Background: an optimization exercise with open tools, aiming at small area, a short achievable clock period and few clock cycles. Do not read the settings as production practice.
RTL that was checked went through simulation tests only; none was proved equivalent to the original.
Some runs may be left out. An edit can pass the tests and still lose a function that they never use.
Function not checked in runs 3 to 9: the RTL went through the layout flow alone.

[design.v]
module fifo_fwft_sync #(
    parameter int DATA_W = 16,          
    parameter int DEPTH  = 16           
)(
    input  logic               clk,
    input  logic               rst_n,       
    input  logic               wr_en,
    input  logic [DATA_W-1:0] wr_data,
    output logic               full,
    input  logic               rd_en,
    output logic [DATA_W-1:0] rd_data,
    output logic               empty
);
    logic [DATA_W-1:0] mem [0:DEPTH-1];
    logic [$clog2(DEPTH)-1:0] wr_ptr, rd_ptr;
    logic [$clog2(DEPTH):0]   fifo_count;   
    assign empty = (fifo_count == 0);
    assign full  = (fifo_count == DEPTH);
    assign rd_data = mem[rd_ptr];
    always_ff @(posedge clk or negedge rst_n) begin
        if (!rst_n) begin
            wr_ptr     <= '0;
        end else if (wr_en && !full) begin
            wr_ptr      <= wr_ptr + 1;
        end
    end
    always_ff @(posedge clk) begin
        if (wr_en && !full) begin
            mem[wr_ptr] <= wr_data;
        end
    end
    always_ff @(posedge clk or negedge rst_n) begin
        if (!rst_n) begin
            rd_ptr     <= '0;
            fifo_count <= '0;
        end else begin
            case ({wr_en && !full, rd_en && !empty})
                2'b10: fifo_count <= fifo_count + 1;  
                2'b01: fifo_count <= fifo_count - 1;  
                default: fifo_count <= fifo_count;    
            endcase
            if (rd_en && !empty)
                rd_ptr <= rd_ptr + 1;
        end
    end
endmodule
module skid_buffer
#(
    parameter DATA_W = 8
)
(
    input clk,
    input rstn,
    input valid_i,
    output ready_o,
    input logic[DATA_W-1:0] data_i,
    output  valid_o,
    input   ready_i,
    output logic[DATA_W-1:0] data_o
);
logic full;
logic [DATA_W-1:0] data_reg;
logic [DATA_W-1:0] main_reg;
logic main_valid;
assign ready_o = ~full;
assign valid_o = main_valid;
assign data_o = main_reg;
always_ff @(posedge clk or negedge rstn) begin
    if(~rstn) begin
        full <= 1'b0;
        main_valid <= 1'b0;
    end else begin
        if(valid_i & ready_o & ~ready_i) begin
            full <= 1'b1;
        end else if (ready_i) begin
            full <= 1'b0;
            main_valid <= full ? 1'b1 : valid_i;
        end
    end
end
always_ff @(posedge clk) begin
    if(valid_i & ready_o & ~ready_i) begin
        data_reg <= data_i;
    end else if (ready_i) begin
        main_reg <= full ? data_reg : data_i;
    end
end
endmodule
module decoder
#(
    parameter int VALUE_W = 16,
    parameter int INDEX_W = 16,
    parameter int DECODER_FIFO_DEPTH = 16
)
(
    input mac_clk,
    input mac_rst,
    input sram_valid_i,
    output sram_ready_o,
    input [1+VALUE_W+INDEX_W-1:0] sram_data_i,
    output  decoder_valid_o,
    input   decoder_ready_i,
    output [1+VALUE_W+INDEX_W-1:0] decoder_data_o
);
localparam int DATA_W = 1 + VALUE_W + INDEX_W;
logic decoder_fifo_wren;
logic decoder_fifo_rden;
logic [DATA_W-1:0] decoder_fifo_rdata;
logic decoder_fifo_full;
logic decoder_fifo_empty;
logic[INDEX_W-1:0] current_index;
logic current_index_valid;
logic current_done;
logic[VALUE_W-1:0] current_value;
logic output_buffer_ready;
logic [INDEX_W-1:0] fifo_skip;
logic [VALUE_W-1:0] fifo_value;
logic fifo_done;
assign {fifo_done, fifo_value, fifo_skip} = decoder_fifo_rdata;
assign decoder_fifo_wren = sram_valid_i & sram_ready_o;
assign decoder_fifo_rden = ~decoder_fifo_empty & ~(current_index_valid);
fifo_fwft_sync
#(
    .DATA_W(DATA_W),
    .DEPTH(DECODER_FIFO_DEPTH)
)
inp_buffer
    (
        .clk (mac_clk),
        .rst_n (mac_rst),
        .wr_en(decoder_fifo_wren),
        .wr_data(sram_data_i),
        .full(decoder_fifo_full),
        .rd_en(decoder_fifo_rden),
        .rd_data(decoder_fifo_rdata),
        .empty(decoder_fifo_empty)
    );
always_ff @(posedge mac_clk or negedge mac_rst) begin
    if(~mac_rst) begin
        current_index <= '1;
        current_index_valid <= 1'b0;
    end else begin
        if(decoder_fifo_rden) begin
            current_index_valid <= 1'b1;
            current_index <= current_index + fifo_skip + 1;
        end else if (current_index_valid & output_buffer_ready) begin
            current_index_valid <= 1'b0;
        end
    end
end
always_ff @(posedge mac_clk) begin
    if (decoder_fifo_rden) begin
        current_value <= fifo_value;
        current_done <= fifo_done;
    end
end
skid_buffer
#(
    .DATA_W(DATA_W)
)
out_buffer
    (
        .clk (mac_clk),
        .rstn (mac_rst),
        .valid_i(current_index_valid),
        .ready_o(output_buffer_ready),
        .data_i({current_done, current_value, current_index}),
        .valid_o(decoder_valid_o),
        .ready_i(decoder_ready_i),
        .data_o(decoder_data_o)
    );
assign sram_ready_o = ~decoder_fifo_full;
endmodule
module comparator
#(
    parameter int NUM_DECODERS = 2,
    parameter int VALUE_W = 16,
    parameter int INDEX_W = 16
)
(
    input mac_clk,
    input mac_rst,
    input[NUM_DECODERS-1:0] decoder_valid_i,
    output logic [NUM_DECODERS-1:0] decoder_ready_o,
    input [NUM_DECODERS*(1+VALUE_W+INDEX_W)-1:0] decoder_data_i,
    output logic mac_valid_o,
    output logic mac_finish_o,
    output logic [NUM_DECODERS*VALUE_W-1:0] mac_data_o
);
localparam int DATA_W = 1 + VALUE_W + INDEX_W;
localparam logic [2:0] READ_BOTH_DEC = 3'd0,
                       COMPARE       = 3'd1,
                       RD_LEFT_DEC   = 3'd2,
                       RD_RIGHT_DEC  = 3'd3,
                       MATCH         = 3'd4,
                       DONE          = 3'd5;
logic [2:0] curr_state, next_state;
logic[NUM_DECODERS-1:0] decoder_accept;
logic [DATA_W-1:0] decoder_data0, decoder_data1;
assign decoder_accept[0] = decoder_ready_o[0] & decoder_valid_i[0];
assign decoder_accept[1] = decoder_ready_o[1] & decoder_valid_i[1];
logic [INDEX_W-1:0] index0, index1;
logic [VALUE_W-1:0] value0, value1;
logic done0, done1;
assign {done0, value0, index0} = decoder_data0;
assign {done1, value1, index1} = decoder_data1;
logic idx_gt, idx_lt, idx_eq;
assign idx_gt = (index0 > index1);
assign idx_lt = (index0 < index1);
assign idx_eq = (index0 == index1);
always_ff @(posedge mac_clk or negedge mac_rst) begin
    if(~mac_rst) begin
        curr_state <= READ_BOTH_DEC;
    end else begin
        curr_state <= next_state;
    end
end
always_ff @(posedge mac_clk) begin
    if (decoder_accept[0]) begin
        decoder_data0 <= decoder_data_i[0*DATA_W +: DATA_W];
    end
    if (decoder_accept[1]) begin
        decoder_data1 <= decoder_data_i[1*DATA_W +: DATA_W];
    end
end
always_comb begin
  next_state = curr_state;
  decoder_ready_o = '0;
  mac_valid_o = 1'b0;
  mac_data_o = '0;
  mac_finish_o = 1'b0;
  case (curr_state)
    READ_BOTH_DEC: begin
        decoder_ready_o = '1;
        if(&decoder_accept) begin
            next_state = COMPARE;
        end else if(decoder_accept[0]) begin
            next_state = RD_RIGHT_DEC;
        end else if(decoder_accept[1]) begin
            next_state = RD_LEFT_DEC;
        end
    end
    RD_RIGHT_DEC: begin
      decoder_ready_o[1] = 1'b1;
      if(decoder_accept[1]) begin
        next_state = COMPARE;
      end
    end
    RD_LEFT_DEC: begin
      decoder_ready_o[0] = 1'b1;
      if(decoder_accept[0]) begin
        next_state = COMPARE;
      end
    end
    COMPARE: begin
      if (done0 || done1) begin
        next_state = DONE;
      end else begin
        case ({idx_gt, idx_lt, idx_eq})
            3'b100:  next_state = RD_RIGHT_DEC;  
            3'b010:  next_state = RD_LEFT_DEC;   
            3'b001:  next_state = MATCH;         
            default: next_state = COMPARE;
        endcase
      end
    end
    MATCH: begin
      mac_valid_o = 1'b1;
      mac_data_o = {value1, value0};
      next_state = READ_BOTH_DEC;
    end
    DONE: begin
      mac_finish_o = 1'b1;
    end
    default: begin
      next_state = curr_state;
    end
  endcase
end
endmodule
module multiply_and_accum
#(
    parameter int NUM_DECODERS = 2,
    parameter int VALUE_W = 16,
    parameter int ACCUM_W = 32
)
(
    input mac_clk,
    input mac_rst,
    input comparator_valid_i,
    input comparator_done_i,
    input [NUM_DECODERS*VALUE_W-1:0] comparator_data_i,
    output mac_valid_o,
    output [ACCUM_W-1:0] mac_data_o
);
logic[2*VALUE_W-1:0] multiply_value;
logic multiply_valid;
always_ff @(posedge mac_clk or negedge mac_rst) begin
    if(~mac_rst) begin
        multiply_valid <= 1'b0;
    end else begin
        if(comparator_valid_i) begin
            multiply_valid <= comparator_valid_i;
        end else begin
            multiply_valid <= 1'b0;
        end
    end
end
always_ff @(posedge mac_clk) begin
    if (comparator_valid_i) begin
        multiply_value <= comparator_data_i[VALUE_W +: VALUE_W] * comparator_data_i[0 +: VALUE_W];
    end
end
logic[2*2*VALUE_W-1:0] accum_value;
always_ff @(posedge mac_clk or negedge mac_rst) begin
    if(~mac_rst) begin
        accum_value <= '0;  
    end else begin
        if(multiply_valid) begin
            accum_value <= accum_value + multiply_value;
        end
    end
end
assign mac_valid_o = comparator_done_i;
assign mac_data_o = accum_value[ACCUM_W-1:0];
endmodule
module sparse_mac_top
#(
    parameter int NUM_DECODERS = 2,
    parameter int VALUE_W = 16,
    parameter int INDEX_W = 16,
    parameter int DECODER_FIFO_DEPTH = 16,
    parameter int ACCUM_W = 32
)
(
    input mac_clk,
    input mac_rst,
    input [NUM_DECODERS-1:0] sram_valid_i,
    output [NUM_DECODERS-1:0] sram_ready_o,
    input [NUM_DECODERS*(1+VALUE_W+INDEX_W)-1:0] sram_data_i,
    output mac_valid_o,
    output [ACCUM_W-1:0] mac_data_o
);
localparam int DATA_W = 1 + VALUE_W + INDEX_W;
logic [NUM_DECODERS-1:0] decoder_valid;
logic [NUM_DECODERS-1:0] decoder_ready;
logic [NUM_DECODERS*DATA_W-1:0] decoder_data;
genvar i;
generate
    for (i = 0; i < NUM_DECODERS; i++) begin : decoder_gen
        decoder #(
            .VALUE_W(VALUE_W),
            .INDEX_W(INDEX_W),
            .DECODER_FIFO_DEPTH(DECODER_FIFO_DEPTH)
        ) decoder_inst (
            .mac_clk(mac_clk),
            .mac_rst(mac_rst),
            .sram_valid_i(sram_valid_i[i]),
            .sram_ready_o(sram_ready_o[i]),
            .sram_data_i(sram_data_i[i*DATA_W +: DATA_W]),
            .decoder_valid_o(decoder_valid[i]),
            .decoder_ready_i(decoder_ready[i]),
            .decoder_data_o(decoder_data[i*DATA_W +: DATA_W])
        );
    end
endgenerate
logic comparator_valid;
logic comparator_done;
logic [NUM_DECODERS*VALUE_W-1:0] comparator_data;
  comparator #(
    .NUM_DECODERS(NUM_DECODERS),
    .VALUE_W(VALUE_W),
    .INDEX_W(INDEX_W)
  )
  u_comparator (
    .mac_clk(mac_clk),
    .mac_rst(mac_rst),
    .decoder_valid_i(decoder_valid),
    .decoder_ready_o(decoder_ready),
    .decoder_data_i (decoder_data),
    .mac_valid_o(comparator_valid),
    .mac_finish_o(comparator_done),
    .mac_data_o (comparator_data)
  );
  multiply_and_accum #(
    .NUM_DECODERS(NUM_DECODERS),
    .VALUE_W(VALUE_W),
    .ACCUM_W(ACCUM_W)
  )
  u_mac
  (
    .mac_clk(mac_clk),
    .mac_rst(mac_rst),
    .comparator_valid_i(comparator_valid),
    .comparator_done_i(comparator_done),
    .comparator_data_i (comparator_data),
    .mac_valid_o(mac_valid_o),
    .mac_data_o(mac_data_o)
  );
endmodule
[run.sh]
#!/bin/bash
# synth_recipe.tcl (not shown) runs the flow's synth.tcl, then flattens the netlist and writes it again
# the make line also repeats each setting of config.mk as NAME=value (left out here)
make -C /OpenROAD-flow-scripts/flow DESIGN_CONFIG=/design/flow/config.mk WORK_HOME=/design/flow/orfs CLKGATE_MAP_FILE= SYNTH_SCRIPT=/design/flow/synth_recipe.tcl finish
[config.mk]
export PLATFORM = sky130hd
export DESIGN_NAME = sparse_mac_top
export DESIGN_NICKNAME = sparse_mac_top
export VERILOG_FILES = /design/flow/design.v
export SDC_FILE = /design/flow/constraint.sdc
export NUM_CORES = 4
export LEC_CHECK = 0
export CAP_MARGIN = 20
export CORE_MARGIN = 2
export CORE_UTILIZATION = 40
export SLEW_MARGIN = 20
[constraint.sdc]
create_clock -name core_clock -period 7.0 [get_ports {mac_clk}]
set_input_delay 1.4000 -clock core_clock [delete_from_list [all_inputs] [get_ports {mac_clk}]]
set_output_delay 1.4000 -clock core_clock [all_outputs]
set_load 0.01 [all_outputs]
### Full-chip view from the flow's report step, run 1

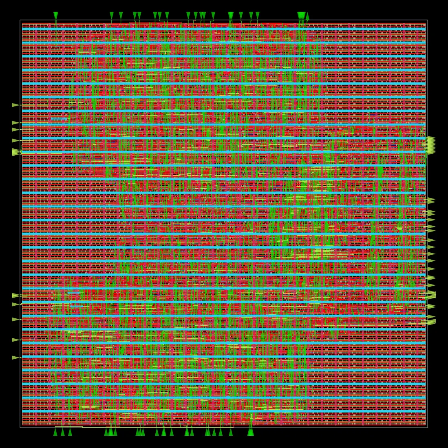
num ports: 105
Chip Width: 406 um

### Signal wires on met1, run 1

Supply wires on this layer in gray.
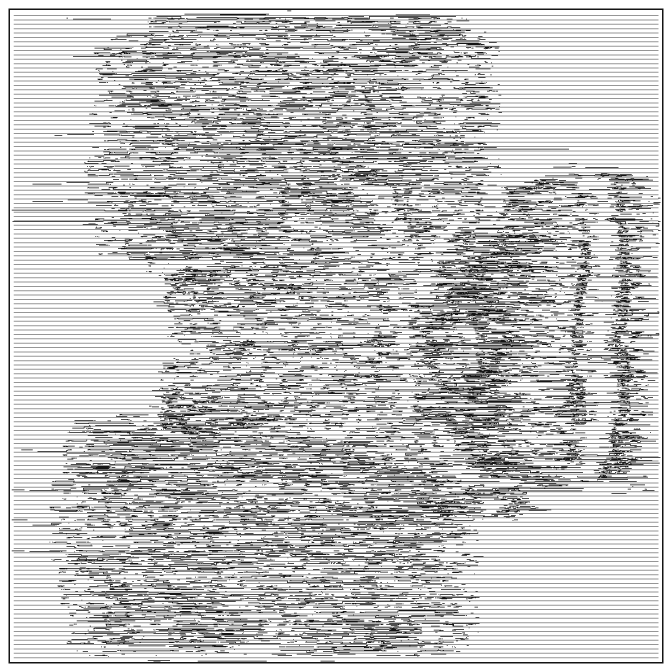
The longest straight run is 80.0 um. The wires run mostly horizontal. The layer holds 44% of the routed length.
vias after detailed routing: 32485
WL final: 139000 um

### Metal 2, run 1

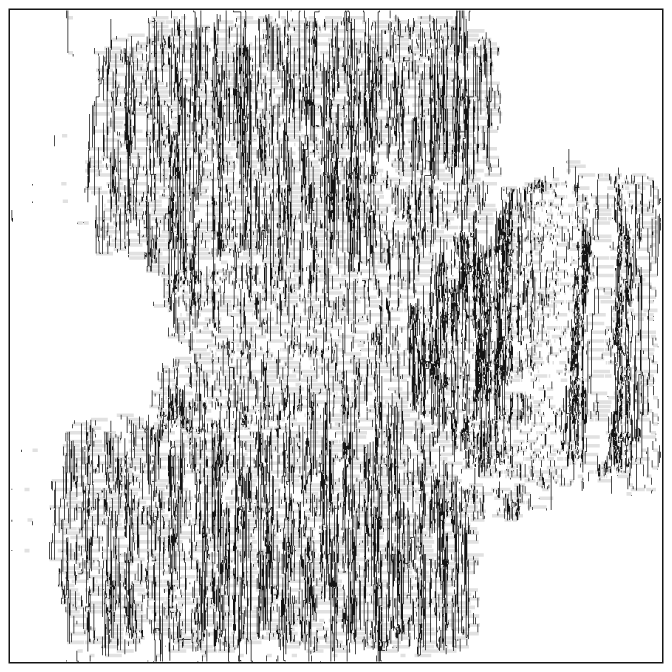
The layer carries 66.3 mm of wire. The wires run mostly vertical. 3703 nets have wire on it. The layer holds 48% of the routed length. The longest straight run is 139 um.
global-route track usage on met2: 27.2%

==> implementation parameters, run 1 <==
Parameter                              Value

Outcome
  Status ... timing/DRC/antenna clean

Timing
  Rel. slew slack ... 31.6%
  Number of endpoints with negative hold slack in the final report ... 0
  Clock skew after layout ... 0.0460 ns
  Min Clock Period, post-route ... 6.66 ns
  Final setup violation count ... 0
  Fmax ... 150 MHz
  RSZ-0062 raised after global routing ... no
  Worst hold margin ... 0.415 ns

CTS
  Root buffer cell ... sky130_fd_sc_hd__clkbuf_16
  CTS-repair resized insts ... 0
  Clock latency on the worst-skew pair ... 0.79 ns
  Clock transition at the register clock pins on the worst setup and hold paths after CTS ... 0.06 ns
  Number of buffers on the longest clock path ... 3

Route
  Detailed router's first-iteration violation count ... 2755
  DRT antenna net count ... 0
  Highest signal layer in the routed design ... met5
  Vias per std cell ... 5.26
  Routed WL per cell ... 22.4 um

Critical path
  Worst setup path category ... reg2reg
  Maximum fanout encountered on the critical timing path ... 35
  Cell count of the worst reg-to-reg path ... 24
  Reg2Reg Capture Point ... u_mac.multiply_value[30]$_DFFE_PN_
  Last element of the critical path ... u_mac.multiply_value[30]$_DFFE_PN_
  CP required ... 7.52 ns
  Capturing element type of the critical path ... register
  Launch point of the critical path ... u_comparator.curr_state[0]$_DFFE_PN0P_
  CP Launch Type ... register

Synth
  Number of standard cells after synthesis ... 3710
  Synth top area cells ... sky130_fd_sc_hd__edfxtp_1 61%, sky130_fd_sc_hd__mux4_2 11%, sky130_fd_sc_hd__fa_1 6.2%, sky130_fd_sc_hd__ha_1 3.9%, sky130_fd_sc_hd__dfrtp_1 2.6%
  Most frequent cells after synthesis ... 1320 x sky130_fd_sc_hd__edfxtp_1, 330 x sky130_fd_sc_hd__mux4_2, 293 x sky130_fd_sc_hd__inv_1
  Yosys reg bits ... 1420
  Synthesized area per cell ... 17.4 um^2
  Top-count cell post-synth ... sky130_fd_sc_hd__edfxtp_1
  Area share of the largest cell type after synthesis ... 61.3%
  Number of synthesized flops with an enable pin ... 1320
  Main synth FF type ... sky130_fd_sc_hd__edfxtp_1
  Post-synthesis cell type count ... 80

Global routing
  Maximum number of pins on one net before global-route repair ... 57
  Overall fraction of global-route tracks in use ... 17.1%

Finish
  Final Net Count ... 4369
  Final standard cell count with taps included and fillers excluded ... 6181
  Growth of design area from synthesis to finish ... 14.0%
  # fillers ... 13500
  Register cell area after layout ... 42200 um^2
  Commonest cells after routing, fill and taps aside ... 1320 x sky130_fd_sc_hd__edfxtp_1, 330 x sky130_fd_sc_hd__mux4_2, 293 x sky130_fd_sc_hd__inv_1

Run
  Number of violations of the max-capacitance limit ... 0

Place
  Last weighted congestion value of the routability-driven placer ... 0.875

Worst hold path
  Destination of the worst hold path ... u_comparator.decoder_data1[1]$_DFFE_PP_
  Min-delay src ... decoder_gen[1].decoder_inst.out_buffer.main_reg[1]$_DFFE_PP_

Floorplan
  DIE AREA ... 165000 um^2
  Floorplan row count ... 147
Testbench counts for the RTL of run 1, summed over its fixed seeds: cycles 19,971.
==> run 1: worst max-delay path, stage by stage, from the launching register on <==
cell	delay (ns)
sky130_fd_sc_hd__dfrtp_1	0.39
sky130_fd_sc_hd__nor3b_2	0.21
sky130_fd_sc_hd__buf_4	0.31
sky130_fd_sc_hd__and2_1	0.29
sky130_fd_sc_hd__nand2_1	0.10
sky130_fd_sc_hd__fa_1	0.49
sky130_fd_sc_hd__fa_1	0.58
sky130_fd_sc_hd__fa_1	0.45
sky130_fd_sc_hd__fa_1	0.54
sky130_fd_sc_hd__inv_1	0.05
sky130_fd_sc_hd__fa_1	0.47
sky130_fd_sc_hd__inv_1	0.05
sky130_fd_sc_hd__fa_1	0.47
sky130_fd_sc_hd__inv_1	0.04
sky130_fd_sc_hd__ha_1	0.28
sky130_fd_sc_hd__buf_4	0.15
sky130_fd_sc_hd__a21o_1	0.17
sky130_fd_sc_hd__a21oi_1	0.19
sky130_fd_sc_hd__nor2_1	0.07
sky130_fd_sc_hd__a21oi_1	0.22
sky130_fd_sc_hd__a211oi_2	0.13
sky130_fd_sc_hd__nor3_1	0.29
sky130_fd_sc_hd__o22ai_1	0.19
sky130_fd_sc_hd__mux2i_1	0.18
sky130_fd_sc_hd__nand3_1	0.08
==> run 1: stage by stage <==
step | instance area (um^2) | worst slack (ns)
final | 73700 | 0.341
after global routing | 73700 | 0.00333
after detailed placement | 68800 | 0.189
after global placement | 68700 | 0.283
after CTS | 73700 | 0.171
after floorplan | 64700 | 0.158
==> run 1: cells by family (layout without fill, tap and decap cells) <==
group	after synthesis	in the layout	share of synthesized area, %
flip-flops	1420	1420	65.2
AND/OR/NAND/NOR	613	613	4.57
buffers and inverters	463	771	2.78
multiplexers	420	420	13.1
adder cells (fa/ha/maj)	399	399	10.0
AO/OA/AOI/OAI	297	297	3.00
XOR/XNOR	98	98	1.33
other	0	3	0
==> run 1: area by class of cell <==
| class | count | share of cell area [%] |
|---|---|---|
| sequential | 1420 | 57.2 |
| multi-input combinational | 1827 | 28.4 |
| clock buffer | 203 | 5.44 |
| tap | 2160 | 3.67 |
| timing repair buffer | 207 | 2.51 |
| inverter | 294 | 1.50 |
| clock inverter | 67 | 1.24 |
| antenna | 3 | 0.0102 |
==> run 2: changes to the inputs <==
==> design.v (replaced) <==
module sparse_mac_top
#(
    parameter int NUM_DECODERS = 2,
    parameter int VALUE_W = 16,
    parameter int INDEX_W = 16,
    parameter int DECODER_FIFO_DEPTH = 16,
    parameter int ACCUM_W = 32
)
(
    input mac_clk,
    input mac_rst,
    input [NUM_DECODERS-1:0] sram_valid_i,
    output [NUM_DECODERS-1:0] sram_ready_o,
    input [NUM_DECODERS*(1+VALUE_W+INDEX_W)-1:0] sram_data_i,
    output mac_valid_o,
    output [ACCUM_W-1:0] mac_data_o
);
localparam int DATA_W = 1 + VALUE_W + INDEX_W;
logic [INDEX_W-1:0] skip0, skip1;
logic [VALUE_W-1:0] val0, val1;
logic in_done0, in_done1;
assign {in_done0, val0, skip0} = sram_data_i[0 +: DATA_W];
assign {in_done1, val1, skip1} = sram_data_i[DATA_W +: DATA_W];
logic hv0, hv1;               
logic hd0, hd1;               
logic [VALUE_W-1:0] hval0, hval1;
logic [INDEX_W:0] diff;       
logic [ACCUM_W-1:0] acc;
logic fin, both, d_zero, d_neg, pop0, pop1, match, take0, take1;
assign fin    = (hv0 & hd0) | (hv1 & hd1);
assign both   = hv0 & hv1 & ~fin;
assign d_zero = (diff == '0);
assign d_neg  = diff[INDEX_W];
assign pop0   = both & ~d_neg;
assign pop1   = both & (d_neg | d_zero);
assign match  = both & d_zero;
assign sram_ready_o[0] = ~fin & (~hv0 | pop0);
assign sram_ready_o[1] = ~fin & (~hv1 | pop1);
assign take0 = sram_valid_i[0] & sram_ready_o[0];
assign take1 = sram_valid_i[1] & sram_ready_o[1];
logic [INDEX_W:0] add1, add0;
assign add1 = take1 ? {1'b0, skip1} : '0;
assign add0 = take0 ? ~{1'b0, skip0} : '0;    
always_ff @(posedge mac_clk or negedge mac_rst) begin
    if (~mac_rst) begin
        hv0  <= 1'b0;
        hv1  <= 1'b0;
        diff <= '0;
        acc  <= '0;
    end else begin
        hv0  <= take0 | (hv0 & ~pop0);
        hv1  <= take1 | (hv1 & ~pop1);
        diff <= diff + add1 + add0 + {{INDEX_W{1'b0}}, take1};
        if (match) acc <= acc + hval0 * hval1;
    end
end
always_ff @(posedge mac_clk) begin
    if (take0) begin
        hval0 <= val0;
        hd0   <= in_done0;
    end
    if (take1) begin
        hval1 <= val1;
        hd1   <= in_done1;
    end
end
assign mac_valid_o = fin;
assign mac_data_o  = acc;
endmodule
==> run 2 against run 1 <==
Cell area down 79%. Clock skew down 0.034 ns. Synthesized cell count shrank 62%. Critical path type unchanged. Critical endpoint is now acc[30]$_DFFE_PN0P_. Largest cell class is now multi-input combinational cells. Highest routed layer is now met4.
==> implementation parameters, run 2 <==
Parameter                              Value

Outcome
  Status ... timing/DRC/antenna clean

Floorplan
  Inserted tap cell count ... 442
  Num ports ... 105
  DIE AREA ... 34900 um^2

Timing
  Slack of the critical path ... 0.541 ns
  Rel. slew slack ... 27.4%
  RSZ-0062 raised after global routing ... no
  Min Clock Period, post-route ... 6.46 ns
  Final setup violation count ... 0

Finish
  # fillers ... 3182
  Sequential share of cell area ... 15.2%
  Final Net Count ... 1928
  Non-Clock Buffer Count ... 114
  Growth of design area from synthesis to finish ... 13.2%
  Number of clock buffer instances in the layout ... 10
  Signal buf overhead ... 7.33%
  Cell class ranked first by area ... multi-input combinational cells
  Layout sequential cell count ... 85

Synth
  Synthesized area per cell ... 9.39 um^2
  Top-count cell post-synth ... sky130_fd_sc_hd__inv_1
  Number of synthesized flops with an enable pin ... 34
  Number of standard cells after synthesis ... 1425
  Synth top area cells ... sky130_fd_sc_hd__fa_1 36%, sky130_fd_sc_hd__ha_1 11%, sky130_fd_sc_hd__dfrtp_1 9.5%, sky130_fd_sc_hd__inv_1 9.5%, sky130_fd_sc_hd__edfxtp_1 7.6%
  Post-synthesis cell type count ... 62

Global routing
  Maximum number of pins on one net before global-route repair ... 61

Critical path
  Last element of the critical path ... acc[30]$_DFFE_PN0P_
  Reg2Reg Capture Point ... acc[30]$_DFFE_PN0P_
  Maximum fanout encountered on the critical timing path ... 16
  Cell count of the worst reg-to-reg path ... 20

Route
  WL final ... 32800 um
  Vias per std cell ... 4.84
  DRT antenna net count ... 0

CTS
  Number of buffers on the longest clock path ... 2

Run
  Number of violations of the max-capacitance limit ... 0

Place
  Last weighted congestion value of the routability-driven placer ... 0.887
  Setup Slack @ Placement ... 0.618 ns
Testbench counts for the RTL of run 2, summed over its fixed seeds: cycles 7,395.
## run 2: cell families after synthesis
group,synth area share [%]
buffers and inverters,11.2
XOR/XNOR,3.14
AND/OR/NAND/NOR,15.1
flip-flops,17.2
multiplexers,0.337
AO/OA/AOI/OAI,6.07
adder cells (fa/ha/maj),47.0
## run 2: worst min-delay path by stage
| stage | cells past startpoint | endpoint | from |
|---|---|---|---|
| finish | 2 | acc[25]$_DFFE_PN0P_ | acc[25]$_DFFE_PN0P_ |
| global route | 1 | acc[1]$_DFFE_PN0P_ | acc[1]$_DFFE_PN0P_ |
| CTS | 2 | acc[25]$_DFFE_PN0P_ | acc[25]$_DFFE_PN0P_ |
| detailed placement | 2 | acc[25]$_DFFE_PN0P_ | acc[25]$_DFFE_PN0P_ |
| global placement | 2 | acc[25]$_DFFE_PN0P_ | acc[25]$_DFFE_PN0P_ |
| floorplan | 1 | hv0$_DFF_PN0_ | hv0$_DFF_PN0_ |
## run 2: critical path, cell delays in order (launching register included)
cell                       delay, ns
sky130_fd_sc_hd__edfxtp_1       0.79
sky130_fd_sc_hd__nand2_1        0.17
sky130_fd_sc_hd__fa_1           0.56
sky130_fd_sc_hd__fa_1           0.55
sky130_fd_sc_hd__inv_1          0.05
sky130_fd_sc_hd__fa_1           0.50
sky130_fd_sc_hd__fa_1           0.52
sky130_fd_sc_hd__fa_1           0.53
sky130_fd_sc_hd__inv_1          0.06
sky130_fd_sc_hd__fa_1           0.48
sky130_fd_sc_hd__inv_1          0.05
sky130_fd_sc_hd__ha_1           0.39
sky130_fd_sc_hd__a21oi_1        0.30
sky130_fd_sc_hd__o22ai_1        0.14
sky130_fd_sc_hd__o21ai_0        0.16
sky130_fd_sc_hd__nand2b_1       0.09
sky130_fd_sc_hd__a21oi_2        0.20
sky130_fd_sc_hd__o21ai_1        0.19
sky130_fd_sc_hd__a211oi_1       0.29
sky130_fd_sc_hd__xor2_1         0.19
sky130_fd_sc_hd__o21ai_0        0.09
### The routed nets, run 2

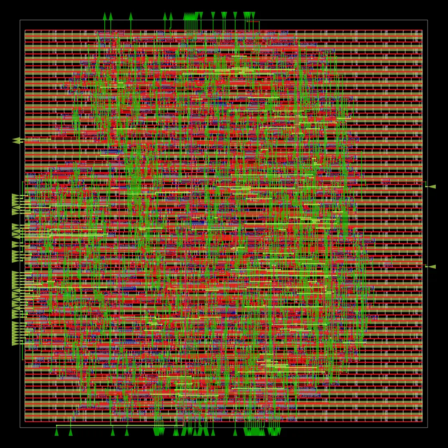
M1 wire length: 15300 um
Routed WL per cell: 16.8 um
highest signal layer in the routed design: met4
total length of routed met3 wires: 1590 um

### Full-chip view from the flow's report step, run 2

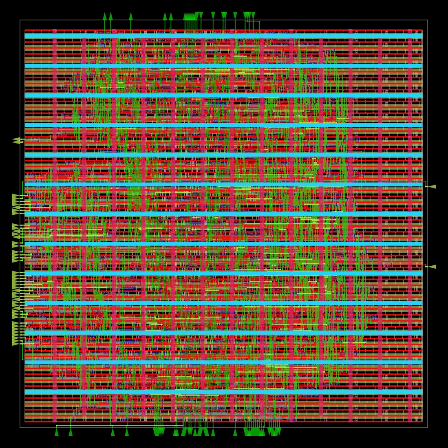
Final Core Density: 46.3%
Chip Width: 187 um
final cell area excluding filler cells: 15200 um^2
floorplan row count: 66
final standard cell count with taps included and fillers excluded: 1948

## Run 3: files that changed since run 2, shown whole
==> design.v <==
module csa_fa (
    input  a,
    input  b,
    input  c,
    output s,
    output co
);
assign s  = a ^ b ^ c;
assign co = (a & b) | (a & c) | (b & c);
endmodule
module csa_ha (
    input  a,
    input  b,
    output s,
    output co
);
assign s  = a ^ b;
assign co = a & b;
endmodule
module csa_fax (
    input  a,
    input  b,
    input  c,
    output s,
    output co
);
logic x;
assign x  = a ^ b;
assign s  = x ^ c;
assign co = x ? c : a;
endmodule
module sparse_mac_top
#(
    parameter int NUM_DECODERS = 2,
    parameter int VALUE_W = 16,
    parameter int INDEX_W = 16,
    parameter int DECODER_FIFO_DEPTH = 16,
    parameter int ACCUM_W = 32
)
(
    input mac_clk,
    input mac_rst,
    input [NUM_DECODERS-1:0] sram_valid_i,
    output [NUM_DECODERS-1:0] sram_ready_o,
    input [NUM_DECODERS*(1+VALUE_W+INDEX_W)-1:0] sram_data_i,
    output mac_valid_o,
    output [ACCUM_W-1:0] mac_data_o
);
localparam int DATA_W = 1 + VALUE_W + INDEX_W;
logic [INDEX_W-1:0] skip0, skip1;
logic [VALUE_W-1:0] val0, val1;
logic in_done0, in_done1;
assign {in_done0, val0, skip0} = sram_data_i[0 +: DATA_W];
assign {in_done1, val1, skip1} = sram_data_i[DATA_W +: DATA_W];
logic hv0, hv1;               
logic hd0, hd1;               
logic [VALUE_W-1:0] hval0;
logic [7:0] b_one, b_two, b_neg;    
logic b_top;                        
logic [INDEX_W:0] diff;       
logic [31:0] acc_s, acc_c;    
logic [31:0] res;             
logic mq;                     
logic fin, both, d_zero, d_neg, pop0, pop1, match, take0, take1;
assign fin    = (hv0 & hd0) | (hv1 & hd1);
assign both   = hv0 & hv1 & ~fin;
assign d_zero = (diff == '0);
assign d_neg  = diff[INDEX_W];
assign pop0   = both & ~d_neg;
assign pop1   = both & (d_neg | d_zero);
assign match  = both & d_zero;
assign sram_ready_o[0] = ~fin & (~hv0 | pop0);
assign sram_ready_o[1] = ~fin & (~hv1 | pop1);
assign take0 = sram_valid_i[0] & sram_ready_o[0];
assign take1 = sram_valid_i[1] & sram_ready_o[1];
logic [INDEX_W:0] s1x, n0x, c10, c01, c11, x11, y11;
assign s1x = {1'b0, skip1};
assign n0x = ~{1'b0, skip0};                  
assign c10 = diff + s1x + 1'b1;
assign c01 = diff + n0x;
assign x11 = diff ^ s1x ^ n0x;
assign y11 = {(diff[INDEX_W-1:0] & s1x[INDEX_W-1:0]) | (diff[INDEX_W-1:0] & n0x[INDEX_W-1:0])
              | (s1x[INDEX_W-1:0] & n0x[INDEX_W-1:0]), 1'b1};
assign c11 = x11 + y11;
logic [7:0] e_one, e_two, e_neg;
always_comb begin
    for (int j = 0; j < 8; j++) begin
        logic hi, mid, lo;
        hi  = val1[2*j+1];
        mid = val1[2*j];
        lo  = (j == 0) ? 1'b0 : val1[2*j-1];
        e_one[j] = mid ^ lo;
        e_two[j] = (hi & ~mid & ~lo) | (~hi & mid & lo);
        e_neg[j] = hi;
    end
end
logic [16:0] bpp [8];
logic [15:0] bpp8;
always_comb begin
    for (int j = 0; j < 8; j++)
        for (int i = 0; i < 17; i++)
            bpp[j][i] = ((b_one[j] & ((i < 16) ? hval0[i] : 1'b0))
                       | (b_two[j] & ((i > 0) ? hval0[i-1] : 1'b0))) ^ b_neg[j];
    for (int i = 0; i < 16; i++)
        bpp8[i] = b_top & hval0[i];
end
logic [31:0] tree_s, tree_c;
logic mt_0, mt_1, mt_2, mt_3, mt_4, mt_5, mt_6, mt_7, mt_8, mt_9, mt_10, mt_11;
logic mt_12, mt_13, mt_14, mt_15, mt_16, mt_17, mt_18, mt_19, mt_20, mt_21, mt_22, mt_23;
logic mt_24, mt_25, mt_26, mt_27, mt_28, mt_29, mt_30, mt_31, mt_32, mt_33, mt_34, mt_35;
logic mt_36, mt_37, mt_38, mt_39, mt_40, mt_41, mt_42, mt_43, mt_44, mt_45, mt_46, mt_47;
logic mt_48, mt_49, mt_50, mt_51, mt_52, mt_53, mt_54, mt_55, mt_56, mt_57, mt_58, mt_59;
logic mt_60, mt_61, mt_62, mt_63, mt_64, mt_65, mt_66, mt_67, mt_68, mt_69, mt_70, mt_71;
logic mt_72, mt_73, mt_74, mt_75, mt_76, mt_77, mt_78, mt_79, mt_80, mt_81, mt_82, mt_83;
logic mt_84, mt_85, mt_86, mt_87, mt_88, mt_89, mt_90, mt_91, mt_92, mt_93, mt_94, mt_95;
logic mt_96, mt_97, mt_98, mt_99, mt_100, mt_101, mt_102, mt_103, mt_104, mt_105, mt_106, mt_107;
logic mt_108, mt_109, mt_110, mt_111, mt_112, mt_113, mt_114, mt_115, mt_116, mt_117, mt_118, mt_119;
logic mt_120, mt_121, mt_122, mt_123, mt_124, mt_125, mt_126, mt_127, mt_128, mt_129, mt_130, mt_131;
logic mt_132, mt_133, mt_134, mt_135, mt_136, mt_137, mt_138, mt_139, mt_140, mt_141, mt_142, mt_143;
logic mt_144, mt_145, mt_146, mt_147, mt_148, mt_149, mt_150, mt_151, mt_152, mt_153, mt_154, mt_155;
logic mt_156, mt_157, mt_158, mt_159, mt_160, mt_161, mt_162, mt_163, mt_164, mt_165, mt_166, mt_167;
logic mt_168, mt_169, mt_170, mt_171, mt_172, mt_173, mt_174, mt_175, mt_176, mt_177, mt_178, mt_179;
logic mt_180, mt_181, mt_182, mt_183, mt_184, mt_185, mt_186, mt_187, mt_188, mt_189, mt_190, mt_191;
logic mt_192, mt_193, mt_194, mt_195, mt_196, mt_197, mt_198, mt_199, mt_200, mt_201, mt_202, mt_203;
logic mt_204, mt_205, mt_206, mt_207, mt_208, mt_209, mt_210, mt_211, mt_212, mt_213, mt_214, mt_215;
logic mt_216, mt_217, mt_218, mt_219, mt_220, mt_221, mt_222, mt_223, mt_224, mt_225, mt_226, mt_227;
logic mt_228, mt_229, mt_230, mt_231, mt_232, mt_233, mt_234, mt_235, mt_236, mt_237, mt_238, mt_239;
logic mt_240, mt_241, mt_242, mt_243, mt_244, mt_245, mt_246, mt_247, mt_248, mt_249, mt_250, mt_251;
logic mt_252, mt_253, mt_254, mt_255, mt_256, mt_257, mt_258, mt_259, mt_260, mt_261, mt_262, mt_263;
logic mt_264, mt_265, mt_266, mt_267, mt_268, mt_269, mt_270, mt_271, mt_272, mt_273, mt_274, mt_275;
logic mt_276, mt_277, mt_278, mt_279, mt_280, mt_281, mt_282, mt_283, mt_284, mt_285, mt_286, mt_287;
logic mt_288, mt_289, mt_290, mt_291, mt_292, mt_293, mt_294, mt_295, mt_296, mt_297, mt_298, mt_299;
logic mt_300, mt_301, mt_302, mt_303, mt_304, mt_305, mt_306, mt_307, mt_308, mt_309, mt_310, mt_311;
logic mt_312, mt_313, mt_314, mt_315, mt_316, mt_317, mt_318, mt_319, mt_320, mt_321, mt_322, mt_323;
logic mt_324, mt_325, mt_326, mt_327, mt_328, mt_329, mt_330, mt_331, mt_332, mt_333, mt_334, mt_335;
logic mt_336, mt_337, mt_338, mt_339, mt_340, mt_341, mt_342, mt_343, mt_344, mt_345, mt_346, mt_347;
logic mt_348, mt_349, mt_350, mt_351, mt_352, mt_353, mt_354, mt_355, mt_356, mt_357, mt_358, mt_359;
logic mt_360, mt_361, mt_362, mt_363, mt_364, mt_365, mt_366, mt_367, mt_368, mt_369, mt_370, mt_371;
logic mt_372, mt_373, mt_374, mt_375, mt_376, mt_377, mt_378, mt_379, mt_380, mt_381, mt_382, mt_383;
logic mt_384, mt_385, mt_386, mt_387, mt_388, mt_389, mt_390, mt_391;
csa_ha u_mt_0 (.a(acc_s[12]), .b(acc_c[12]), .s(mt_0), .co(mt_1));
csa_ha u_mt_2 (.a(acc_s[13]), .b(acc_c[13]), .s(mt_2), .co(mt_3));
csa_fax u_mt_4 (.a(acc_s[14]), .b(acc_c[14]), .c(bpp[0][14]), .s(mt_4), .co(mt_5));
csa_ha u_mt_6 (.a(bpp[1][12]), .b(bpp[2][10]), .s(mt_6), .co(mt_7));
csa_fax u_mt_8 (.a(acc_s[15]), .b(acc_c[15]), .c(bpp[0][15]), .s(mt_8), .co(mt_9));
csa_ha u_mt_10 (.a(bpp[1][13]), .b(bpp[2][11]), .s(mt_10), .co(mt_11));
csa_fax u_mt_12 (.a(acc_s[16]), .b(acc_c[16]), .c(bpp[0][16]), .s(mt_12), .co(mt_13));
csa_fax u_mt_14 (.a(bpp[1][14]), .b(bpp[2][12]), .c(bpp[3][10]), .s(mt_14), .co(mt_15));
csa_fax u_mt_16 (.a(acc_s[17]), .b(acc_c[17]), .c(b_neg[0]), .s(mt_16), .co(mt_17));
csa_fax u_mt_18 (.a(bpp[1][15]), .b(bpp[2][13]), .c(bpp[3][11]), .s(mt_18), .co(mt_19));
csa_fax u_mt_20 (.a(acc_s[18]), .b(acc_c[18]), .c(b_neg[0]), .s(mt_20), .co(mt_21));
csa_fax u_mt_22 (.a(bpp[1][16]), .b(bpp[2][14]), .c(bpp[3][12]), .s(mt_22), .co(mt_23));
csa_fax u_mt_24 (.a(acc_s[19]), .b(acc_c[19]), .c(~b_neg[0]), .s(mt_24), .co(mt_25));
csa_fax u_mt_26 (.a(~b_neg[1]), .b(bpp[2][15]), .c(bpp[3][13]), .s(mt_26), .co(mt_27));
csa_fax u_mt_28 (.a(acc_s[20]), .b(acc_c[20]), .c(1'b1), .s(mt_28), .co(mt_29));
csa_ha u_mt_30 (.a(bpp[2][16]), .b(bpp[3][14]), .s(mt_30), .co(mt_31));
csa_fax u_mt_32 (.a(acc_s[21]), .b(acc_c[21]), .c(~b_neg[2]), .s(mt_32), .co(mt_33));
csa_ha u_mt_34 (.a(acc_s[22]), .b(acc_c[22]), .s(mt_34), .co(mt_35));
csa_ha u_mt_36 (.a(acc_s[6]), .b(acc_c[6]), .s(mt_36), .co(mt_37));
csa_ha u_mt_38 (.a(acc_s[7]), .b(acc_c[7]), .s(mt_38), .co(mt_39));
csa_fax u_mt_40 (.a(acc_s[8]), .b(acc_c[8]), .c(bpp[0][8]), .s(mt_40), .co(mt_41));
csa_ha u_mt_42 (.a(bpp[1][6]), .b(bpp[2][4]), .s(mt_42), .co(mt_43));
csa_fax u_mt_44 (.a(acc_s[9]), .b(acc_c[9]), .c(bpp[0][9]), .s(mt_44), .co(mt_45));
csa_ha u_mt_46 (.a(bpp[1][7]), .b(bpp[2][5]), .s(mt_46), .co(mt_47));
csa_fax u_mt_48 (.a(acc_s[10]), .b(acc_c[10]), .c(bpp[0][10]), .s(mt_48), .co(mt_49));
csa_fax u_mt_50 (.a(bpp[1][8]), .b(bpp[2][6]), .c(bpp[3][4]), .s(mt_50), .co(mt_51));
csa_ha u_mt_52 (.a(bpp[4][2]), .b(bpp[5][0]), .s(mt_52), .co(mt_53));
csa_fax u_mt_54 (.a(acc_s[11]), .b(acc_c[11]), .c(bpp[0][11]), .s(mt_54), .co(mt_55));
csa_fax u_mt_56 (.a(bpp[1][9]), .b(bpp[2][7]), .c(bpp[3][5]), .s(mt_56), .co(mt_57));
csa_ha u_mt_58 (.a(bpp[4][3]), .b(bpp[5][1]), .s(mt_58), .co(mt_59));
csa_fax u_mt_60 (.a(bpp[0][12]), .b(bpp[1][10]), .c(bpp[2][8]), .s(mt_60), .co(mt_61));
csa_fax u_mt_62 (.a(bpp[3][6]), .b(bpp[4][4]), .c(bpp[5][2]), .s(mt_62), .co(mt_63));
csa_fax u_mt_64 (.a(bpp[6][0]), .b(b_neg[6]), .c(mt_0), .s(mt_64), .co(mt_65));
csa_fax u_mt_66 (.a(bpp[0][13]), .b(bpp[1][11]), .c(bpp[2][9]), .s(mt_66), .co(mt_67));
csa_fax u_mt_68 (.a(bpp[3][7]), .b(bpp[4][5]), .c(bpp[5][3]), .s(mt_68), .co(mt_69));
csa_fax u_mt_70 (.a(bpp[6][1]), .b(mt_2), .c(mt_1), .s(mt_70), .co(mt_71));
csa_fax u_mt_72 (.a(bpp[3][8]), .b(bpp[4][6]), .c(bpp[5][4]), .s(mt_72), .co(mt_73));
csa_fax u_mt_74 (.a(bpp[6][2]), .b(bpp[7][0]), .c(b_neg[7]), .s(mt_74), .co(mt_75));
csa_fax u_mt_76 (.a(mt_4), .b(mt_6), .c(mt_3), .s(mt_76), .co(mt_77));
csa_fax u_mt_78 (.a(bpp[3][9]), .b(bpp[4][7]), .c(bpp[5][5]), .s(mt_78), .co(mt_79));
csa_fax u_mt_80 (.a(bpp[6][3]), .b(bpp[7][1]), .c(mt_8), .s(mt_80), .co(mt_81));
csa_fax u_mt_82 (.a(mt_10), .b(mt_5), .c(mt_7), .s(mt_82), .co(mt_83));
csa_fax u_mt_84 (.a(bpp[4][8]), .b(bpp[5][6]), .c(bpp[6][4]), .s(mt_84), .co(mt_85));
csa_fax u_mt_86 (.a(bpp[7][2]), .b(bpp8[0]), .c(mt_12), .s(mt_86), .co(mt_87));
csa_fax u_mt_88 (.a(mt_14), .b(mt_9), .c(mt_11), .s(mt_88), .co(mt_89));
csa_fax u_mt_90 (.a(bpp[4][9]), .b(bpp[5][7]), .c(bpp[6][5]), .s(mt_90), .co(mt_91));
csa_fax u_mt_92 (.a(bpp[7][3]), .b(bpp8[1]), .c(mt_16), .s(mt_92), .co(mt_93));
csa_fax u_mt_94 (.a(mt_18), .b(mt_13), .c(mt_15), .s(mt_94), .co(mt_95));
csa_fax u_mt_96 (.a(bpp[4][10]), .b(bpp[5][8]), .c(bpp[6][6]), .s(mt_96), .co(mt_97));
csa_fax u_mt_98 (.a(bpp[7][4]), .b(bpp8[2]), .c(mt_20), .s(mt_98), .co(mt_99));
csa_fax u_mt_100 (.a(mt_22), .b(mt_17), .c(mt_19), .s(mt_100), .co(mt_101));
csa_fax u_mt_102 (.a(bpp[4][11]), .b(bpp[5][9]), .c(bpp[6][7]), .s(mt_102), .co(mt_103));
csa_fax u_mt_104 (.a(bpp[7][5]), .b(bpp8[3]), .c(mt_24), .s(mt_104), .co(mt_105));
csa_fax u_mt_106 (.a(mt_26), .b(mt_21), .c(mt_23), .s(mt_106), .co(mt_107));
csa_fax u_mt_108 (.a(bpp[4][12]), .b(bpp[5][10]), .c(bpp[6][8]), .s(mt_108), .co(mt_109));
csa_fax u_mt_110 (.a(bpp[7][6]), .b(bpp8[4]), .c(mt_28), .s(mt_110), .co(mt_111));
csa_fax u_mt_112 (.a(mt_30), .b(mt_25), .c(mt_27), .s(mt_112), .co(mt_113));
csa_fax u_mt_114 (.a(bpp[3][15]), .b(bpp[4][13]), .c(bpp[5][11]), .s(mt_114), .co(mt_115));
csa_fax u_mt_116 (.a(bpp[6][9]), .b(bpp[7][7]), .c(bpp8[5]), .s(mt_116), .co(mt_117));
csa_fax u_mt_118 (.a(mt_32), .b(mt_29), .c(mt_31), .s(mt_118), .co(mt_119));
csa_fax u_mt_120 (.a(1'b1), .b(bpp[3][16]), .c(bpp[4][14]), .s(mt_120), .co(mt_121));
csa_fax u_mt_122 (.a(bpp[5][12]), .b(bpp[6][10]), .c(bpp[7][8]), .s(mt_122), .co(mt_123));
csa_fax u_mt_124 (.a(bpp8[6]), .b(mt_34), .c(mt_33), .s(mt_124), .co(mt_125));
csa_fax u_mt_126 (.a(acc_s[23]), .b(acc_c[23]), .c(~b_neg[3]), .s(mt_126), .co(mt_127));
csa_fax u_mt_128 (.a(bpp[4][15]), .b(bpp[5][13]), .c(bpp[6][11]), .s(mt_128), .co(mt_129));
csa_fax u_mt_130 (.a(bpp[7][9]), .b(bpp8[7]), .c(mt_35), .s(mt_130), .co(mt_131));
csa_fax u_mt_132 (.a(acc_s[24]), .b(acc_c[24]), .c(1'b1), .s(mt_132), .co(mt_133));
csa_fax u_mt_134 (.a(bpp[4][16]), .b(bpp[5][14]), .c(bpp[6][12]), .s(mt_134), .co(mt_135));
csa_ha u_mt_136 (.a(bpp[7][10]), .b(bpp8[8]), .s(mt_136), .co(mt_137));
csa_fax u_mt_138 (.a(acc_s[25]), .b(acc_c[25]), .c(~b_neg[4]), .s(mt_138), .co(mt_139));
csa_fax u_mt_140 (.a(bpp[5][15]), .b(bpp[6][13]), .c(bpp[7][11]), .s(mt_140), .co(mt_141));
csa_fax u_mt_142 (.a(acc_s[26]), .b(acc_c[26]), .c(1'b1), .s(mt_142), .co(mt_143));
csa_ha u_mt_144 (.a(bpp[5][16]), .b(bpp[6][14]), .s(mt_144), .co(mt_145));
csa_fax u_mt_146 (.a(acc_s[27]), .b(acc_c[27]), .c(~b_neg[5]), .s(mt_146), .co(mt_147));
csa_ha u_mt_148 (.a(acc_s[28]), .b(acc_c[28]), .s(mt_148), .co(mt_149));
csa_ha u_mt_150 (.a(acc_s[2]), .b(acc_c[2]), .s(mt_150), .co(mt_151));
csa_ha u_mt_152 (.a(acc_s[3]), .b(acc_c[3]), .s(mt_152), .co(mt_153));
csa_fax u_mt_154 (.a(acc_s[4]), .b(acc_c[4]), .c(bpp[0][4]), .s(mt_154), .co(mt_155));
csa_ha u_mt_156 (.a(bpp[1][2]), .b(bpp[2][0]), .s(mt_156), .co(mt_157));
csa_fax u_mt_158 (.a(acc_s[5]), .b(acc_c[5]), .c(bpp[0][5]), .s(mt_158), .co(mt_159));
csa_ha u_mt_160 (.a(bpp[1][3]), .b(bpp[2][1]), .s(mt_160), .co(mt_161));
csa_fax u_mt_162 (.a(bpp[0][6]), .b(bpp[1][4]), .c(bpp[2][2]), .s(mt_162), .co(mt_163));
csa_fax u_mt_164 (.a(bpp[3][0]), .b(b_neg[3]), .c(mt_36), .s(mt_164), .co(mt_165));
csa_fax u_mt_166 (.a(bpp[0][7]), .b(bpp[1][5]), .c(bpp[2][3]), .s(mt_166), .co(mt_167));
csa_fax u_mt_168 (.a(bpp[3][1]), .b(mt_38), .c(mt_37), .s(mt_168), .co(mt_169));
csa_fax u_mt_170 (.a(bpp[3][2]), .b(bpp[4][0]), .c(b_neg[4]), .s(mt_170), .co(mt_171));
csa_fax u_mt_172 (.a(mt_40), .b(mt_42), .c(mt_39), .s(mt_172), .co(mt_173));
csa_fax u_mt_174 (.a(bpp[3][3]), .b(bpp[4][1]), .c(mt_44), .s(mt_174), .co(mt_175));
csa_fax u_mt_176 (.a(mt_46), .b(mt_41), .c(mt_43), .s(mt_176), .co(mt_177));
csa_fax u_mt_178 (.a(b_neg[5]), .b(mt_48), .c(mt_50), .s(mt_178), .co(mt_179));
csa_fax u_mt_180 (.a(mt_52), .b(mt_45), .c(mt_47), .s(mt_180), .co(mt_181));
csa_fax u_mt_182 (.a(mt_54), .b(mt_56), .c(mt_58), .s(mt_182), .co(mt_183));
csa_fax u_mt_184 (.a(mt_49), .b(mt_51), .c(mt_53), .s(mt_184), .co(mt_185));
csa_fax u_mt_186 (.a(mt_60), .b(mt_62), .c(mt_64), .s(mt_186), .co(mt_187));
csa_fax u_mt_188 (.a(mt_55), .b(mt_57), .c(mt_59), .s(mt_188), .co(mt_189));
csa_fax u_mt_190 (.a(mt_66), .b(mt_68), .c(mt_70), .s(mt_190), .co(mt_191));
csa_fax u_mt_192 (.a(mt_61), .b(mt_63), .c(mt_65), .s(mt_192), .co(mt_193));
csa_fax u_mt_194 (.a(mt_72), .b(mt_74), .c(mt_76), .s(mt_194), .co(mt_195));
csa_fax u_mt_196 (.a(mt_67), .b(mt_69), .c(mt_71), .s(mt_196), .co(mt_197));
csa_fax u_mt_198 (.a(mt_78), .b(mt_80), .c(mt_82), .s(mt_198), .co(mt_199));
csa_fax u_mt_200 (.a(mt_73), .b(mt_75), .c(mt_77), .s(mt_200), .co(mt_201));
csa_fax u_mt_202 (.a(mt_84), .b(mt_86), .c(mt_88), .s(mt_202), .co(mt_203));
csa_fax u_mt_204 (.a(mt_79), .b(mt_81), .c(mt_83), .s(mt_204), .co(mt_205));
csa_fax u_mt_206 (.a(mt_90), .b(mt_92), .c(mt_94), .s(mt_206), .co(mt_207));
csa_fax u_mt_208 (.a(mt_85), .b(mt_87), .c(mt_89), .s(mt_208), .co(mt_209));
csa_fax u_mt_210 (.a(mt_96), .b(mt_98), .c(mt_100), .s(mt_210), .co(mt_211));
csa_fax u_mt_212 (.a(mt_91), .b(mt_93), .c(mt_95), .s(mt_212), .co(mt_213));
csa_fax u_mt_214 (.a(mt_102), .b(mt_104), .c(mt_106), .s(mt_214), .co(mt_215));
csa_fax u_mt_216 (.a(mt_97), .b(mt_99), .c(mt_101), .s(mt_216), .co(mt_217));
csa_fax u_mt_218 (.a(mt_108), .b(mt_110), .c(mt_112), .s(mt_218), .co(mt_219));
csa_fax u_mt_220 (.a(mt_103), .b(mt_105), .c(mt_107), .s(mt_220), .co(mt_221));
csa_fax u_mt_222 (.a(mt_114), .b(mt_116), .c(mt_118), .s(mt_222), .co(mt_223));
csa_fax u_mt_224 (.a(mt_109), .b(mt_111), .c(mt_113), .s(mt_224), .co(mt_225));
csa_fax u_mt_226 (.a(mt_120), .b(mt_122), .c(mt_124), .s(mt_226), .co(mt_227));
csa_fax u_mt_228 (.a(mt_115), .b(mt_117), .c(mt_119), .s(mt_228), .co(mt_229));
csa_fax u_mt_230 (.a(mt_126), .b(mt_128), .c(mt_130), .s(mt_230), .co(mt_231));
csa_fax u_mt_232 (.a(mt_121), .b(mt_123), .c(mt_125), .s(mt_232), .co(mt_233));
csa_fax u_mt_234 (.a(mt_132), .b(mt_134), .c(mt_136), .s(mt_234), .co(mt_235));
csa_fax u_mt_236 (.a(mt_127), .b(mt_129), .c(mt_131), .s(mt_236), .co(mt_237));
csa_fax u_mt_238 (.a(bpp8[9]), .b(mt_138), .c(mt_140), .s(mt_238), .co(mt_239));
csa_fax u_mt_240 (.a(mt_133), .b(mt_135), .c(mt_137), .s(mt_240), .co(mt_241));
csa_fax u_mt_242 (.a(bpp[7][12]), .b(bpp8[10]), .c(mt_142), .s(mt_242), .co(mt_243));
csa_fax u_mt_244 (.a(mt_144), .b(mt_139), .c(mt_141), .s(mt_244), .co(mt_245));
csa_fax u_mt_246 (.a(bpp[6][15]), .b(bpp[7][13]), .c(bpp8[11]), .s(mt_246), .co(mt_247));
csa_fax u_mt_248 (.a(mt_146), .b(mt_143), .c(mt_145), .s(mt_248), .co(mt_249));
csa_fax u_mt_250 (.a(1'b1), .b(bpp[6][16]), .c(bpp[7][14]), .s(mt_250), .co(mt_251));
csa_fax u_mt_252 (.a(bpp8[12]), .b(mt_148), .c(mt_147), .s(mt_252), .co(mt_253));
csa_fax u_mt_254 (.a(acc_s[29]), .b(acc_c[29]), .c(~b_neg[6]), .s(mt_254), .co(mt_255));
csa_fax u_mt_256 (.a(bpp[7][15]), .b(bpp8[13]), .c(mt_149), .s(mt_256), .co(mt_257));
csa_fax u_mt_258 (.a(acc_s[30]), .b(acc_c[30]), .c(1'b1), .s(mt_258), .co(mt_259));
csa_ha u_mt_260 (.a(bpp[7][16]), .b(bpp8[14]), .s(mt_260), .co(mt_261));
csa_fax u_mt_262 (.a(acc_s[31]), .b(acc_c[31]), .c(~b_neg[7]), .s(mt_262), .co(mt_263));
csa_ha u_mt_264 (.a(acc_s[0]), .b(acc_c[0]), .s(mt_264), .co(mt_265));
csa_ha u_mt_266 (.a(acc_s[1]), .b(acc_c[1]), .s(mt_266), .co(mt_267));
csa_fax u_mt_268 (.a(bpp[0][2]), .b(bpp[1][0]), .c(b_neg[1]), .s(mt_268), .co(mt_269));
csa_fax u_mt_270 (.a(bpp[0][3]), .b(bpp[1][1]), .c(mt_152), .s(mt_270), .co(mt_271));
csa_fax u_mt_272 (.a(b_neg[2]), .b(mt_154), .c(mt_156), .s(mt_272), .co(mt_273));
csa_fax u_mt_274 (.a(mt_158), .b(mt_160), .c(mt_155), .s(mt_274), .co(mt_275));
csa_fax u_mt_276 (.a(mt_162), .b(mt_164), .c(mt_159), .s(mt_276), .co(mt_277));
csa_fax u_mt_278 (.a(mt_166), .b(mt_168), .c(mt_163), .s(mt_278), .co(mt_279));
csa_fax u_mt_280 (.a(mt_170), .b(mt_172), .c(mt_167), .s(mt_280), .co(mt_281));
csa_fax u_mt_282 (.a(mt_174), .b(mt_176), .c(mt_171), .s(mt_282), .co(mt_283));
csa_fax u_mt_284 (.a(mt_178), .b(mt_180), .c(mt_175), .s(mt_284), .co(mt_285));
csa_fax u_mt_286 (.a(mt_182), .b(mt_184), .c(mt_179), .s(mt_286), .co(mt_287));
csa_fax u_mt_288 (.a(mt_186), .b(mt_188), .c(mt_183), .s(mt_288), .co(mt_289));
csa_fax u_mt_290 (.a(mt_190), .b(mt_192), .c(mt_187), .s(mt_290), .co(mt_291));
csa_fax u_mt_292 (.a(mt_194), .b(mt_196), .c(mt_191), .s(mt_292), .co(mt_293));
csa_fax u_mt_294 (.a(mt_198), .b(mt_200), .c(mt_195), .s(mt_294), .co(mt_295));
csa_fax u_mt_296 (.a(mt_202), .b(mt_204), .c(mt_199), .s(mt_296), .co(mt_297));
csa_fax u_mt_298 (.a(mt_206), .b(mt_208), .c(mt_203), .s(mt_298), .co(mt_299));
csa_fax u_mt_300 (.a(mt_210), .b(mt_212), .c(mt_207), .s(mt_300), .co(mt_301));
csa_fax u_mt_302 (.a(mt_214), .b(mt_216), .c(mt_211), .s(mt_302), .co(mt_303));
csa_fax u_mt_304 (.a(mt_218), .b(mt_220), .c(mt_215), .s(mt_304), .co(mt_305));
csa_fax u_mt_306 (.a(mt_222), .b(mt_224), .c(mt_219), .s(mt_306), .co(mt_307));
csa_fax u_mt_308 (.a(mt_226), .b(mt_228), .c(mt_223), .s(mt_308), .co(mt_309));
csa_fax u_mt_310 (.a(mt_230), .b(mt_232), .c(mt_227), .s(mt_310), .co(mt_311));
csa_fax u_mt_312 (.a(mt_234), .b(mt_236), .c(mt_231), .s(mt_312), .co(mt_313));
csa_fax u_mt_314 (.a(mt_238), .b(mt_240), .c(mt_235), .s(mt_314), .co(mt_315));
csa_fax u_mt_316 (.a(mt_242), .b(mt_244), .c(mt_239), .s(mt_316), .co(mt_317));
csa_fax u_mt_318 (.a(mt_246), .b(mt_248), .c(mt_243), .s(mt_318), .co(mt_319));
csa_fax u_mt_320 (.a(mt_250), .b(mt_252), .c(mt_247), .s(mt_320), .co(mt_321));
csa_fax u_mt_322 (.a(mt_254), .b(mt_256), .c(mt_251), .s(mt_322), .co(mt_323));
csa_fax u_mt_324 (.a(mt_258), .b(mt_260), .c(mt_255), .s(mt_324), .co(mt_325));
csa_fax u_mt_326 (.a(bpp8[15]), .b(mt_262), .c(mt_259), .s(mt_326), .co(mt_327));
csa_ha u_mt_328 (.a(bpp[0][0]), .b(b_neg[0]), .s(mt_328), .co(mt_329));
csa_fax u_mt_330 (.a(bpp[0][1]), .b(mt_266), .c(mt_265), .s(mt_330), .co(mt_331));
csa_fax u_mt_332 (.a(mt_150), .b(mt_268), .c(mt_267), .s(mt_332), .co(mt_333));
csa_fax u_mt_334 (.a(mt_151), .b(mt_270), .c(mt_269), .s(mt_334), .co(mt_335));
csa_fax u_mt_336 (.a(mt_153), .b(mt_272), .c(mt_271), .s(mt_336), .co(mt_337));
csa_fax u_mt_338 (.a(mt_157), .b(mt_274), .c(mt_273), .s(mt_338), .co(mt_339));
csa_fax u_mt_340 (.a(mt_161), .b(mt_276), .c(mt_275), .s(mt_340), .co(mt_341));
csa_fax u_mt_342 (.a(mt_165), .b(mt_278), .c(mt_277), .s(mt_342), .co(mt_343));
csa_fax u_mt_344 (.a(mt_169), .b(mt_280), .c(mt_279), .s(mt_344), .co(mt_345));
csa_fax u_mt_346 (.a(mt_173), .b(mt_282), .c(mt_281), .s(mt_346), .co(mt_347));
csa_fax u_mt_348 (.a(mt_177), .b(mt_284), .c(mt_283), .s(mt_348), .co(mt_349));
csa_fax u_mt_350 (.a(mt_181), .b(mt_286), .c(mt_285), .s(mt_350), .co(mt_351));
csa_fax u_mt_352 (.a(mt_185), .b(mt_288), .c(mt_287), .s(mt_352), .co(mt_353));
csa_fax u_mt_354 (.a(mt_189), .b(mt_290), .c(mt_289), .s(mt_354), .co(mt_355));
csa_fax u_mt_356 (.a(mt_193), .b(mt_292), .c(mt_291), .s(mt_356), .co(mt_357));
csa_fax u_mt_358 (.a(mt_197), .b(mt_294), .c(mt_293), .s(mt_358), .co(mt_359));
csa_fax u_mt_360 (.a(mt_201), .b(mt_296), .c(mt_295), .s(mt_360), .co(mt_361));
csa_fax u_mt_362 (.a(mt_205), .b(mt_298), .c(mt_297), .s(mt_362), .co(mt_363));
csa_fax u_mt_364 (.a(mt_209), .b(mt_300), .c(mt_299), .s(mt_364), .co(mt_365));
csa_fax u_mt_366 (.a(mt_213), .b(mt_302), .c(mt_301), .s(mt_366), .co(mt_367));
csa_fax u_mt_368 (.a(mt_217), .b(mt_304), .c(mt_303), .s(mt_368), .co(mt_369));
csa_fax u_mt_370 (.a(mt_221), .b(mt_306), .c(mt_305), .s(mt_370), .co(mt_371));
csa_fax u_mt_372 (.a(mt_225), .b(mt_308), .c(mt_307), .s(mt_372), .co(mt_373));
csa_fax u_mt_374 (.a(mt_229), .b(mt_310), .c(mt_309), .s(mt_374), .co(mt_375));
csa_fax u_mt_376 (.a(mt_233), .b(mt_312), .c(mt_311), .s(mt_376), .co(mt_377));
csa_fax u_mt_378 (.a(mt_237), .b(mt_314), .c(mt_313), .s(mt_378), .co(mt_379));
csa_fax u_mt_380 (.a(mt_241), .b(mt_316), .c(mt_315), .s(mt_380), .co(mt_381));
csa_fax u_mt_382 (.a(mt_245), .b(mt_318), .c(mt_317), .s(mt_382), .co(mt_383));
csa_fax u_mt_384 (.a(mt_249), .b(mt_320), .c(mt_319), .s(mt_384), .co(mt_385));
csa_fax u_mt_386 (.a(mt_253), .b(mt_322), .c(mt_321), .s(mt_386), .co(mt_387));
csa_fax u_mt_388 (.a(mt_257), .b(mt_324), .c(mt_323), .s(mt_388), .co(mt_389));
csa_fax u_mt_390 (.a(mt_261), .b(mt_326), .c(mt_325), .s(mt_390), .co(mt_391));
assign tree_s[0] = mt_264;
assign tree_c[0] = mt_328;
assign tree_s[1] = mt_330;
assign tree_c[1] = mt_329;
assign tree_s[2] = mt_332;
assign tree_c[2] = mt_331;
assign tree_s[3] = mt_334;
assign tree_c[3] = mt_333;
assign tree_s[4] = mt_336;
assign tree_c[4] = mt_335;
assign tree_s[5] = mt_338;
assign tree_c[5] = mt_337;
assign tree_s[6] = mt_340;
assign tree_c[6] = mt_339;
assign tree_s[7] = mt_342;
assign tree_c[7] = mt_341;
assign tree_s[8] = mt_344;
assign tree_c[8] = mt_343;
assign tree_s[9] = mt_346;
assign tree_c[9] = mt_345;
assign tree_s[10] = mt_348;
assign tree_c[10] = mt_347;
assign tree_s[11] = mt_350;
assign tree_c[11] = mt_349;
assign tree_s[12] = mt_352;
assign tree_c[12] = mt_351;
assign tree_s[13] = mt_354;
assign tree_c[13] = mt_353;
assign tree_s[14] = mt_356;
assign tree_c[14] = mt_355;
assign tree_s[15] = mt_358;
assign tree_c[15] = mt_357;
assign tree_s[16] = mt_360;
assign tree_c[16] = mt_359;
assign tree_s[17] = mt_362;
assign tree_c[17] = mt_361;
assign tree_s[18] = mt_364;
assign tree_c[18] = mt_363;
assign tree_s[19] = mt_366;
assign tree_c[19] = mt_365;
assign tree_s[20] = mt_368;
assign tree_c[20] = mt_367;
assign tree_s[21] = mt_370;
assign tree_c[21] = mt_369;
assign tree_s[22] = mt_372;
assign tree_c[22] = mt_371;
assign tree_s[23] = mt_374;
assign tree_c[23] = mt_373;
assign tree_s[24] = mt_376;
assign tree_c[24] = mt_375;
assign tree_s[25] = mt_378;
assign tree_c[25] = mt_377;
assign tree_s[26] = mt_380;
assign tree_c[26] = mt_379;
assign tree_s[27] = mt_382;
assign tree_c[27] = mt_381;
assign tree_s[28] = mt_384;
assign tree_c[28] = mt_383;
assign tree_s[29] = mt_386;
assign tree_c[29] = mt_385;
assign tree_s[30] = mt_388;
assign tree_c[30] = mt_387;
assign tree_s[31] = mt_390;
assign tree_c[31] = mt_389;
always_ff @(posedge mac_clk or negedge mac_rst) begin
    if (~mac_rst) begin
        hval0 <= '0;
        b_one <= '0;
        b_two <= '0;
        b_neg <= '0;
        b_top <= 1'b0;
        hv0   <= 1'b0;
        hv1   <= 1'b0;
        diff  <= '0;
        acc_s <= '0;
        acc_c <= '0;
        mq    <= 1'b0;
    end else begin
        hv0 <= take0 | (hv0 & ~pop0);
        hv1 <= take1 | (hv1 & ~pop1);
        case ({take1, take0})
            2'b00: diff <= diff;
            2'b01: diff <= c01;
            2'b10: diff <= c10;
            2'b11: diff <= c11;
        endcase
        mq <= match;
        if (take0) hval0 <= val0;
        if (take1) begin
            b_one <= e_one;
            b_two <= e_two;
            b_neg <= e_neg;
            b_top <= val1[15];
        end
        if (match) begin
            acc_s <= tree_s;
            acc_c <= tree_c;
        end
    end
end
always_ff @(posedge mac_clk) begin
    res <= acc_s + acc_c;
    if (take0) hd0 <= in_done0;
    if (take1) hd1 <= in_done1;
end
assign mac_valid_o = fin & ~mq;
assign mac_data_o  = res;
endmodule
==> config.mk <==
export PLATFORM = sky130hd
export DESIGN_NAME = sparse_mac_top
export DESIGN_NICKNAME = sparse_mac_top
export VERILOG_FILES = /design/flow/design.v
export SDC_FILE = /design/flow/constraint.sdc
export NUM_CORES = 4
export LEC_CHECK = 0
export CAP_MARGIN = 20
export CORE_MARGIN = 2
export CORE_UTILIZATION = 40
export SETUP_SLACK_MARGIN = 3.0
export SLEW_MARGIN = 20
export SYNTH_HIERARCHICAL = 1
### Full-chip view from the flow's report step, run 3

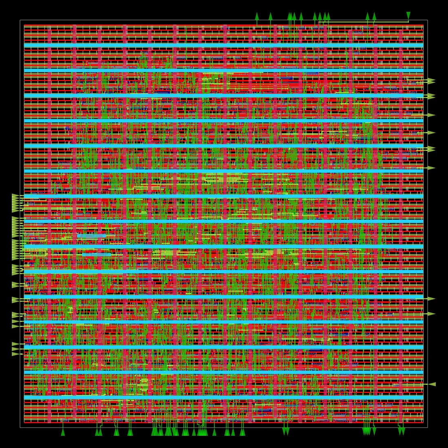
Final Core Density: 45.5%
floorplan row count: 79
die span in y: 220 um

==> run 3 against run 2 <==
Register-to-register slack improved by 2.6 ns. Worst hold slack got worse by 0.0013 ns. Sequential share of layout area rose by 2.9 points. Worst setup slack improved by 2.5 ns. Wire length rose by 49%. Via count rose by 46%. Flip-flop and latch count rose by 73. Area after synthesis rose by 40%. Critical path type is now reg2out. Highest routed layer is now met5.
==> implementation parameters, run 3 <==
Parameter                              Value

Outcome
  Status ... timing/DRC/antenna clean

Timing
  Fmax ... 255 MHz
  Max-slew violation count ... 0
  Clock skew after layout ... 0.0112 ns
  Slack of the critical path ... 3.07 ns
  RSZ-0062 raised after global routing ... yes
  Number of endpoints with negative hold slack in the final report ... 0
  Transition time of the tightest slew-check pin ... 1.08 ns
  Rel. slew slack ... 28.3%
  Final setup violation count ... 0
  Worst hold margin ... 0.515 ns
  Min Clock Period, post-route ... 3.93 ns

Critical path
  Slowest CP cell ... sky130_fd_sc_hd__clkdlybuf4s50_1
  Reg2Reg Capture Point ... acc_c[21]$_DFFE_PN0P_
  Maximum fanout encountered on the critical timing path ... 4
  CP Launch Type ... register
  Number of buffers and inverters on the critical path ... 1
  Critical Path Max Stage Delay ... 0.57 ns
  Cell type group with the largest total delay on the critical path ... buffers and inverters
  Cells traversed along the worst timing path ... nor4_4 -> nand4_1 -> a21o_1 -> a21oi_1 -> clkdlybuf4s50_1
  Worst setup path category ... reg2out
  Capturing element type of the critical path ... output port

Route
  Vias per std cell ... 5.60
  Detailed router's first-iteration violation count ... 1004
  DRT antenna net count ... 0
  Highest signal layer in the routed design ... met5

Worst hold path
  Min-delay src ... acc_c[0]$_DFFE_PN0P_
  Destination of the worst hold path ... res[0]$_DFF_P_
  Hold-critical path depth ... 1

Run
  Number of violations of the max-capacitance limit ... 0

CTS
  Number of buffers on the longest clock path ... 2
  Clock transition at the register clock pins on the worst setup and hold paths after CTS ... 0.07 ns
  Root buffer cell ... sky130_fd_sc_hd__clkbuf_16
  Clock latency on the worst-skew pair ... 0.48 ns

Finish
  Commonest cells after routing, fill and taps aside ... 188 x sky130_fd_sc_hd__xnor2_1, 173 x sky130_fd_sc_hd__xor3_1, 170 x sky130_fd_sc_hd__maj3_1
  Final standard cell count with taps included and fillers excluded ... 2461
  Final cell area excluding filler cells ... 21100 um^2
  Growth of design area from synthesis to finish ... 12.7%
  Final Net Count ... 2029

Floorplan
  Chip Width ... 220 um
  DIE AREA ... 48600 um^2
  Num ports ... 105

Synth
  Number of standard cells after synthesis ... 1792

Global routing
  Overall fraction of global-route tracks in use ... 20.9%
  Global-route track usage on met2 ... 35.6%
  Maximum number of pins on one net before global-route repair ... 68

Place
  Setup Slack @ Placement ... 2.25 ns
  Last weighted congestion value of the routability-driven placer ... 0.795
  Post-DP Area ... 20200 um^2
### Signal wires on met1, run 3

Supply wires on this layer in gray.
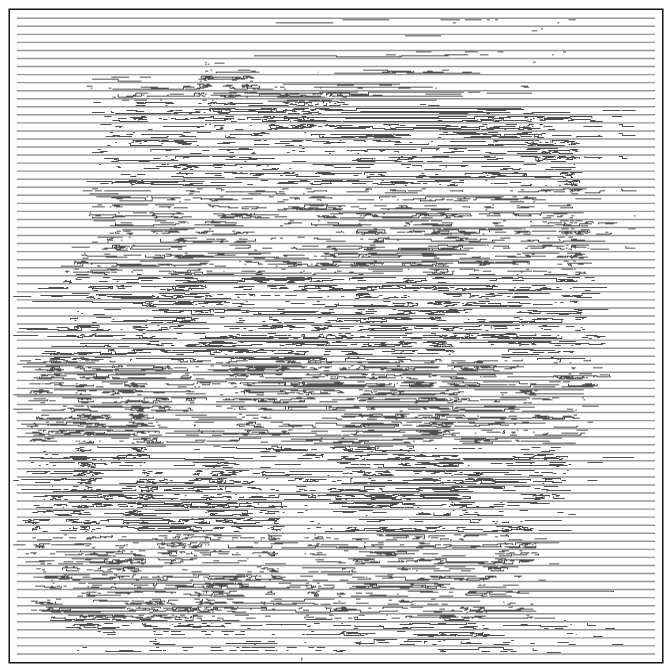
The layer holds 46% of the routed length. The longest straight run is 57.0 um. The wires run mostly horizontal. 1907 nets have wire on it. The layer carries 22.3 mm of wire.
GR Util met1: 27.3%
WL final: 49000 um
vias after detailed routing: 13778

-- run 3: layout make-up --
type	instances	area (um^2)	area share, %
Sequential cell	158	3820	18.1
Clock inverter	14	154	0.729
Inverter	114	428	2.03
Antenna cell	3	7.51	0.0356
Timing Repair Buffer	125	1210	5.72
Tap cell	607	759	3.60
Clock buffer	18	439	2.08
Multi-Input combinational cell	1422	14300	67.7
-- run 3: what timing repair did --
item / 4_1_cts / 5_1_grt
cloned: 0 / 0
resized for setup: 18 / 37
pin swaps: 7 / 20
endpoints found under the setup margin: 5 / 12
buffers inserted: 4 / 6
hold endpoints to repair: 0 / 0
-- run 3: worst reg2reg max path, cell delays in order, from the launching register on --
cell and delay [ns]:
sky130_fd_sc_hd__dfrtp_1 1.06, sky130_fd_sc_hd__xnor2_1 0.23, sky130_fd_sc_hd__xor3_1 0.54, sky130_fd_sc_hd__xor3_1 0.42, sky130_fd_sc_hd__maj3_1 0.41, sky130_fd_sc_hd__maj3_1 0.40, sky130_fd_sc_hd__maj3_1 0.36, sky130_fd_sc_hd__mux2_1 0.30
-- run 3: how the worst max path moves through the flow --
| stage | start | to | slack (ns) | depth (start not counted) |
|---|---|---|---|---|
| 2_1_floorplan | sram_data_i[38] | diff[15]$_DFFE_PN0P_ | 2.92 | 11 |
| 3_3_place_gp | sram_data_i[38] | diff[16]$_DFFE_PN0P_ | 2.30 | 13 |
| 3_5_place_dp | sram_data_i[38] | diff[16]$_DFFE_PN0P_ | 2.25 | 13 |
| 4_1_cts | sram_data_i[35] | diff[16]$_DFFE_PN0P_ | 2.99 | 13 |
| 5_1_grt | sram_data_i[2] | diff[16]$_DFFE_PN0P_ | 2.94 | 12 |
| 6_report | diff[13]$_DFFE_PN0P_ | sram_ready_o[1] | 3.07 | 5 |
==> run 4: changes to the inputs <==
--- a/config.mk
+++ b/config.mk
@@ -8,6 +8,6 @@
 export CAP_MARGIN = 20
 export CORE_MARGIN = 2
 export CORE_UTILIZATION = 40
-export SETUP_SLACK_MARGIN = 3.0
+export SETUP_SLACK_MARGIN = 4.0
 export SLEW_MARGIN = 20
 export SYNTH_HIERARCHICAL = 1
### Metal 2, run 4

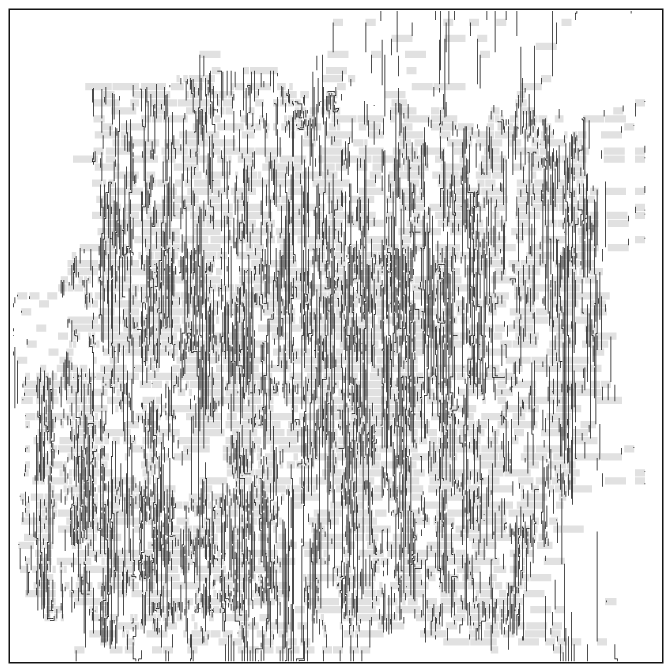
vias after detailed routing: 14787
WL final: 53900 um
global-route track usage on met2: 36.3%

==> run 4 against run 3 <==
Clock skew is 0.0023 ns higher. Register-to-register slack better by 0.36 ns. Global-route usage is 1.4 points higher. Clock-buffer cell count is 5 higher. Worst setup slack better by 0.078 ns. Fmax is 2.0% higher. Worst hold slack better by 0.017 ns. Cell area is 14% higher.
==> implementation parameters, run 4 <==
Parameter                              Value

Timing
  Part of the cycle the worst path needs ... 55.0%
  Rel. slew slack ... 48.1%
  Min Clock Period, post-route ... 3.85 ns
  Fmax ... 260 MHz
  Worst hold margin ... 0.533 ns
  Number of endpoints with negative hold slack in the final report ... 0
  Final setup violation count ... 0
  Clock skew after layout ... 0.0135 ns
  Max-slew violation count ... 0
  Transition time of the tightest slew-check pin ... 0.779 ns
  RSZ-0062 raised after global routing ... yes

Place
  Post-DP HPWL ... 36000 um
  Last weighted congestion value of the routability-driven placer ... 0.819

Critical path
  Cells traversed along the worst timing path ... buf_8 -> inv_4 -> fa_1 -> inv_1 -> ha_2 -> or3_4 -> or3_4 -> o221a_4 -> o211ai_1 -> a22oi_1 -> xor2_1 -> mux4_2
  Critical Path Most Common Cell ... sky130_fd_sc_hd__or3_4
  Critical Path Max Stage Delay ... 0.54 ns
  Slowest CP cell ... sky130_fd_sc_hd__fa_1
  Maximum fanout encountered on the critical timing path ... 2
  Stages on the worst setup path ... 12
  Cell count of the worst reg-to-reg path ... 10
  Capturing element type of the critical path ... register
  Worst setup path category ... in2reg
  CP Launch Type ... input pin
  Cell type group with the largest total delay on the critical path ... simple AND/OR/NAND/NOR gates
  Reg2Reg Setup Slack ... 3.54 ns
  CP required ... 7.34 ns
  Number of buffers and inverters on the critical path ... 3

CTS
  Clock latency on the worst-skew pair ... 0.47 ns
  Root buffer cell ... sky130_fd_sc_hd__clkbuf_16
  Clock transition at the register clock pins on the worst setup and hold paths after CTS ... 0.07 ns
  Number of buffers on the longest clock path ... 2

Floorplan
  Num ports ... 105
  Effective utilization at floorplan ... 40.4%
  DIE AREA ... 48600 um^2
  Die span in y ... 220 um
  Chip Width ... 220 um
  Floorplan row count ... 79

Synth
  Number of standard cells after synthesis ... 1792
  Synthesized area per cell ... 10.5 um^2

Finish
  Commonest cells after routing, fill and taps aside ... 169 x sky130_fd_sc_hd__buf_4, 157 x sky130_fd_sc_hd__xnor2_1, 154 x sky130_fd_sc_hd__xor3_1
  Final Net Count ... 2226
  Growth of design area from synthesis to finish ... 28.2%

Route
  Detailed router's first-iteration violation count ... 1006
  Routed WL per cell ... 20.3 um
  Vias per std cell ... 5.57
  Highest signal layer in the routed design ... met5
  M1 wire length ... 23800 um
  DRT antenna net count ... 0
  Total length of routed met3 wires ... 3070 um

Global routing
  Maximum number of pins on one net before global-route repair ... 68
  Global-route wire length before repair ... 83400 um
  Overall fraction of global-route tracks in use ... 22.3%

Outcome
  Status ... timing/DRC/antenna clean

Worst hold path
  Hold-critical path depth ... 1

Run
  Number of violations of the max-capacitance limit ... 0
### Signal wires on met1, run 4

Supply wires on this layer in gray.
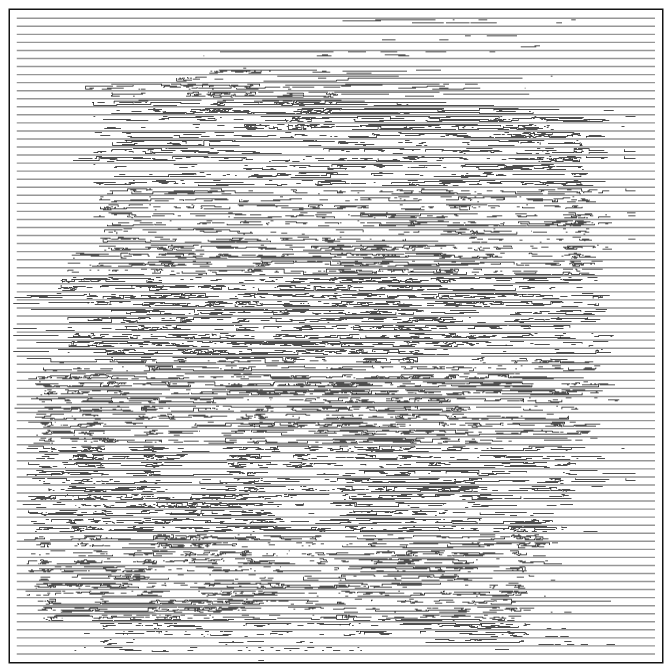
GR Util met1: 29.0%

run 4: final timing paths:
path / from / to
max: sram_data_i[40] / diff[15]$_DFFE_PN0P_
min: acc_c[0]$_DFFE_PN0P_ / res[0]$_DFF_P_
max reg2reg: hval0[13]$_DFFE_PN0P_ / acc_s[18]$_DFFE_PN0P_
min in group asynchronous: mac_rst / acc_s[5]$_DFFE_PN0P_
min reg2reg: acc_c[0]$_DFFE_PN0P_ / res[0]$_DFF_P_
max in group asynchronous: mac_rst / b_two[3]$_DFFE_PN0P_
run 4: per-stage QoR:
stage                     setup WS, ns  area [um^2]  utilization [%]  std cells
after floorplan                   2.93        19300                -       1803
after global placement            2.26        20500             44.2       2414
after detailed placement          2.13        20500             44.2       2414
after CTS                         3.20        23100             49.9       2599
after global routing              3.06        24000             51.8       2655
final                             3.15        24000             51.8       2657
run 4: per-layer routing:
metal  up-vias  track usage [%]
li1       6940                -
met1      7355             29.0
met2       395             36.3
met3        91             5.43
met4         6             7.47
met5         -                0
run 4: layout make-up:
cell class                 count  area [um^2]
fill                        4067        22300
antenna                        2         5.00
clock inverter                 9          133
multi-input combinational   1422        15300
sequential                   158         3940
inverter                     114          440
timing repair buffer         322         2920
tap                          607          759
clock buffer                  23          478
run 4: timing repair:
item / CTS / global route
pin swaps: 212 / 120
setup buffers: 153 / 56
endpoints found under the hold margin: 0 / 0
resized for setup: 343 / 113
setup endpoints to repair: 96 / 80
### M4 wires, run 4

The bar under the picture is 50 um long. Supply wires on this layer in gray.
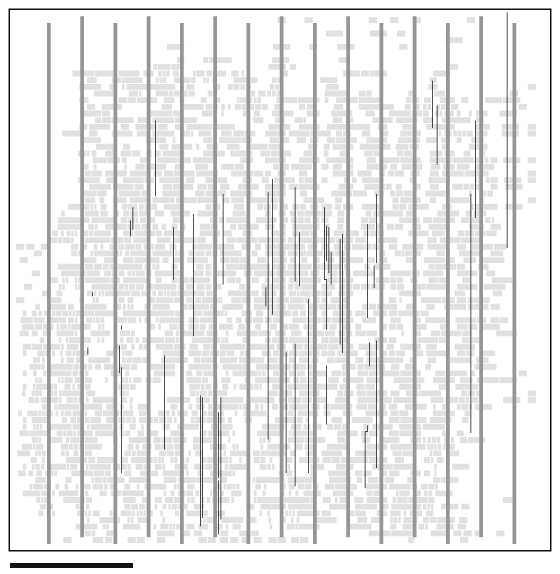

==> run 5: changes to the inputs <==
--- a/design.v
+++ b/design.v
@@ -25,9 +25,24 @@
     output co
 );
 logic x;
-assign x  = a ^ b;
-assign s  = x ^ c;
-assign co = x ? c : a;
+csa_xor2 u_x (.a(a), .b(b), .y(x));
+csa_xor2 u_s (.a(x), .b(c), .y(s));
+csa_mux2 u_c (.s(x), .a(a), .b(c), .y(co));
+endmodule
+module csa_xor2 (
+    input  a,
+    input  b,
+    output y
+);
+assign y = a ^ b;
+endmodule
+module csa_mux2 (
+    input  s,
+    input  a,
+    input  b,
+    output y
+);
+assign y = s ? b : a;
 endmodule
 module sparse_mac_top
 #(
### M4 wires, run 5

The bar under the picture is 50 um long. Supply wires on this layer in gray.
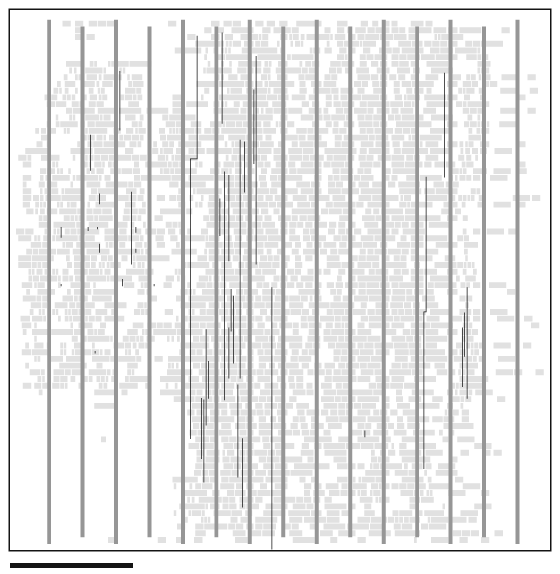
The wires run mostly vertical. The layer holds 2.4% of the routed length. 31 nets have wire on it. The longest straight run is 114 um. The layer carries 1260 um of wire.
vias after detailed routing: 15355
WL final: 53500 um

### The routed nets, run 5

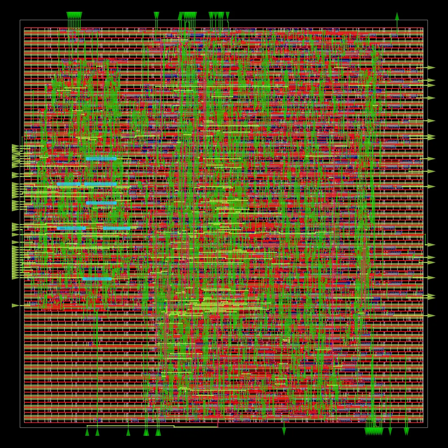
Routed WL per cell: 18.5 um
met2 layer wire length in the routed design: 26500 um

==> run 5 against run 4 <==
Still clean. Die area is 1.2% lower. Worst setup slack better by 0.026 ns. Critical path type unchanged.
==> implementation parameters, run 5 <==
Parameter                              Value

Floorplan
  Effective utilization at floorplan ... 40.7%
  Die span in y ... 219 um
  Floorplan row count ... 78
  Num ports ... 105

CTS
  Number of buffers on the longest clock path ... 2
  Clock transition at the register clock pins on the worst setup and hold paths after CTS ... 0.07 ns
  Root buffer cell ... sky130_fd_sc_hd__clkbuf_16
  Clock latency on the worst-skew pair ... 0.47 ns

Outcome
  Status ... timing/DRC/antenna clean

Timing
  RSZ-0062 raised after global routing ... yes
  Number of endpoints with negative hold slack in the final report ... 0
  Fmax ... 262 MHz
  Rel. slew slack ... 46.1%
  Part of the cycle the worst path needs ... 54.6%
  Final setup violation count ... 0
  Clock skew after layout ... 0.0132 ns
  Min Clock Period, post-route ... 3.82 ns
  Max-slew violation count ... 0
  Transition time of the tightest slew-check pin ... 0.809 ns

Route
  DRT antenna net count ... 0
  Vias per std cell ... 5.30
  Number of detailed-routing iterations run before antenna repair ... 7

Finish
  Most common library cell in the layout ignoring fill and taps ... sky130_fd_sc_hd__xor2_1
  Growth of design area from synthesis to finish ... 36.1%
  Final Net Count ... 2470
  Commonest cells after routing, fill and taps aside ... 284 x sky130_fd_sc_hd__xor2_1, 224 x sky130_fd_sc_hd__mux2_4, 218 x sky130_fd_sc_hd__buf_4
  Final standard cell count with taps included and fillers excluded ... 2897

Place
  Count of placed standard cells including taps ... 2583
  Post-DP HPWL ... 35200 um

Critical path
  Cells traversed along the worst timing path ... buf_8 -> inv_4 -> fa_1 -> inv_2 -> ha_4 -> or3_4 -> or3_4 -> o221a_4 -> o211ai_1 -> a22oi_1 -> xor2_1 -> mux4_2
  Critical R2R Launch ... hval0[13]$_DFFE_PN0P_
  Slowest CP cell ... sky130_fd_sc_hd__fa_1
  Cell count of the worst reg-to-reg path ... 14
  Reg2Reg Capture Point ... acc_c[18]$_DFFE_PN0P_
  CP required ... 7.35 ns
  Reg2Reg Setup Slack ... 3.19 ns
  Critical Path Most Common Cell ... sky130_fd_sc_hd__or3_4
  Capturing element type of the critical path ... register
  Critical Path Max Stage Delay ... 0.54 ns
  Maximum fanout encountered on the critical timing path ... 3
  Arrival time at the worst endpoint ... 4.17 ns

Worst hold path
  Min-delay src ... acc_c[0]$_DFFE_PN0P_
  Destination of the worst hold path ... res[0]$_DFF_P_

Synth
  Cell area after synthesis ... 18500 um^2
  Number of standard cells after synthesis ... 1967
  Synthesized area per cell ... 9.40 um^2

Global routing
  Global-route wire length before repair ... 82100 um
  Overall fraction of global-route tracks in use ... 21.7%
  Maximum number of pins on one net before global-route repair ... 66
==> run 5: layout make-up <==
type                       instances  area (um^2)
sequential                       158         3940
multi-input combinational       1597        15900
inverter                         114          442
antenna                            5         12.5
clock buffer                      23          532
tap                              600          751
fill                            3882        20300
timing repair buffer             391         3570
clock inverter                     9         66.3
==> run 5: layer usage <==
metal / vias to the layer above / track usage, % / wire (um)
met3: 91 / 4.44 / 2410
met2: 309 / 37.1 / 26500
met5: - / 0 / 96
li1: 7347 / - / -
met1: 7594 / 26.7 / 23200
met4: 14 / 8.20 / 1260
==> run 5: stage by stage <==
stage	area (um^2)	util, %	hold slack, ns	setup slack [ns]
2_1_floorplan	19500	-	0.481	2.93
3_5_place_dp	20500	45.0	0.535	2.13
5_1_grt	25200	55.3	0.574	3.10
4_1_cts	23800	52.4	0.553	3.23
6_report	25200	55.3	0.550	3.18
3_3_place_gp	20500	45.0	0.524	2.25
==> run 5: critical path: cells and delay by family <==
family | cells | cell delay, ns
compound gates | 3 | 0.54
xor+xnor | 1 | 0.17
fa+ha+maj | 2 | 0.69
buf+inv | 3 | 0.16
mux | 1 | 0.46
simple gates | 2 | 0.75
==> run 5: what timing repair did <==
action,CTS,global route
setup endpoints to repair,110,87
buffers inserted,218,56
pin swaps,227,185
hold endpoints to repair,0,0
resized for setup,310,166
gates cloned,1,2
==> run 5: how the worst max path moves through the flow <==
stage                          start                     to  slack, ns
4_1_cts               sram_data_i[7]   diff[15]$_DFFE_PN0P_       3.23
5_1_grt        hval0[13]$_DFFE_PN0P_  acc_c[18]$_DFFE_PN0P_       3.10
3_5_place_dp         sram_data_i[38]   diff[14]$_DFFE_PN0P_       2.13
2_1_floorplan         sram_data_i[5]   diff[15]$_DFFE_PN0P_       2.93
6_report             sram_data_i[40]   diff[15]$_DFFE_PN0P_       3.18
3_3_place_gp         sram_data_i[38]   diff[16]$_DFFE_PN0P_       2.25
==> run 6: changes to the inputs <==
--- a/config.mk
+++ b/config.mk
@@ -8,6 +8,6 @@
 export CAP_MARGIN = 20
 export CORE_MARGIN = 2
 export CORE_UTILIZATION = 40
-export SETUP_SLACK_MARGIN = 4.0
+export SETUP_SLACK_MARGIN = 3.0
 export SLEW_MARGIN = 20
 export SYNTH_HIERARCHICAL = 1
==> run 6 against run 5 <==
Critical path depth fell by 1. Die area stayed put. Area after synthesis stayed put. Wire length decreased by 12%. Clock skew down 0.0031 ns. First-iteration DRC count rose by 0.82%. Sequential share of layout area rose by 2.7 points.
==> implementation parameters, run 6 <==
Parameter                              Value

Synth
  Synthesized area per cell ... 9.40 um^2
  Cell area after synthesis ... 18500 um^2

Critical path
  Worst setup path category ... in2reg
  Cells traversed along the worst timing path ... dlygate4sd2_1 -> fa_1 -> inv_1 -> ha_4 -> or3_4 -> or3_4 -> o221a_4 -> o211ai_1 -> a22oi_1 -> xor2_1 -> mux4_2
  Maximum fanout encountered on the critical timing path ... 4
  Critical R2R Launch ... hval0[11]$_DFFE_PN0P_
  Cell count of the worst reg-to-reg path ... 12
  Reg2Reg Setup Slack ... 3.20 ns
  CP required ... 7.34 ns
  CP Launch Type ... input pin
  Number of buffers and inverters on the critical path ... 2
  Capturing element type of the critical path ... register
  Slowest CP cell ... sky130_fd_sc_hd__fa_1

Timing
  Slack of the critical path ... 3.07 ns
  Max-slew violation count ... 0
  RSZ-0062 raised after global routing ... yes
  Number of endpoints with negative hold slack in the final report ... 0
  Part of the cycle the worst path needs ... 56.1%
  Rel. slew slack ... 36.3%

Route
  DRT antenna net count ... 0
  Detailed router's first-iteration violation count ... 734
  Vias per std cell ... 5.36
  Number of detailed-routing iterations run before antenna repair ... 6

Finish
  Final Net Count ... 2216
  Final Core Density ... 46.4%
  # fillers ... 4441
  Most common library cell in the layout ignoring fill and taps ... sky130_fd_sc_hd__xor2_1
  Growth of design area from synthesis to finish ... 14.1%

Outcome
  Status ... timing/DRC/antenna clean

Floorplan
  Floorplan row count ... 78
  DIE AREA ... 48000 um^2
  Chip Width ... 219 um

CTS
  Number of buffers on the longest clock path ... 2

Worst hold path
  Destination of the worst hold path ... res[0]$_DFF_P_
  Hold-critical path depth ... 1

Place
  Count of placed standard cells including taps ... 2585

Global routing
  Maximum number of pins on one net before global-route repair ... 68

Run
  Number of violations of the max-capacitance limit ... 0
==> run 6: stage by stage <==
stage / hold WS, ns / cell area (um^2)
after detailed placement: 0.521 / 20000
after global routing: 0.551 / 21100
after floorplan: 0.481 / 18500
after global placement: 0.521 / 20000
final: 0.536 / 21100
after CTS: 0.542 / 20800
==> run 6: worst max-delay path by stage <==
stage	slack (ns)	to	start	cells after the start
2_1_floorplan	2.92	diff[15]$_DFFE_PN0P_	sram_data_i[38]	11
5_1_grt	2.96	acc_c[17]$_DFFE_PN0P_	hval0[12]$_DFFE_PN0P_	12
3_3_place_gp	2.24	diff[16]$_DFFE_PN0P_	sram_data_i[38]	13
3_5_place_dp	2.19	diff[16]$_DFFE_PN0P_	sram_data_i[38]	13
6_report	3.07	diff[15]$_DFFE_PN0P_	sram_data_i[7]	11
4_1_cts	3.00	sram_ready_o[1]	diff[4]$_DFFE_PN0P_	5
==> run 6: final cells by class <==
| class | count | area [um^2] | area share (%) |
|---|---|---|---|
| sequential | 158 | 3870 | 18.3 |
| antenna | 1 | 2.50 | 0.0119 |
| multi-input combinational | 1597 | 14200 | 67.1 |
| timing repair buffer | 137 | 1270 | 6.01 |
| clock inverter | 10 | 160 | 0.759 |
| tap | 600 | 751 | 3.56 |
| inverter | 114 | 428 | 2.03 |
| clock buffer | 22 | 474 | 2.25 |
==> run 6: repair_timing <==
item / in CTS / in global routing
gates cloned: 0 / 0
resized for setup: 46 / 69
pin swaps: 16 / 33
endpoints found under the setup margin: 16 / 23
setup buffers: 9 / 12
hold endpoints to repair: 0 / 0
==> run 6: metal layers <==
layer | track usage [%] | up-vias | share of wire [%]
met5 | 0 | - | 0.17
met4 | 6.35 | 12 | 1.9
met3 | 3.65 | 61 | 4.1
met2 | 33.3 | 248 | 47
met1 | 25.2 | 6918 | 47
li1 | - | 6905 | -
### The routed nets, run 6

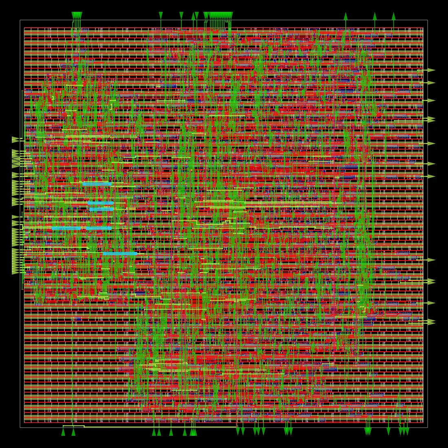
highest signal layer in the routed design: met5
vias after detailed routing: 14144
total length of routed met3 wires: 1930 um
M1 wire length: 21900 um
Routed WL per cell: 17.8 um

### Metal 2, run 6

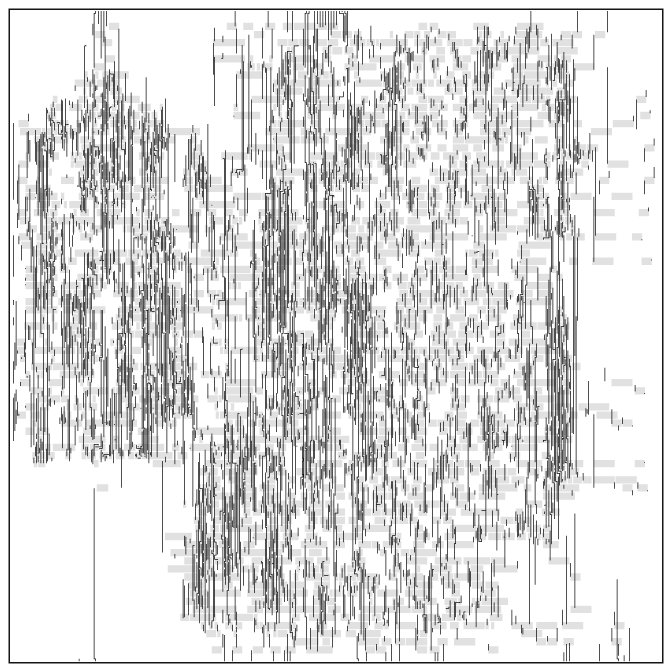
The layer carries 22.1 mm of wire. The longest straight run is 66.6 um. The layer holds 47% of the routed length. 1886 nets have wire on it.
global-route track usage on met2: 33.3%
WL final: 46900 um

### Full-chip view from the flow's report step, run 6

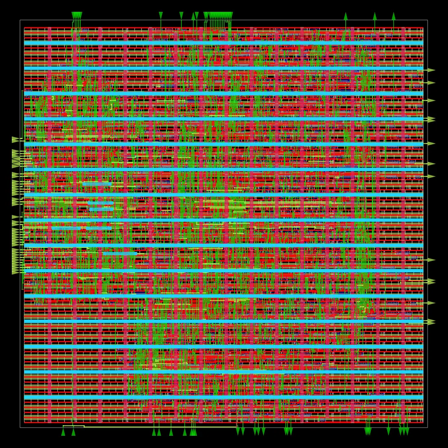

## Run 7: large edit since run 6, in outline
design.v: 459 -> 606 lines; modules unchanged: 0
  sparse_mac_top: edited, 413 -> 606 lines
  removed: csa_fa, csa_ha, csa_fax, csa_xor2, csa_mux2
--- a/config.mk
+++ b/config.mk
@@ -9,5 +9,3 @@
 export CORE_MARGIN = 2
 export CORE_UTILIZATION = 40
-export SETUP_SLACK_MARGIN = 3.0
 export SLEW_MARGIN = 20
-export SYNTH_HIERARCHICAL = 1
### Full-chip view from the flow's report step, run 7

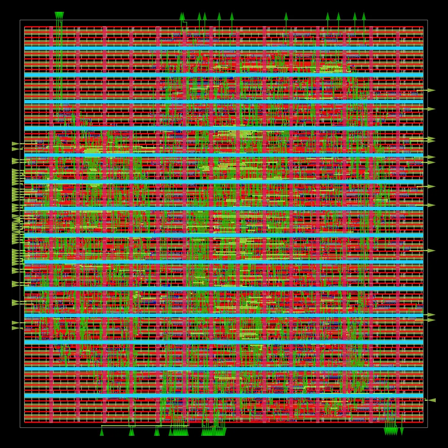
die span in y: 207 um
Chip Width: 207 um
floorplan row count: 74
final standard cell count with taps included and fillers excluded: 2313
Final Core Density: 45.4%

==> run 7 against run 6 <==
Die area is 10% lower. Still clean on timing, DRC and antenna. Worst hold slack got worse by 0.040 ns. Final cell count is 12% lower. Largest cell class unchanged. First-iteration DRC count up 18%. Register-to-register slack got worse by 0.61 ns. Non-clock buffer count fell by 22. Core utilization decreased by 0.97 points. Sequential share of layout area up 3.2 points.
==> implementation parameters, run 7 <==
Parameter                              Value

Route
  DRT antenna net count ... 0
  Vias per std cell ... 5.38

Critical path
  CP required ... 7.33 ns
  Critical Path Max Stage Delay ... 0.65 ns
  Slowest CP cell ... sky130_fd_sc_hd__inv_1
  Worst setup path category ... reg2reg
  Cells traversed along the worst timing path ... inv_1 -> xnor2_1 -> fa_1 -> fa_1 -> fa_1 -> fa_1 -> inv_1 -> fa_1 -> mux2_1
  Capturing element type of the critical path ... register
  Cell count of the worst reg-to-reg path ... 9
  CP Launch Type ... register
  Arrival time at the worst endpoint ... 4.74 ns

CTS
  CTS-repair resized insts ... 0
  Root buffer cell ... sky130_fd_sc_hd__clkbuf_16
  Post CTS Setup Buffer Count ... 0
  Clock latency on the worst-skew pair ... 0.46 ns

Global routing
  Maximum number of pins on one net before global-route repair ... 56
  Global-route wire length before repair ... 69300 um

Synth
  Most frequent cells after synthesis ... 276 x sky130_fd_sc_hd__inv_1, 179 x sky130_fd_sc_hd__fa_1, 131 x sky130_fd_sc_hd__xnor2_1
  Area fraction in and, or, nand and nor cells after synthesis ... 8.14%
  Combinational family with the most area after synthesis ... adder cells
  Synthesized area per cell ... 9.56 um^2
  Number of synthesized flops with an enable pin ... 42
  Main synth FF type ... sky130_fd_sc_hd__dfrtp_1
  Adder-Cell Fraction of Synth Area ... 29.0%
  Multiplexer area fraction after synthesis ... 2.95%
  Yosys reg bits ... 158
  Cell area after synthesis ... 16600 um^2
  Synth top area cells ... sky130_fd_sc_hd__fa_1 22%, sky130_fd_sc_hd__dfrtp_1 13%, sky130_fd_sc_hd__edfxtp_1 7.6%, sky130_fd_sc_hd__ha_1 7.3%, sky130_fd_sc_hd__xnor2_1 6.9%

Timing
  Clock skew after layout ... 0.0102 ns
  Max-slew violation count ... 0
  RSZ-0062 raised after global routing ... no
  Rel. slew slack ... 25.7%

Finish
  Most common library cell in the layout ignoring fill and taps ... sky130_fd_sc_hd__inv_1
  Commonest cells after routing, fill and taps aside ... 276 x sky130_fd_sc_hd__inv_1, 179 x sky130_fd_sc_hd__fa_1, 131 x sky130_fd_sc_hd__xnor2_1
  # fillers ... 3822
  Final Net Count ... 2108
  Growth of design area from synthesis to finish ... 12.0%

Run
  Number of violations of the max-capacitance limit ... 0

Place
  Post-DP HPWL ... 33100 um
  Setup Slack @ Placement ... 2.28 ns

Floorplan
  DIE AREA ... 43000 um^2

Worst hold path
  Hold-critical path depth ... 1

Outcome
  Status ... timing/DRC/antenna clean
### M4 wires, run 7

The bar under the picture is 50 um long. Supply wires on this layer in gray.
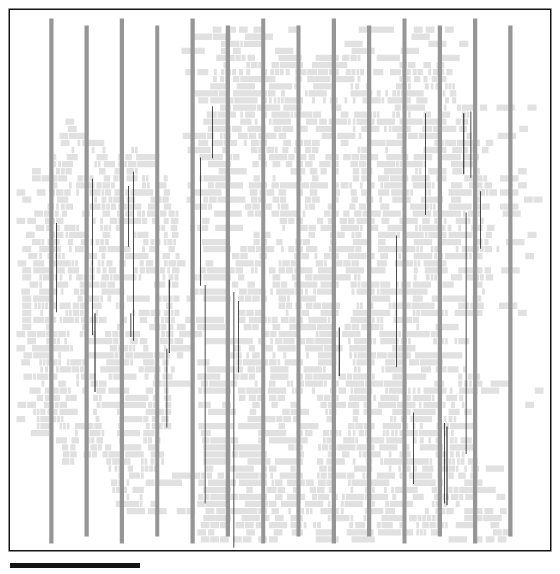
vias after detailed routing: 12449
WL final: 42100 um

run 7: metal layers:
metal	global-route usage, %	share of wire, %
met2	32.8	47
met1	27.4	45
met5	0	0
met3	3.49	5.7
met4	6.90	2.2
run 7: cells by family after synthesis:
family / count (synthesis)
flip-flops: 158
XOR/XNOR: 204
AND/OR/NAND/NOR: 279
adder cells (fa/ha/maj): 276
AO/OA/AOI/OAI: 390
buffers and inverters: 384
multiplexers: 42
run 7: worst paths after layout:
path / end / slack (ns) / from
hold / removal: acc_s[28]$_DFFE_PN0P_ / 0.50 / acc_s[28]$_DFFE_PN0P_
setup / recovery: acc_c[18]$_DFFE_PN0P_ / 2.59 / b_neg[3]$_DFFE_PP_
setup reg to reg: acc_c[18]$_DFFE_PN0P_ / 2.59 / b_neg[3]$_DFFE_PP_
min in group asynchronous: acc_s[27]$_DFFE_PN0P_ / 0.88 / mac_rst
max in group asynchronous: acc_s[4]$_DFFE_PN0P_ / 5.01 / mac_rst
hold reg to reg: acc_s[28]$_DFFE_PN0P_ / 0.50 / acc_s[28]$_DFFE_PN0P_
run 7: metrics by stage:
step                instance area (um^2)  hold slack (ns)  instances  utilization [%]
floorplan                          16600            0.462       1733                -
global placement                   18000            0.475       2275             44.0
detailed placement                 18000            0.486       2275             44.0
CTS                                18500            0.501       2307             45.4
global route                       18500            0.525       2307             45.4
finish                             18600            0.495       2313             45.4
run 7: critical path, delay by kind of cell (launching register included):
kind | cells | cell delay, ns
XOR/XNOR | 1 | 0.21
flip-flops | 1 | 0.59
multiplexers | 1 | 0.31
adder cells (fa/ha/maj) | 5 | 2.47
buffers and inverters | 2 | 0.70
run 7: cell type report:
cell class,count,area [um^2],share of cell area (%)
Antenna cell,6,15.0,0.0809
Sequential cell,158,4000,21.6
Clock inverter,14,143,0.769
Clock buffer,18,439,2.37
Timing Repair Buffer,115,1120,6.04
Tap cell,532,666,3.59
Inverter,279,1050,5.64
Multi-Input combinational cell,1191,11100,59.9
==> run 8: changes to the inputs <==
--- a/config.mk
+++ b/config.mk
@@ -5,7 +5,9 @@
 export SDC_FILE = /design/flow/constraint.sdc
 export NUM_CORES = 4
 export LEC_CHECK = 0
+export ABC_CLOCK_PERIOD_IN_PS = 3500
 export CAP_MARGIN = 20
 export CORE_MARGIN = 2
 export CORE_UTILIZATION = 40
+export SETUP_SLACK_MARGIN = 3.5
 export SLEW_MARGIN = 20
### Full-chip view from the flow's report step, run 8

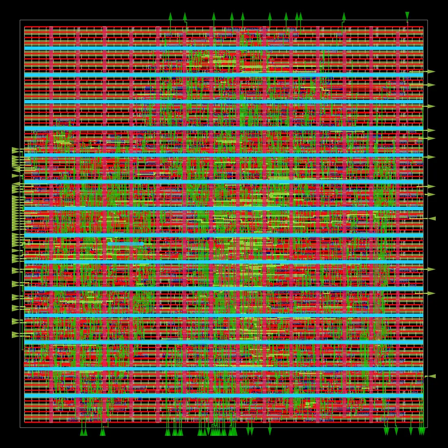
WL final: 44400 um
DIE AREA: 43000 um^2
final cell area excluding filler cells: 20600 um^2

### The routed nets, run 8

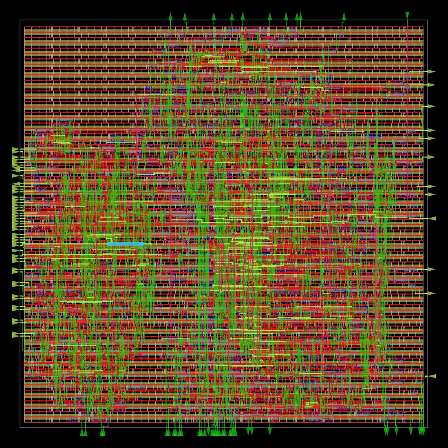
M1 wire length: 19300 um
overall fraction of global-route tracks in use: 21.1%
Routed WL per cell: 18.2 um

==> run 8 against run 7 <==
Wire length up 5.7%. Sequential share of layout area down 2.1 points. Non-clock buffer count up 134. Critical path depth up 1. Critical path type unchanged. Critical endpoint is now acc_s[17]$_DFFE_PN0P_.
==> implementation parameters, run 8 <==
Parameter                              Value

Outcome
  Status ... timing/DRC/antenna clean

Synth
  Combinational family with the most area after synthesis ... adder cells
  Synth Area in Compound Gates ... 16.3%
  Main synth FF type ... sky130_fd_sc_hd__dfrtp_1
  Multiplexer area fraction after synthesis ... 2.95%
  Area share of the largest cell type after synthesis ... 21.6%
  Yosys reg bits ... 158
  Post-synthesis cell type count ... 75
  Adder-Cell Fraction of Synth Area ... 29.0%
  Number of synthesized flops with an enable pin ... 42
  Synthesized area per cell ... 9.56 um^2

Critical path
  CP Launch Type ... register
  Arrival time at the worst endpoint ... 4.26 ns
  Maximum fanout encountered on the critical timing path ... 3
  Cell count of the worst reg-to-reg path ... 10
  Capturing element type of the critical path ... register
  Critical R2R Launch ... b_two[1]$_DFFE_PP_

Floorplan
  Effective utilization at floorplan ... 40.6%
  Chip Width ... 207 um
  Floorplan row count ... 74

Worst hold path
  Min-delay src ... acc_s[28]$_DFFE_PN0P_

Timing
  RSZ-0062 raised after global routing ... yes
  Min Clock Period, post-route ... 3.92 ns
  Slack of the critical path ... 3.08 ns
  Worst hold margin ... 0.499 ns
  Fmax ... 255 MHz
  Transition time of the tightest slew-check pin ... 0.904 ns
  Rel. slew slack ... 39.8%

Finish
  Most common library cell in the layout ignoring fill and taps ... sky130_fd_sc_hd__inv_1
  Final standard cell count with taps included and fillers excluded ... 2442
  Growth of design area from synthesis to finish ... 24.2%
  Register cell area after layout ... 4020 um^2
  Area of the multi-input gates ... 11900 um^2

CTS
  Clock latency on the worst-skew pair ... 0.46 ns
  Clock transition at the register clock pins on the worst setup and hold paths after CTS ... 0.07 ns
  Root buffer cell ... sky130_fd_sc_hd__clkbuf_16

Route
  Vias per std cell ... 5.32
  DRT antenna net count ... 0
  Detailed router's first-iteration violation count ... 830
  Number of detailed-routing iterations run before antenna repair ... 5

Place
  Setup Slack @ Placement ... 2.25 ns
  Post-DP Area ... 18200 um^2

Global routing
  Maximum number of pins on one net before global-route repair ... 86
[run 8: cell counts after synthesis]
No cell type changed its count.
[run 8: area by class of cell]
| cell class | instances | area share [%] |
|---|---|---|
| inverter | 279 | 5.23 |
| sequential | 158 | 19.5 |
| antenna | 1 | 0.0122 |
| clock inverter | 15 | 0.827 |
| tap | 532 | 3.24 |
| multi-input combinational | 1191 | 57.8 |
| timing repair buffer | 249 | 11.3 |
| clock buffer | 17 | 2.07 |
[run 8: per-layer routing]
metal  GRT usage [%]  up-vias  share of wire (%)
li1                -     6116                  -
met1            27.6     6423                 43
met2            35.3      376                 49
met3            3.56       84                5.1
met4            7.46        2                2.7
met5               0        -              0.036
[run 8: timing repair]
item / CTS / global route
endpoints found under the hold margin: 0 / 0
buffers inserted: 114 / 22
endpoints found under the setup margin: 98 / 48
gates resized for setup: 181 / 78
pin swaps: 97 / 66
[run 8: worst max-delay path, stage by stage (launching register included)]
cell and delay, ns:
sky130_fd_sc_hd__edfxtp_1 0.50, sky130_fd_sc_hd__buf_6 0.16, sky130_fd_sc_hd__a22oi_2 0.23, sky130_fd_sc_hd__xor2_2 0.12, sky130_fd_sc_hd__fa_1 0.63, sky130_fd_sc_hd__fa_1 0.45, sky130_fd_sc_hd__fa_2 0.55, sky130_fd_sc_hd__fa_1 0.41
sky130_fd_sc_hd__inv_1 0.08, sky130_fd_sc_hd__fa_2 0.42, sky130_fd_sc_hd__mux2_2 0.26
[run 8: worst max-delay path by stage]
stage / cells past startpoint / endpoint / slack [ns]
finish: 10 / acc_s[17]$_DFFE_PN0P_ / 3.08
global route: 10 / acc_s[17]$_DFFE_PN0P_ / 3.01
CTS: 13 / acc_s[14]$_DFFE_PN0P_ / 3.18
detailed placement: 13 / diff[15]$_DFFE_PN0P_ / 2.25
global placement: 13 / diff[15]$_DFFE_PN0P_ / 2.31
floorplan: 12 / diff[15]$_DFFE_PN0P_ / 3.15
## Run 9: large edit since run 8, in outline
design.v: 606 -> 450 lines; modules unchanged: 0
  csa_fa: new, 10 lines
  csa_ha: new, 9 lines
  csa_fx: new, 12 lines
  sparse_mac_top: edited, 606 -> 419 lines
==> module csa_fx as of run 9 <==
module csa_fx (
    input  a,
    input  b,
    input  c,
    output s,
    output co
);
logic x;
assign x  = a ^ b;
assign s  = x ^ c;
assign co = x ? c : a;
endmodule
==> module csa_fa as of run 9 <==
module csa_fa (
    input  a,
    input  b,
    input  c,
    output s,
    output co
);
assign s  = a ^ b ^ c;
assign co = (a & b) | (a & c) | (b & c);
endmodule
==> module csa_ha as of run 9 <==
module csa_ha (
    input  a,
    input  b,
    output s,
    output co
);
assign s  = a ^ b;
assign co = a & b;
endmodule
==> flow/run.sh (new file) <==
#!/bin/bash
set -euo pipefail
export BUFFER_PORTS_ARGS="-buffer_cell sky130_fd_sc_hd__buf_2"
bash standard.sh finish > flow_make.log 2>&1
==> standard.sh (new file) <==
#!/bin/bash
# synth_recipe.tcl (not shown) runs the flow's synth.tcl, then flattens the netlist and writes it again
# the make line also repeats each setting of config.mk as NAME=value (left out here)
make -C /OpenROAD-flow-scripts/flow DESIGN_CONFIG=/design/flow/config.mk WORK_HOME=/design/flow/orfs CLKGATE_MAP_FILE= SYNTH_SCRIPT=/design/flow/synth_recipe.tcl "${@:-finish}"
--- a/config.mk
+++ b/config.mk
@@ -6,8 +6,9 @@
 export NUM_CORES = 4
 export LEC_CHECK = 0
-export ABC_CLOCK_PERIOD_IN_PS = 3500
 export CAP_MARGIN = 20
 export CORE_MARGIN = 2
 export CORE_UTILIZATION = 40
-export SETUP_SLACK_MARGIN = 3.5
+export CTS_BUF_LIST = sky130_fd_sc_hd__clkbuf_4 sky130_fd_sc_hd__clkbuf_8
+export SETUP_SLACK_MARGIN = 3.75
 export SLEW_MARGIN = 20
+export SYNTH_HIERARCHICAL = 1
removed: run.sh
### Full-chip view from the flow's report step, run 9

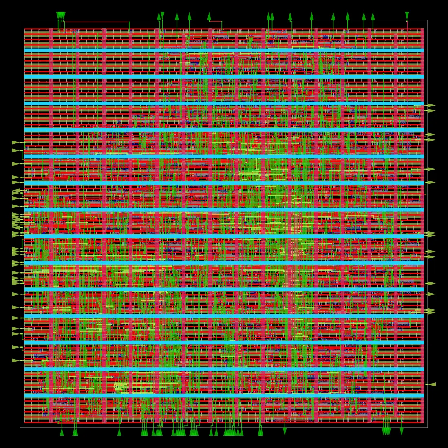
DIE AREA: 43500 um^2
Chip Width: 209 um
Final Core Density: 47.4%
WL final: 43800 um

### Signal wires on met1, run 9

Supply wires on this layer in gray.
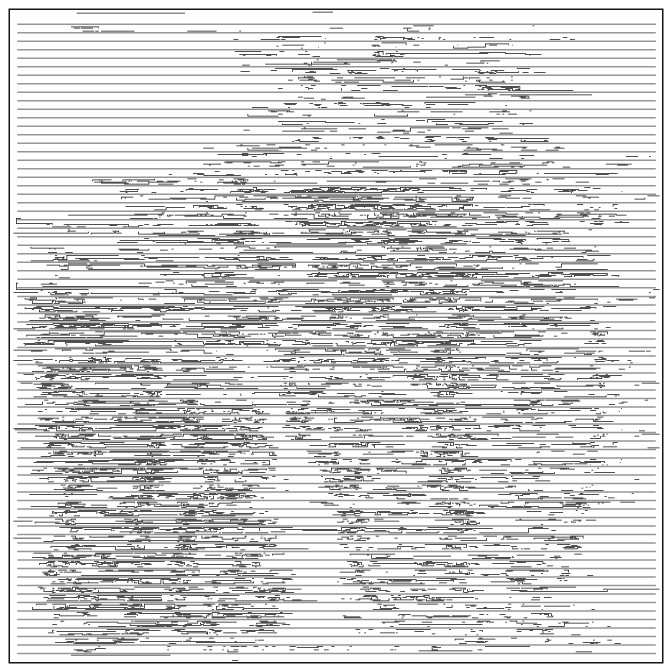
The layer carries 20000 um of wire. 1913 nets have wire on it. The wires run mostly horizontal. The longest straight run is 47.8 um. The layer holds 46% of the routed length.
vias after detailed routing: 12791
GR Util met1: 28.5%

==> run 9 against run 8 <==
Non-clock buffer count is 75 lower. Fmax is 17% higher. Core utilization is 3.0 points lower. Critical path depth stayed put. Critical path type unchanged. Highest routed layer is now met4.
==> implementation parameters, run 9 <==
Parameter                              Value

CTS
  Clock transition at the register clock pins on the worst setup and hold paths after CTS ... 0.12 ns
  Clock latency on the worst-skew pair ... 0.56 ns

Timing
  Max-slew violation count ... 0
  Part of the cycle the worst path needs ... 47.8%
  Number of endpoints with negative hold slack in the final report ... 0
  Min Clock Period, post-route ... 3.34 ns
  Final setup violation count ... 0

Finish
  Final Net Count ... 2055
  Number of clock buffer instances in the layout ... 17
  # fillers ... 3856
  Fraction of area in multi-input gates ... 62.8%

Worst hold path
  Min-delay src ... mat$_DFF_PN0_
  Destination of the worst hold path ... mq$_DFF_PN0_

Synth
  Number of synthesized flops with an enable pin ... 0
  Yosys reg bits ... 196
  Most frequent cells after synthesis ... 155 x sky130_fd_sc_hd__nand2_1, 145 x sky130_fd_sc_hd__dfrtp_1, 141 x sky130_fd_sc_hd__xnor2_1

Route
  Routed WL per cell ... 19.3 um

Critical path
  Capturing element type of the critical path ... register
  CP required ... 7.45 ns
  Cell type group with the largest total delay on the critical path ... simple AND/OR/NAND/NOR gates
  Worst setup path category ... reg2reg
  CP Launch Type ... register

Place
  Last weighted congestion value of the routability-driven placer ... 0.894
  Setup Slack @ Placement ... 2.96 ns

Floorplan
  Floorplan row count ... 74
  Num ports ... 105
  Effective utilization at floorplan ... 40.7%

Outcome
  Status ... timing/DRC/antenna clean
==> run 9: changes by cell type in the layout (fill, tap and decap cells not counted), moves of 31 or more <==
| cell | change |
|---|---|
| sky130_fd_sc_hd__a22oi_1 | -77 |
| sky130_fd_sc_hd__ha_1 | +33 |
| sky130_fd_sc_hd__a221oi_1 | +55 |
| sky130_fd_sc_hd__a22o_1 | +85 |
| sky130_fd_sc_hd__a22oi_2 | -35 |
| sky130_fd_sc_hd__clkdlybuf4s50_1 | -74 |
| sky130_fd_sc_hd__buf_2 | +88 |
| sky130_fd_sc_hd__buf_4 | -46 |
| sky130_fd_sc_hd__fa_1 | -32 |
| sky130_fd_sc_hd__dfrtp_1 | +31 |
| sky130_fd_sc_hd__nand2_1 | +49 |
| sky130_fd_sc_hd__inv_1 | -173 |
| sky130_fd_sc_hd__edfxtp_1 | -42 |
| sky130_fd_sc_hd__xor2_1 | -33 |
==> run 9: worst max path at each step <==
stage	start	end	slack, ns
after detailed placement	sram_data_i[1]	g_s1[3]$_DFF_PN0_	2.96
final	diff[3]$_DFF_PN0_	g_s1[3]$_DFF_PN0_	3.66
after CTS	zq$_DFF_PN1_	sram_ready_o[1]	3.60
after global placement	sram_data_i[1]	g_s3[4]$_DFF_PN0_	3.06
after global routing	zq$_DFF_PN1_	sram_ready_o[1]	3.58
after floorplan	sram_data_i[10]	g_s2[4]$_DFF_PN0_	3.61
==> run 9: kinds of logic (layout without fill, tap and decap cells) <==
group | after synthesis | after routing | share of synthesized area, %
compound gates | 403 | 403 | 18.0
flops | 196 | 196 | 27.8
other cells | 1 | 11 | 0.0224
fa+ha+maj | 280 | 280 | 26.2
mux | 19 | 19 | 1.23
buf+inv | 187 | 285 | 4.28
simple gates | 343 | 347 | 10.3
xor+xnor | 198 | 198 | 12.2
==> run 9: per-layer routing <==
layer,GRT usage (%),up-vias,share of wire (%)
li1,-,6060,-
met1,28.5,6276,46
met2,33.8,374,48
met3,3.67,81,4.7
met4,6.33,0,2.3
met5,0,-,0
==> run 9: Yosys stat by module (local to each module, per instance) <==
| module | area [um^2] | flops+latches | times used |
|---|---|---|---|
| csa_fa | 20.0 | 0 | 104 |
| sparse_mac_top | 13700 | 196 | 1 |
| csa_ha | 12.5 | 0 | 26 |
| csa_fx | 33.8 | 0 | 20 |

==> layout pictures side by side <==
Signal wires on met3.
picture 1
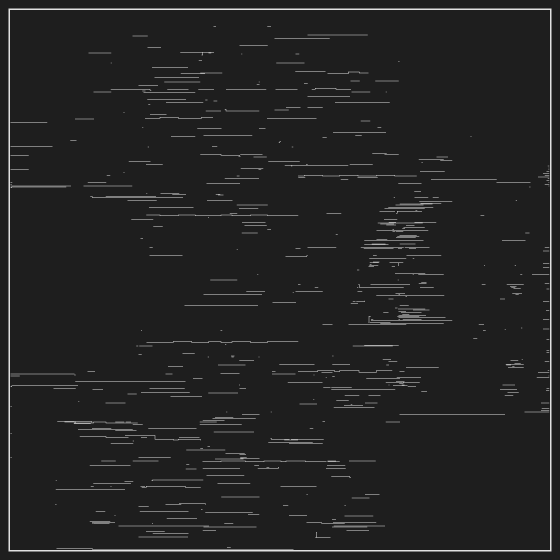
picture 2
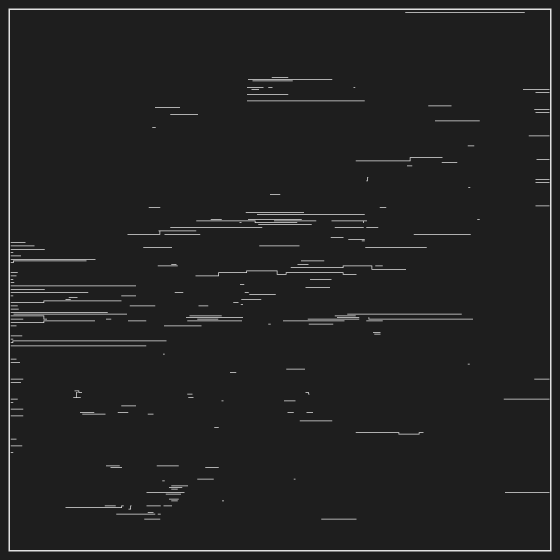
picture 3
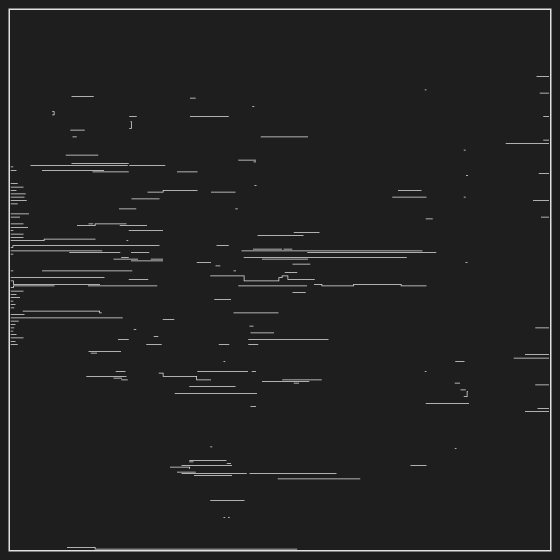
picture 4
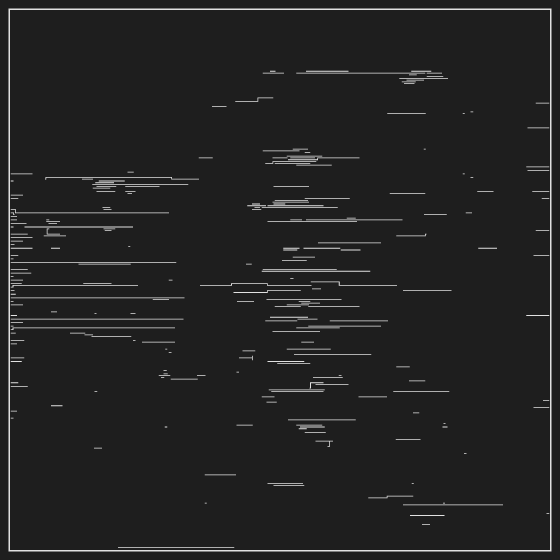
run 3: picture 2
run 6: picture 3
run 7: picture 4
run 1: picture 1

Key to picture 2:
131 nets have wire on it. The wires run mostly horizontal. The layer carries 2050 um of wire. The longest straight run is 62.6 um. The layer holds 4.2% of the routed length.

## re-timing with driven ports
How much do the figures lean on ideal ports? The routed layouts below were timed once more, with nothing changed but the port constraints.
Step 1: set_driving_cell puts a clkbuf_16 on mac_clk and a buf_2 on each other input, an assumption about the parent block.
Step 2 adds t to the input delays and takes it off the output delays; t is the mean of the earliest and latest rising clock arrival at the registers after step 1. Input paths then give back, and output paths get back, about the clock's delay inside the block.
Slacks: no drivers / after step 1 / after step 2; pairs: no drivers / after step 1.
| run | t, ns | slack for setup (ns) | worst setup path after step 2 | worst slew at a driven data input, ns |
|---|---|---|---|---|
| run 1 | 0.855 | 0.341 / 0.341 / 0.341 | register to register | 0.14 |
| run 2 | 0.403 | 0.541 / 0.541 / 0.541 | register to register | 0.06 |
| run 3 | 0.526 | 3.074 / 3.019 / 2.587 | input to register | 0.10 |
| run 4 | 0.521 | 3.152 / 3.158 / 2.637 | input to register | 0.10 |
| run 5 | 0.518 | 3.178 / 3.181 / 2.663 | input to register | 0.08 |
| run 6 | 0.513 | 3.070 / 3.105 / 2.592 | input to register | 0.08 |
| run 7 | 0.505 | 2.588 / 2.588 / 2.255 | input to register | 0.08 |
| run 8 | 0.507 | 3.081 / 3.081 / 2.947 | input to register | 0.09 |
| run 9 | 0.605 | 3.656 / 3.615 / 3.119 | input to register | 0.07 |
After both steps setup and hold are still met in every run listed. The setup slack of run 9, which loses most, moves by -0.041 ns with the drivers and by -0.537 ns with both steps.
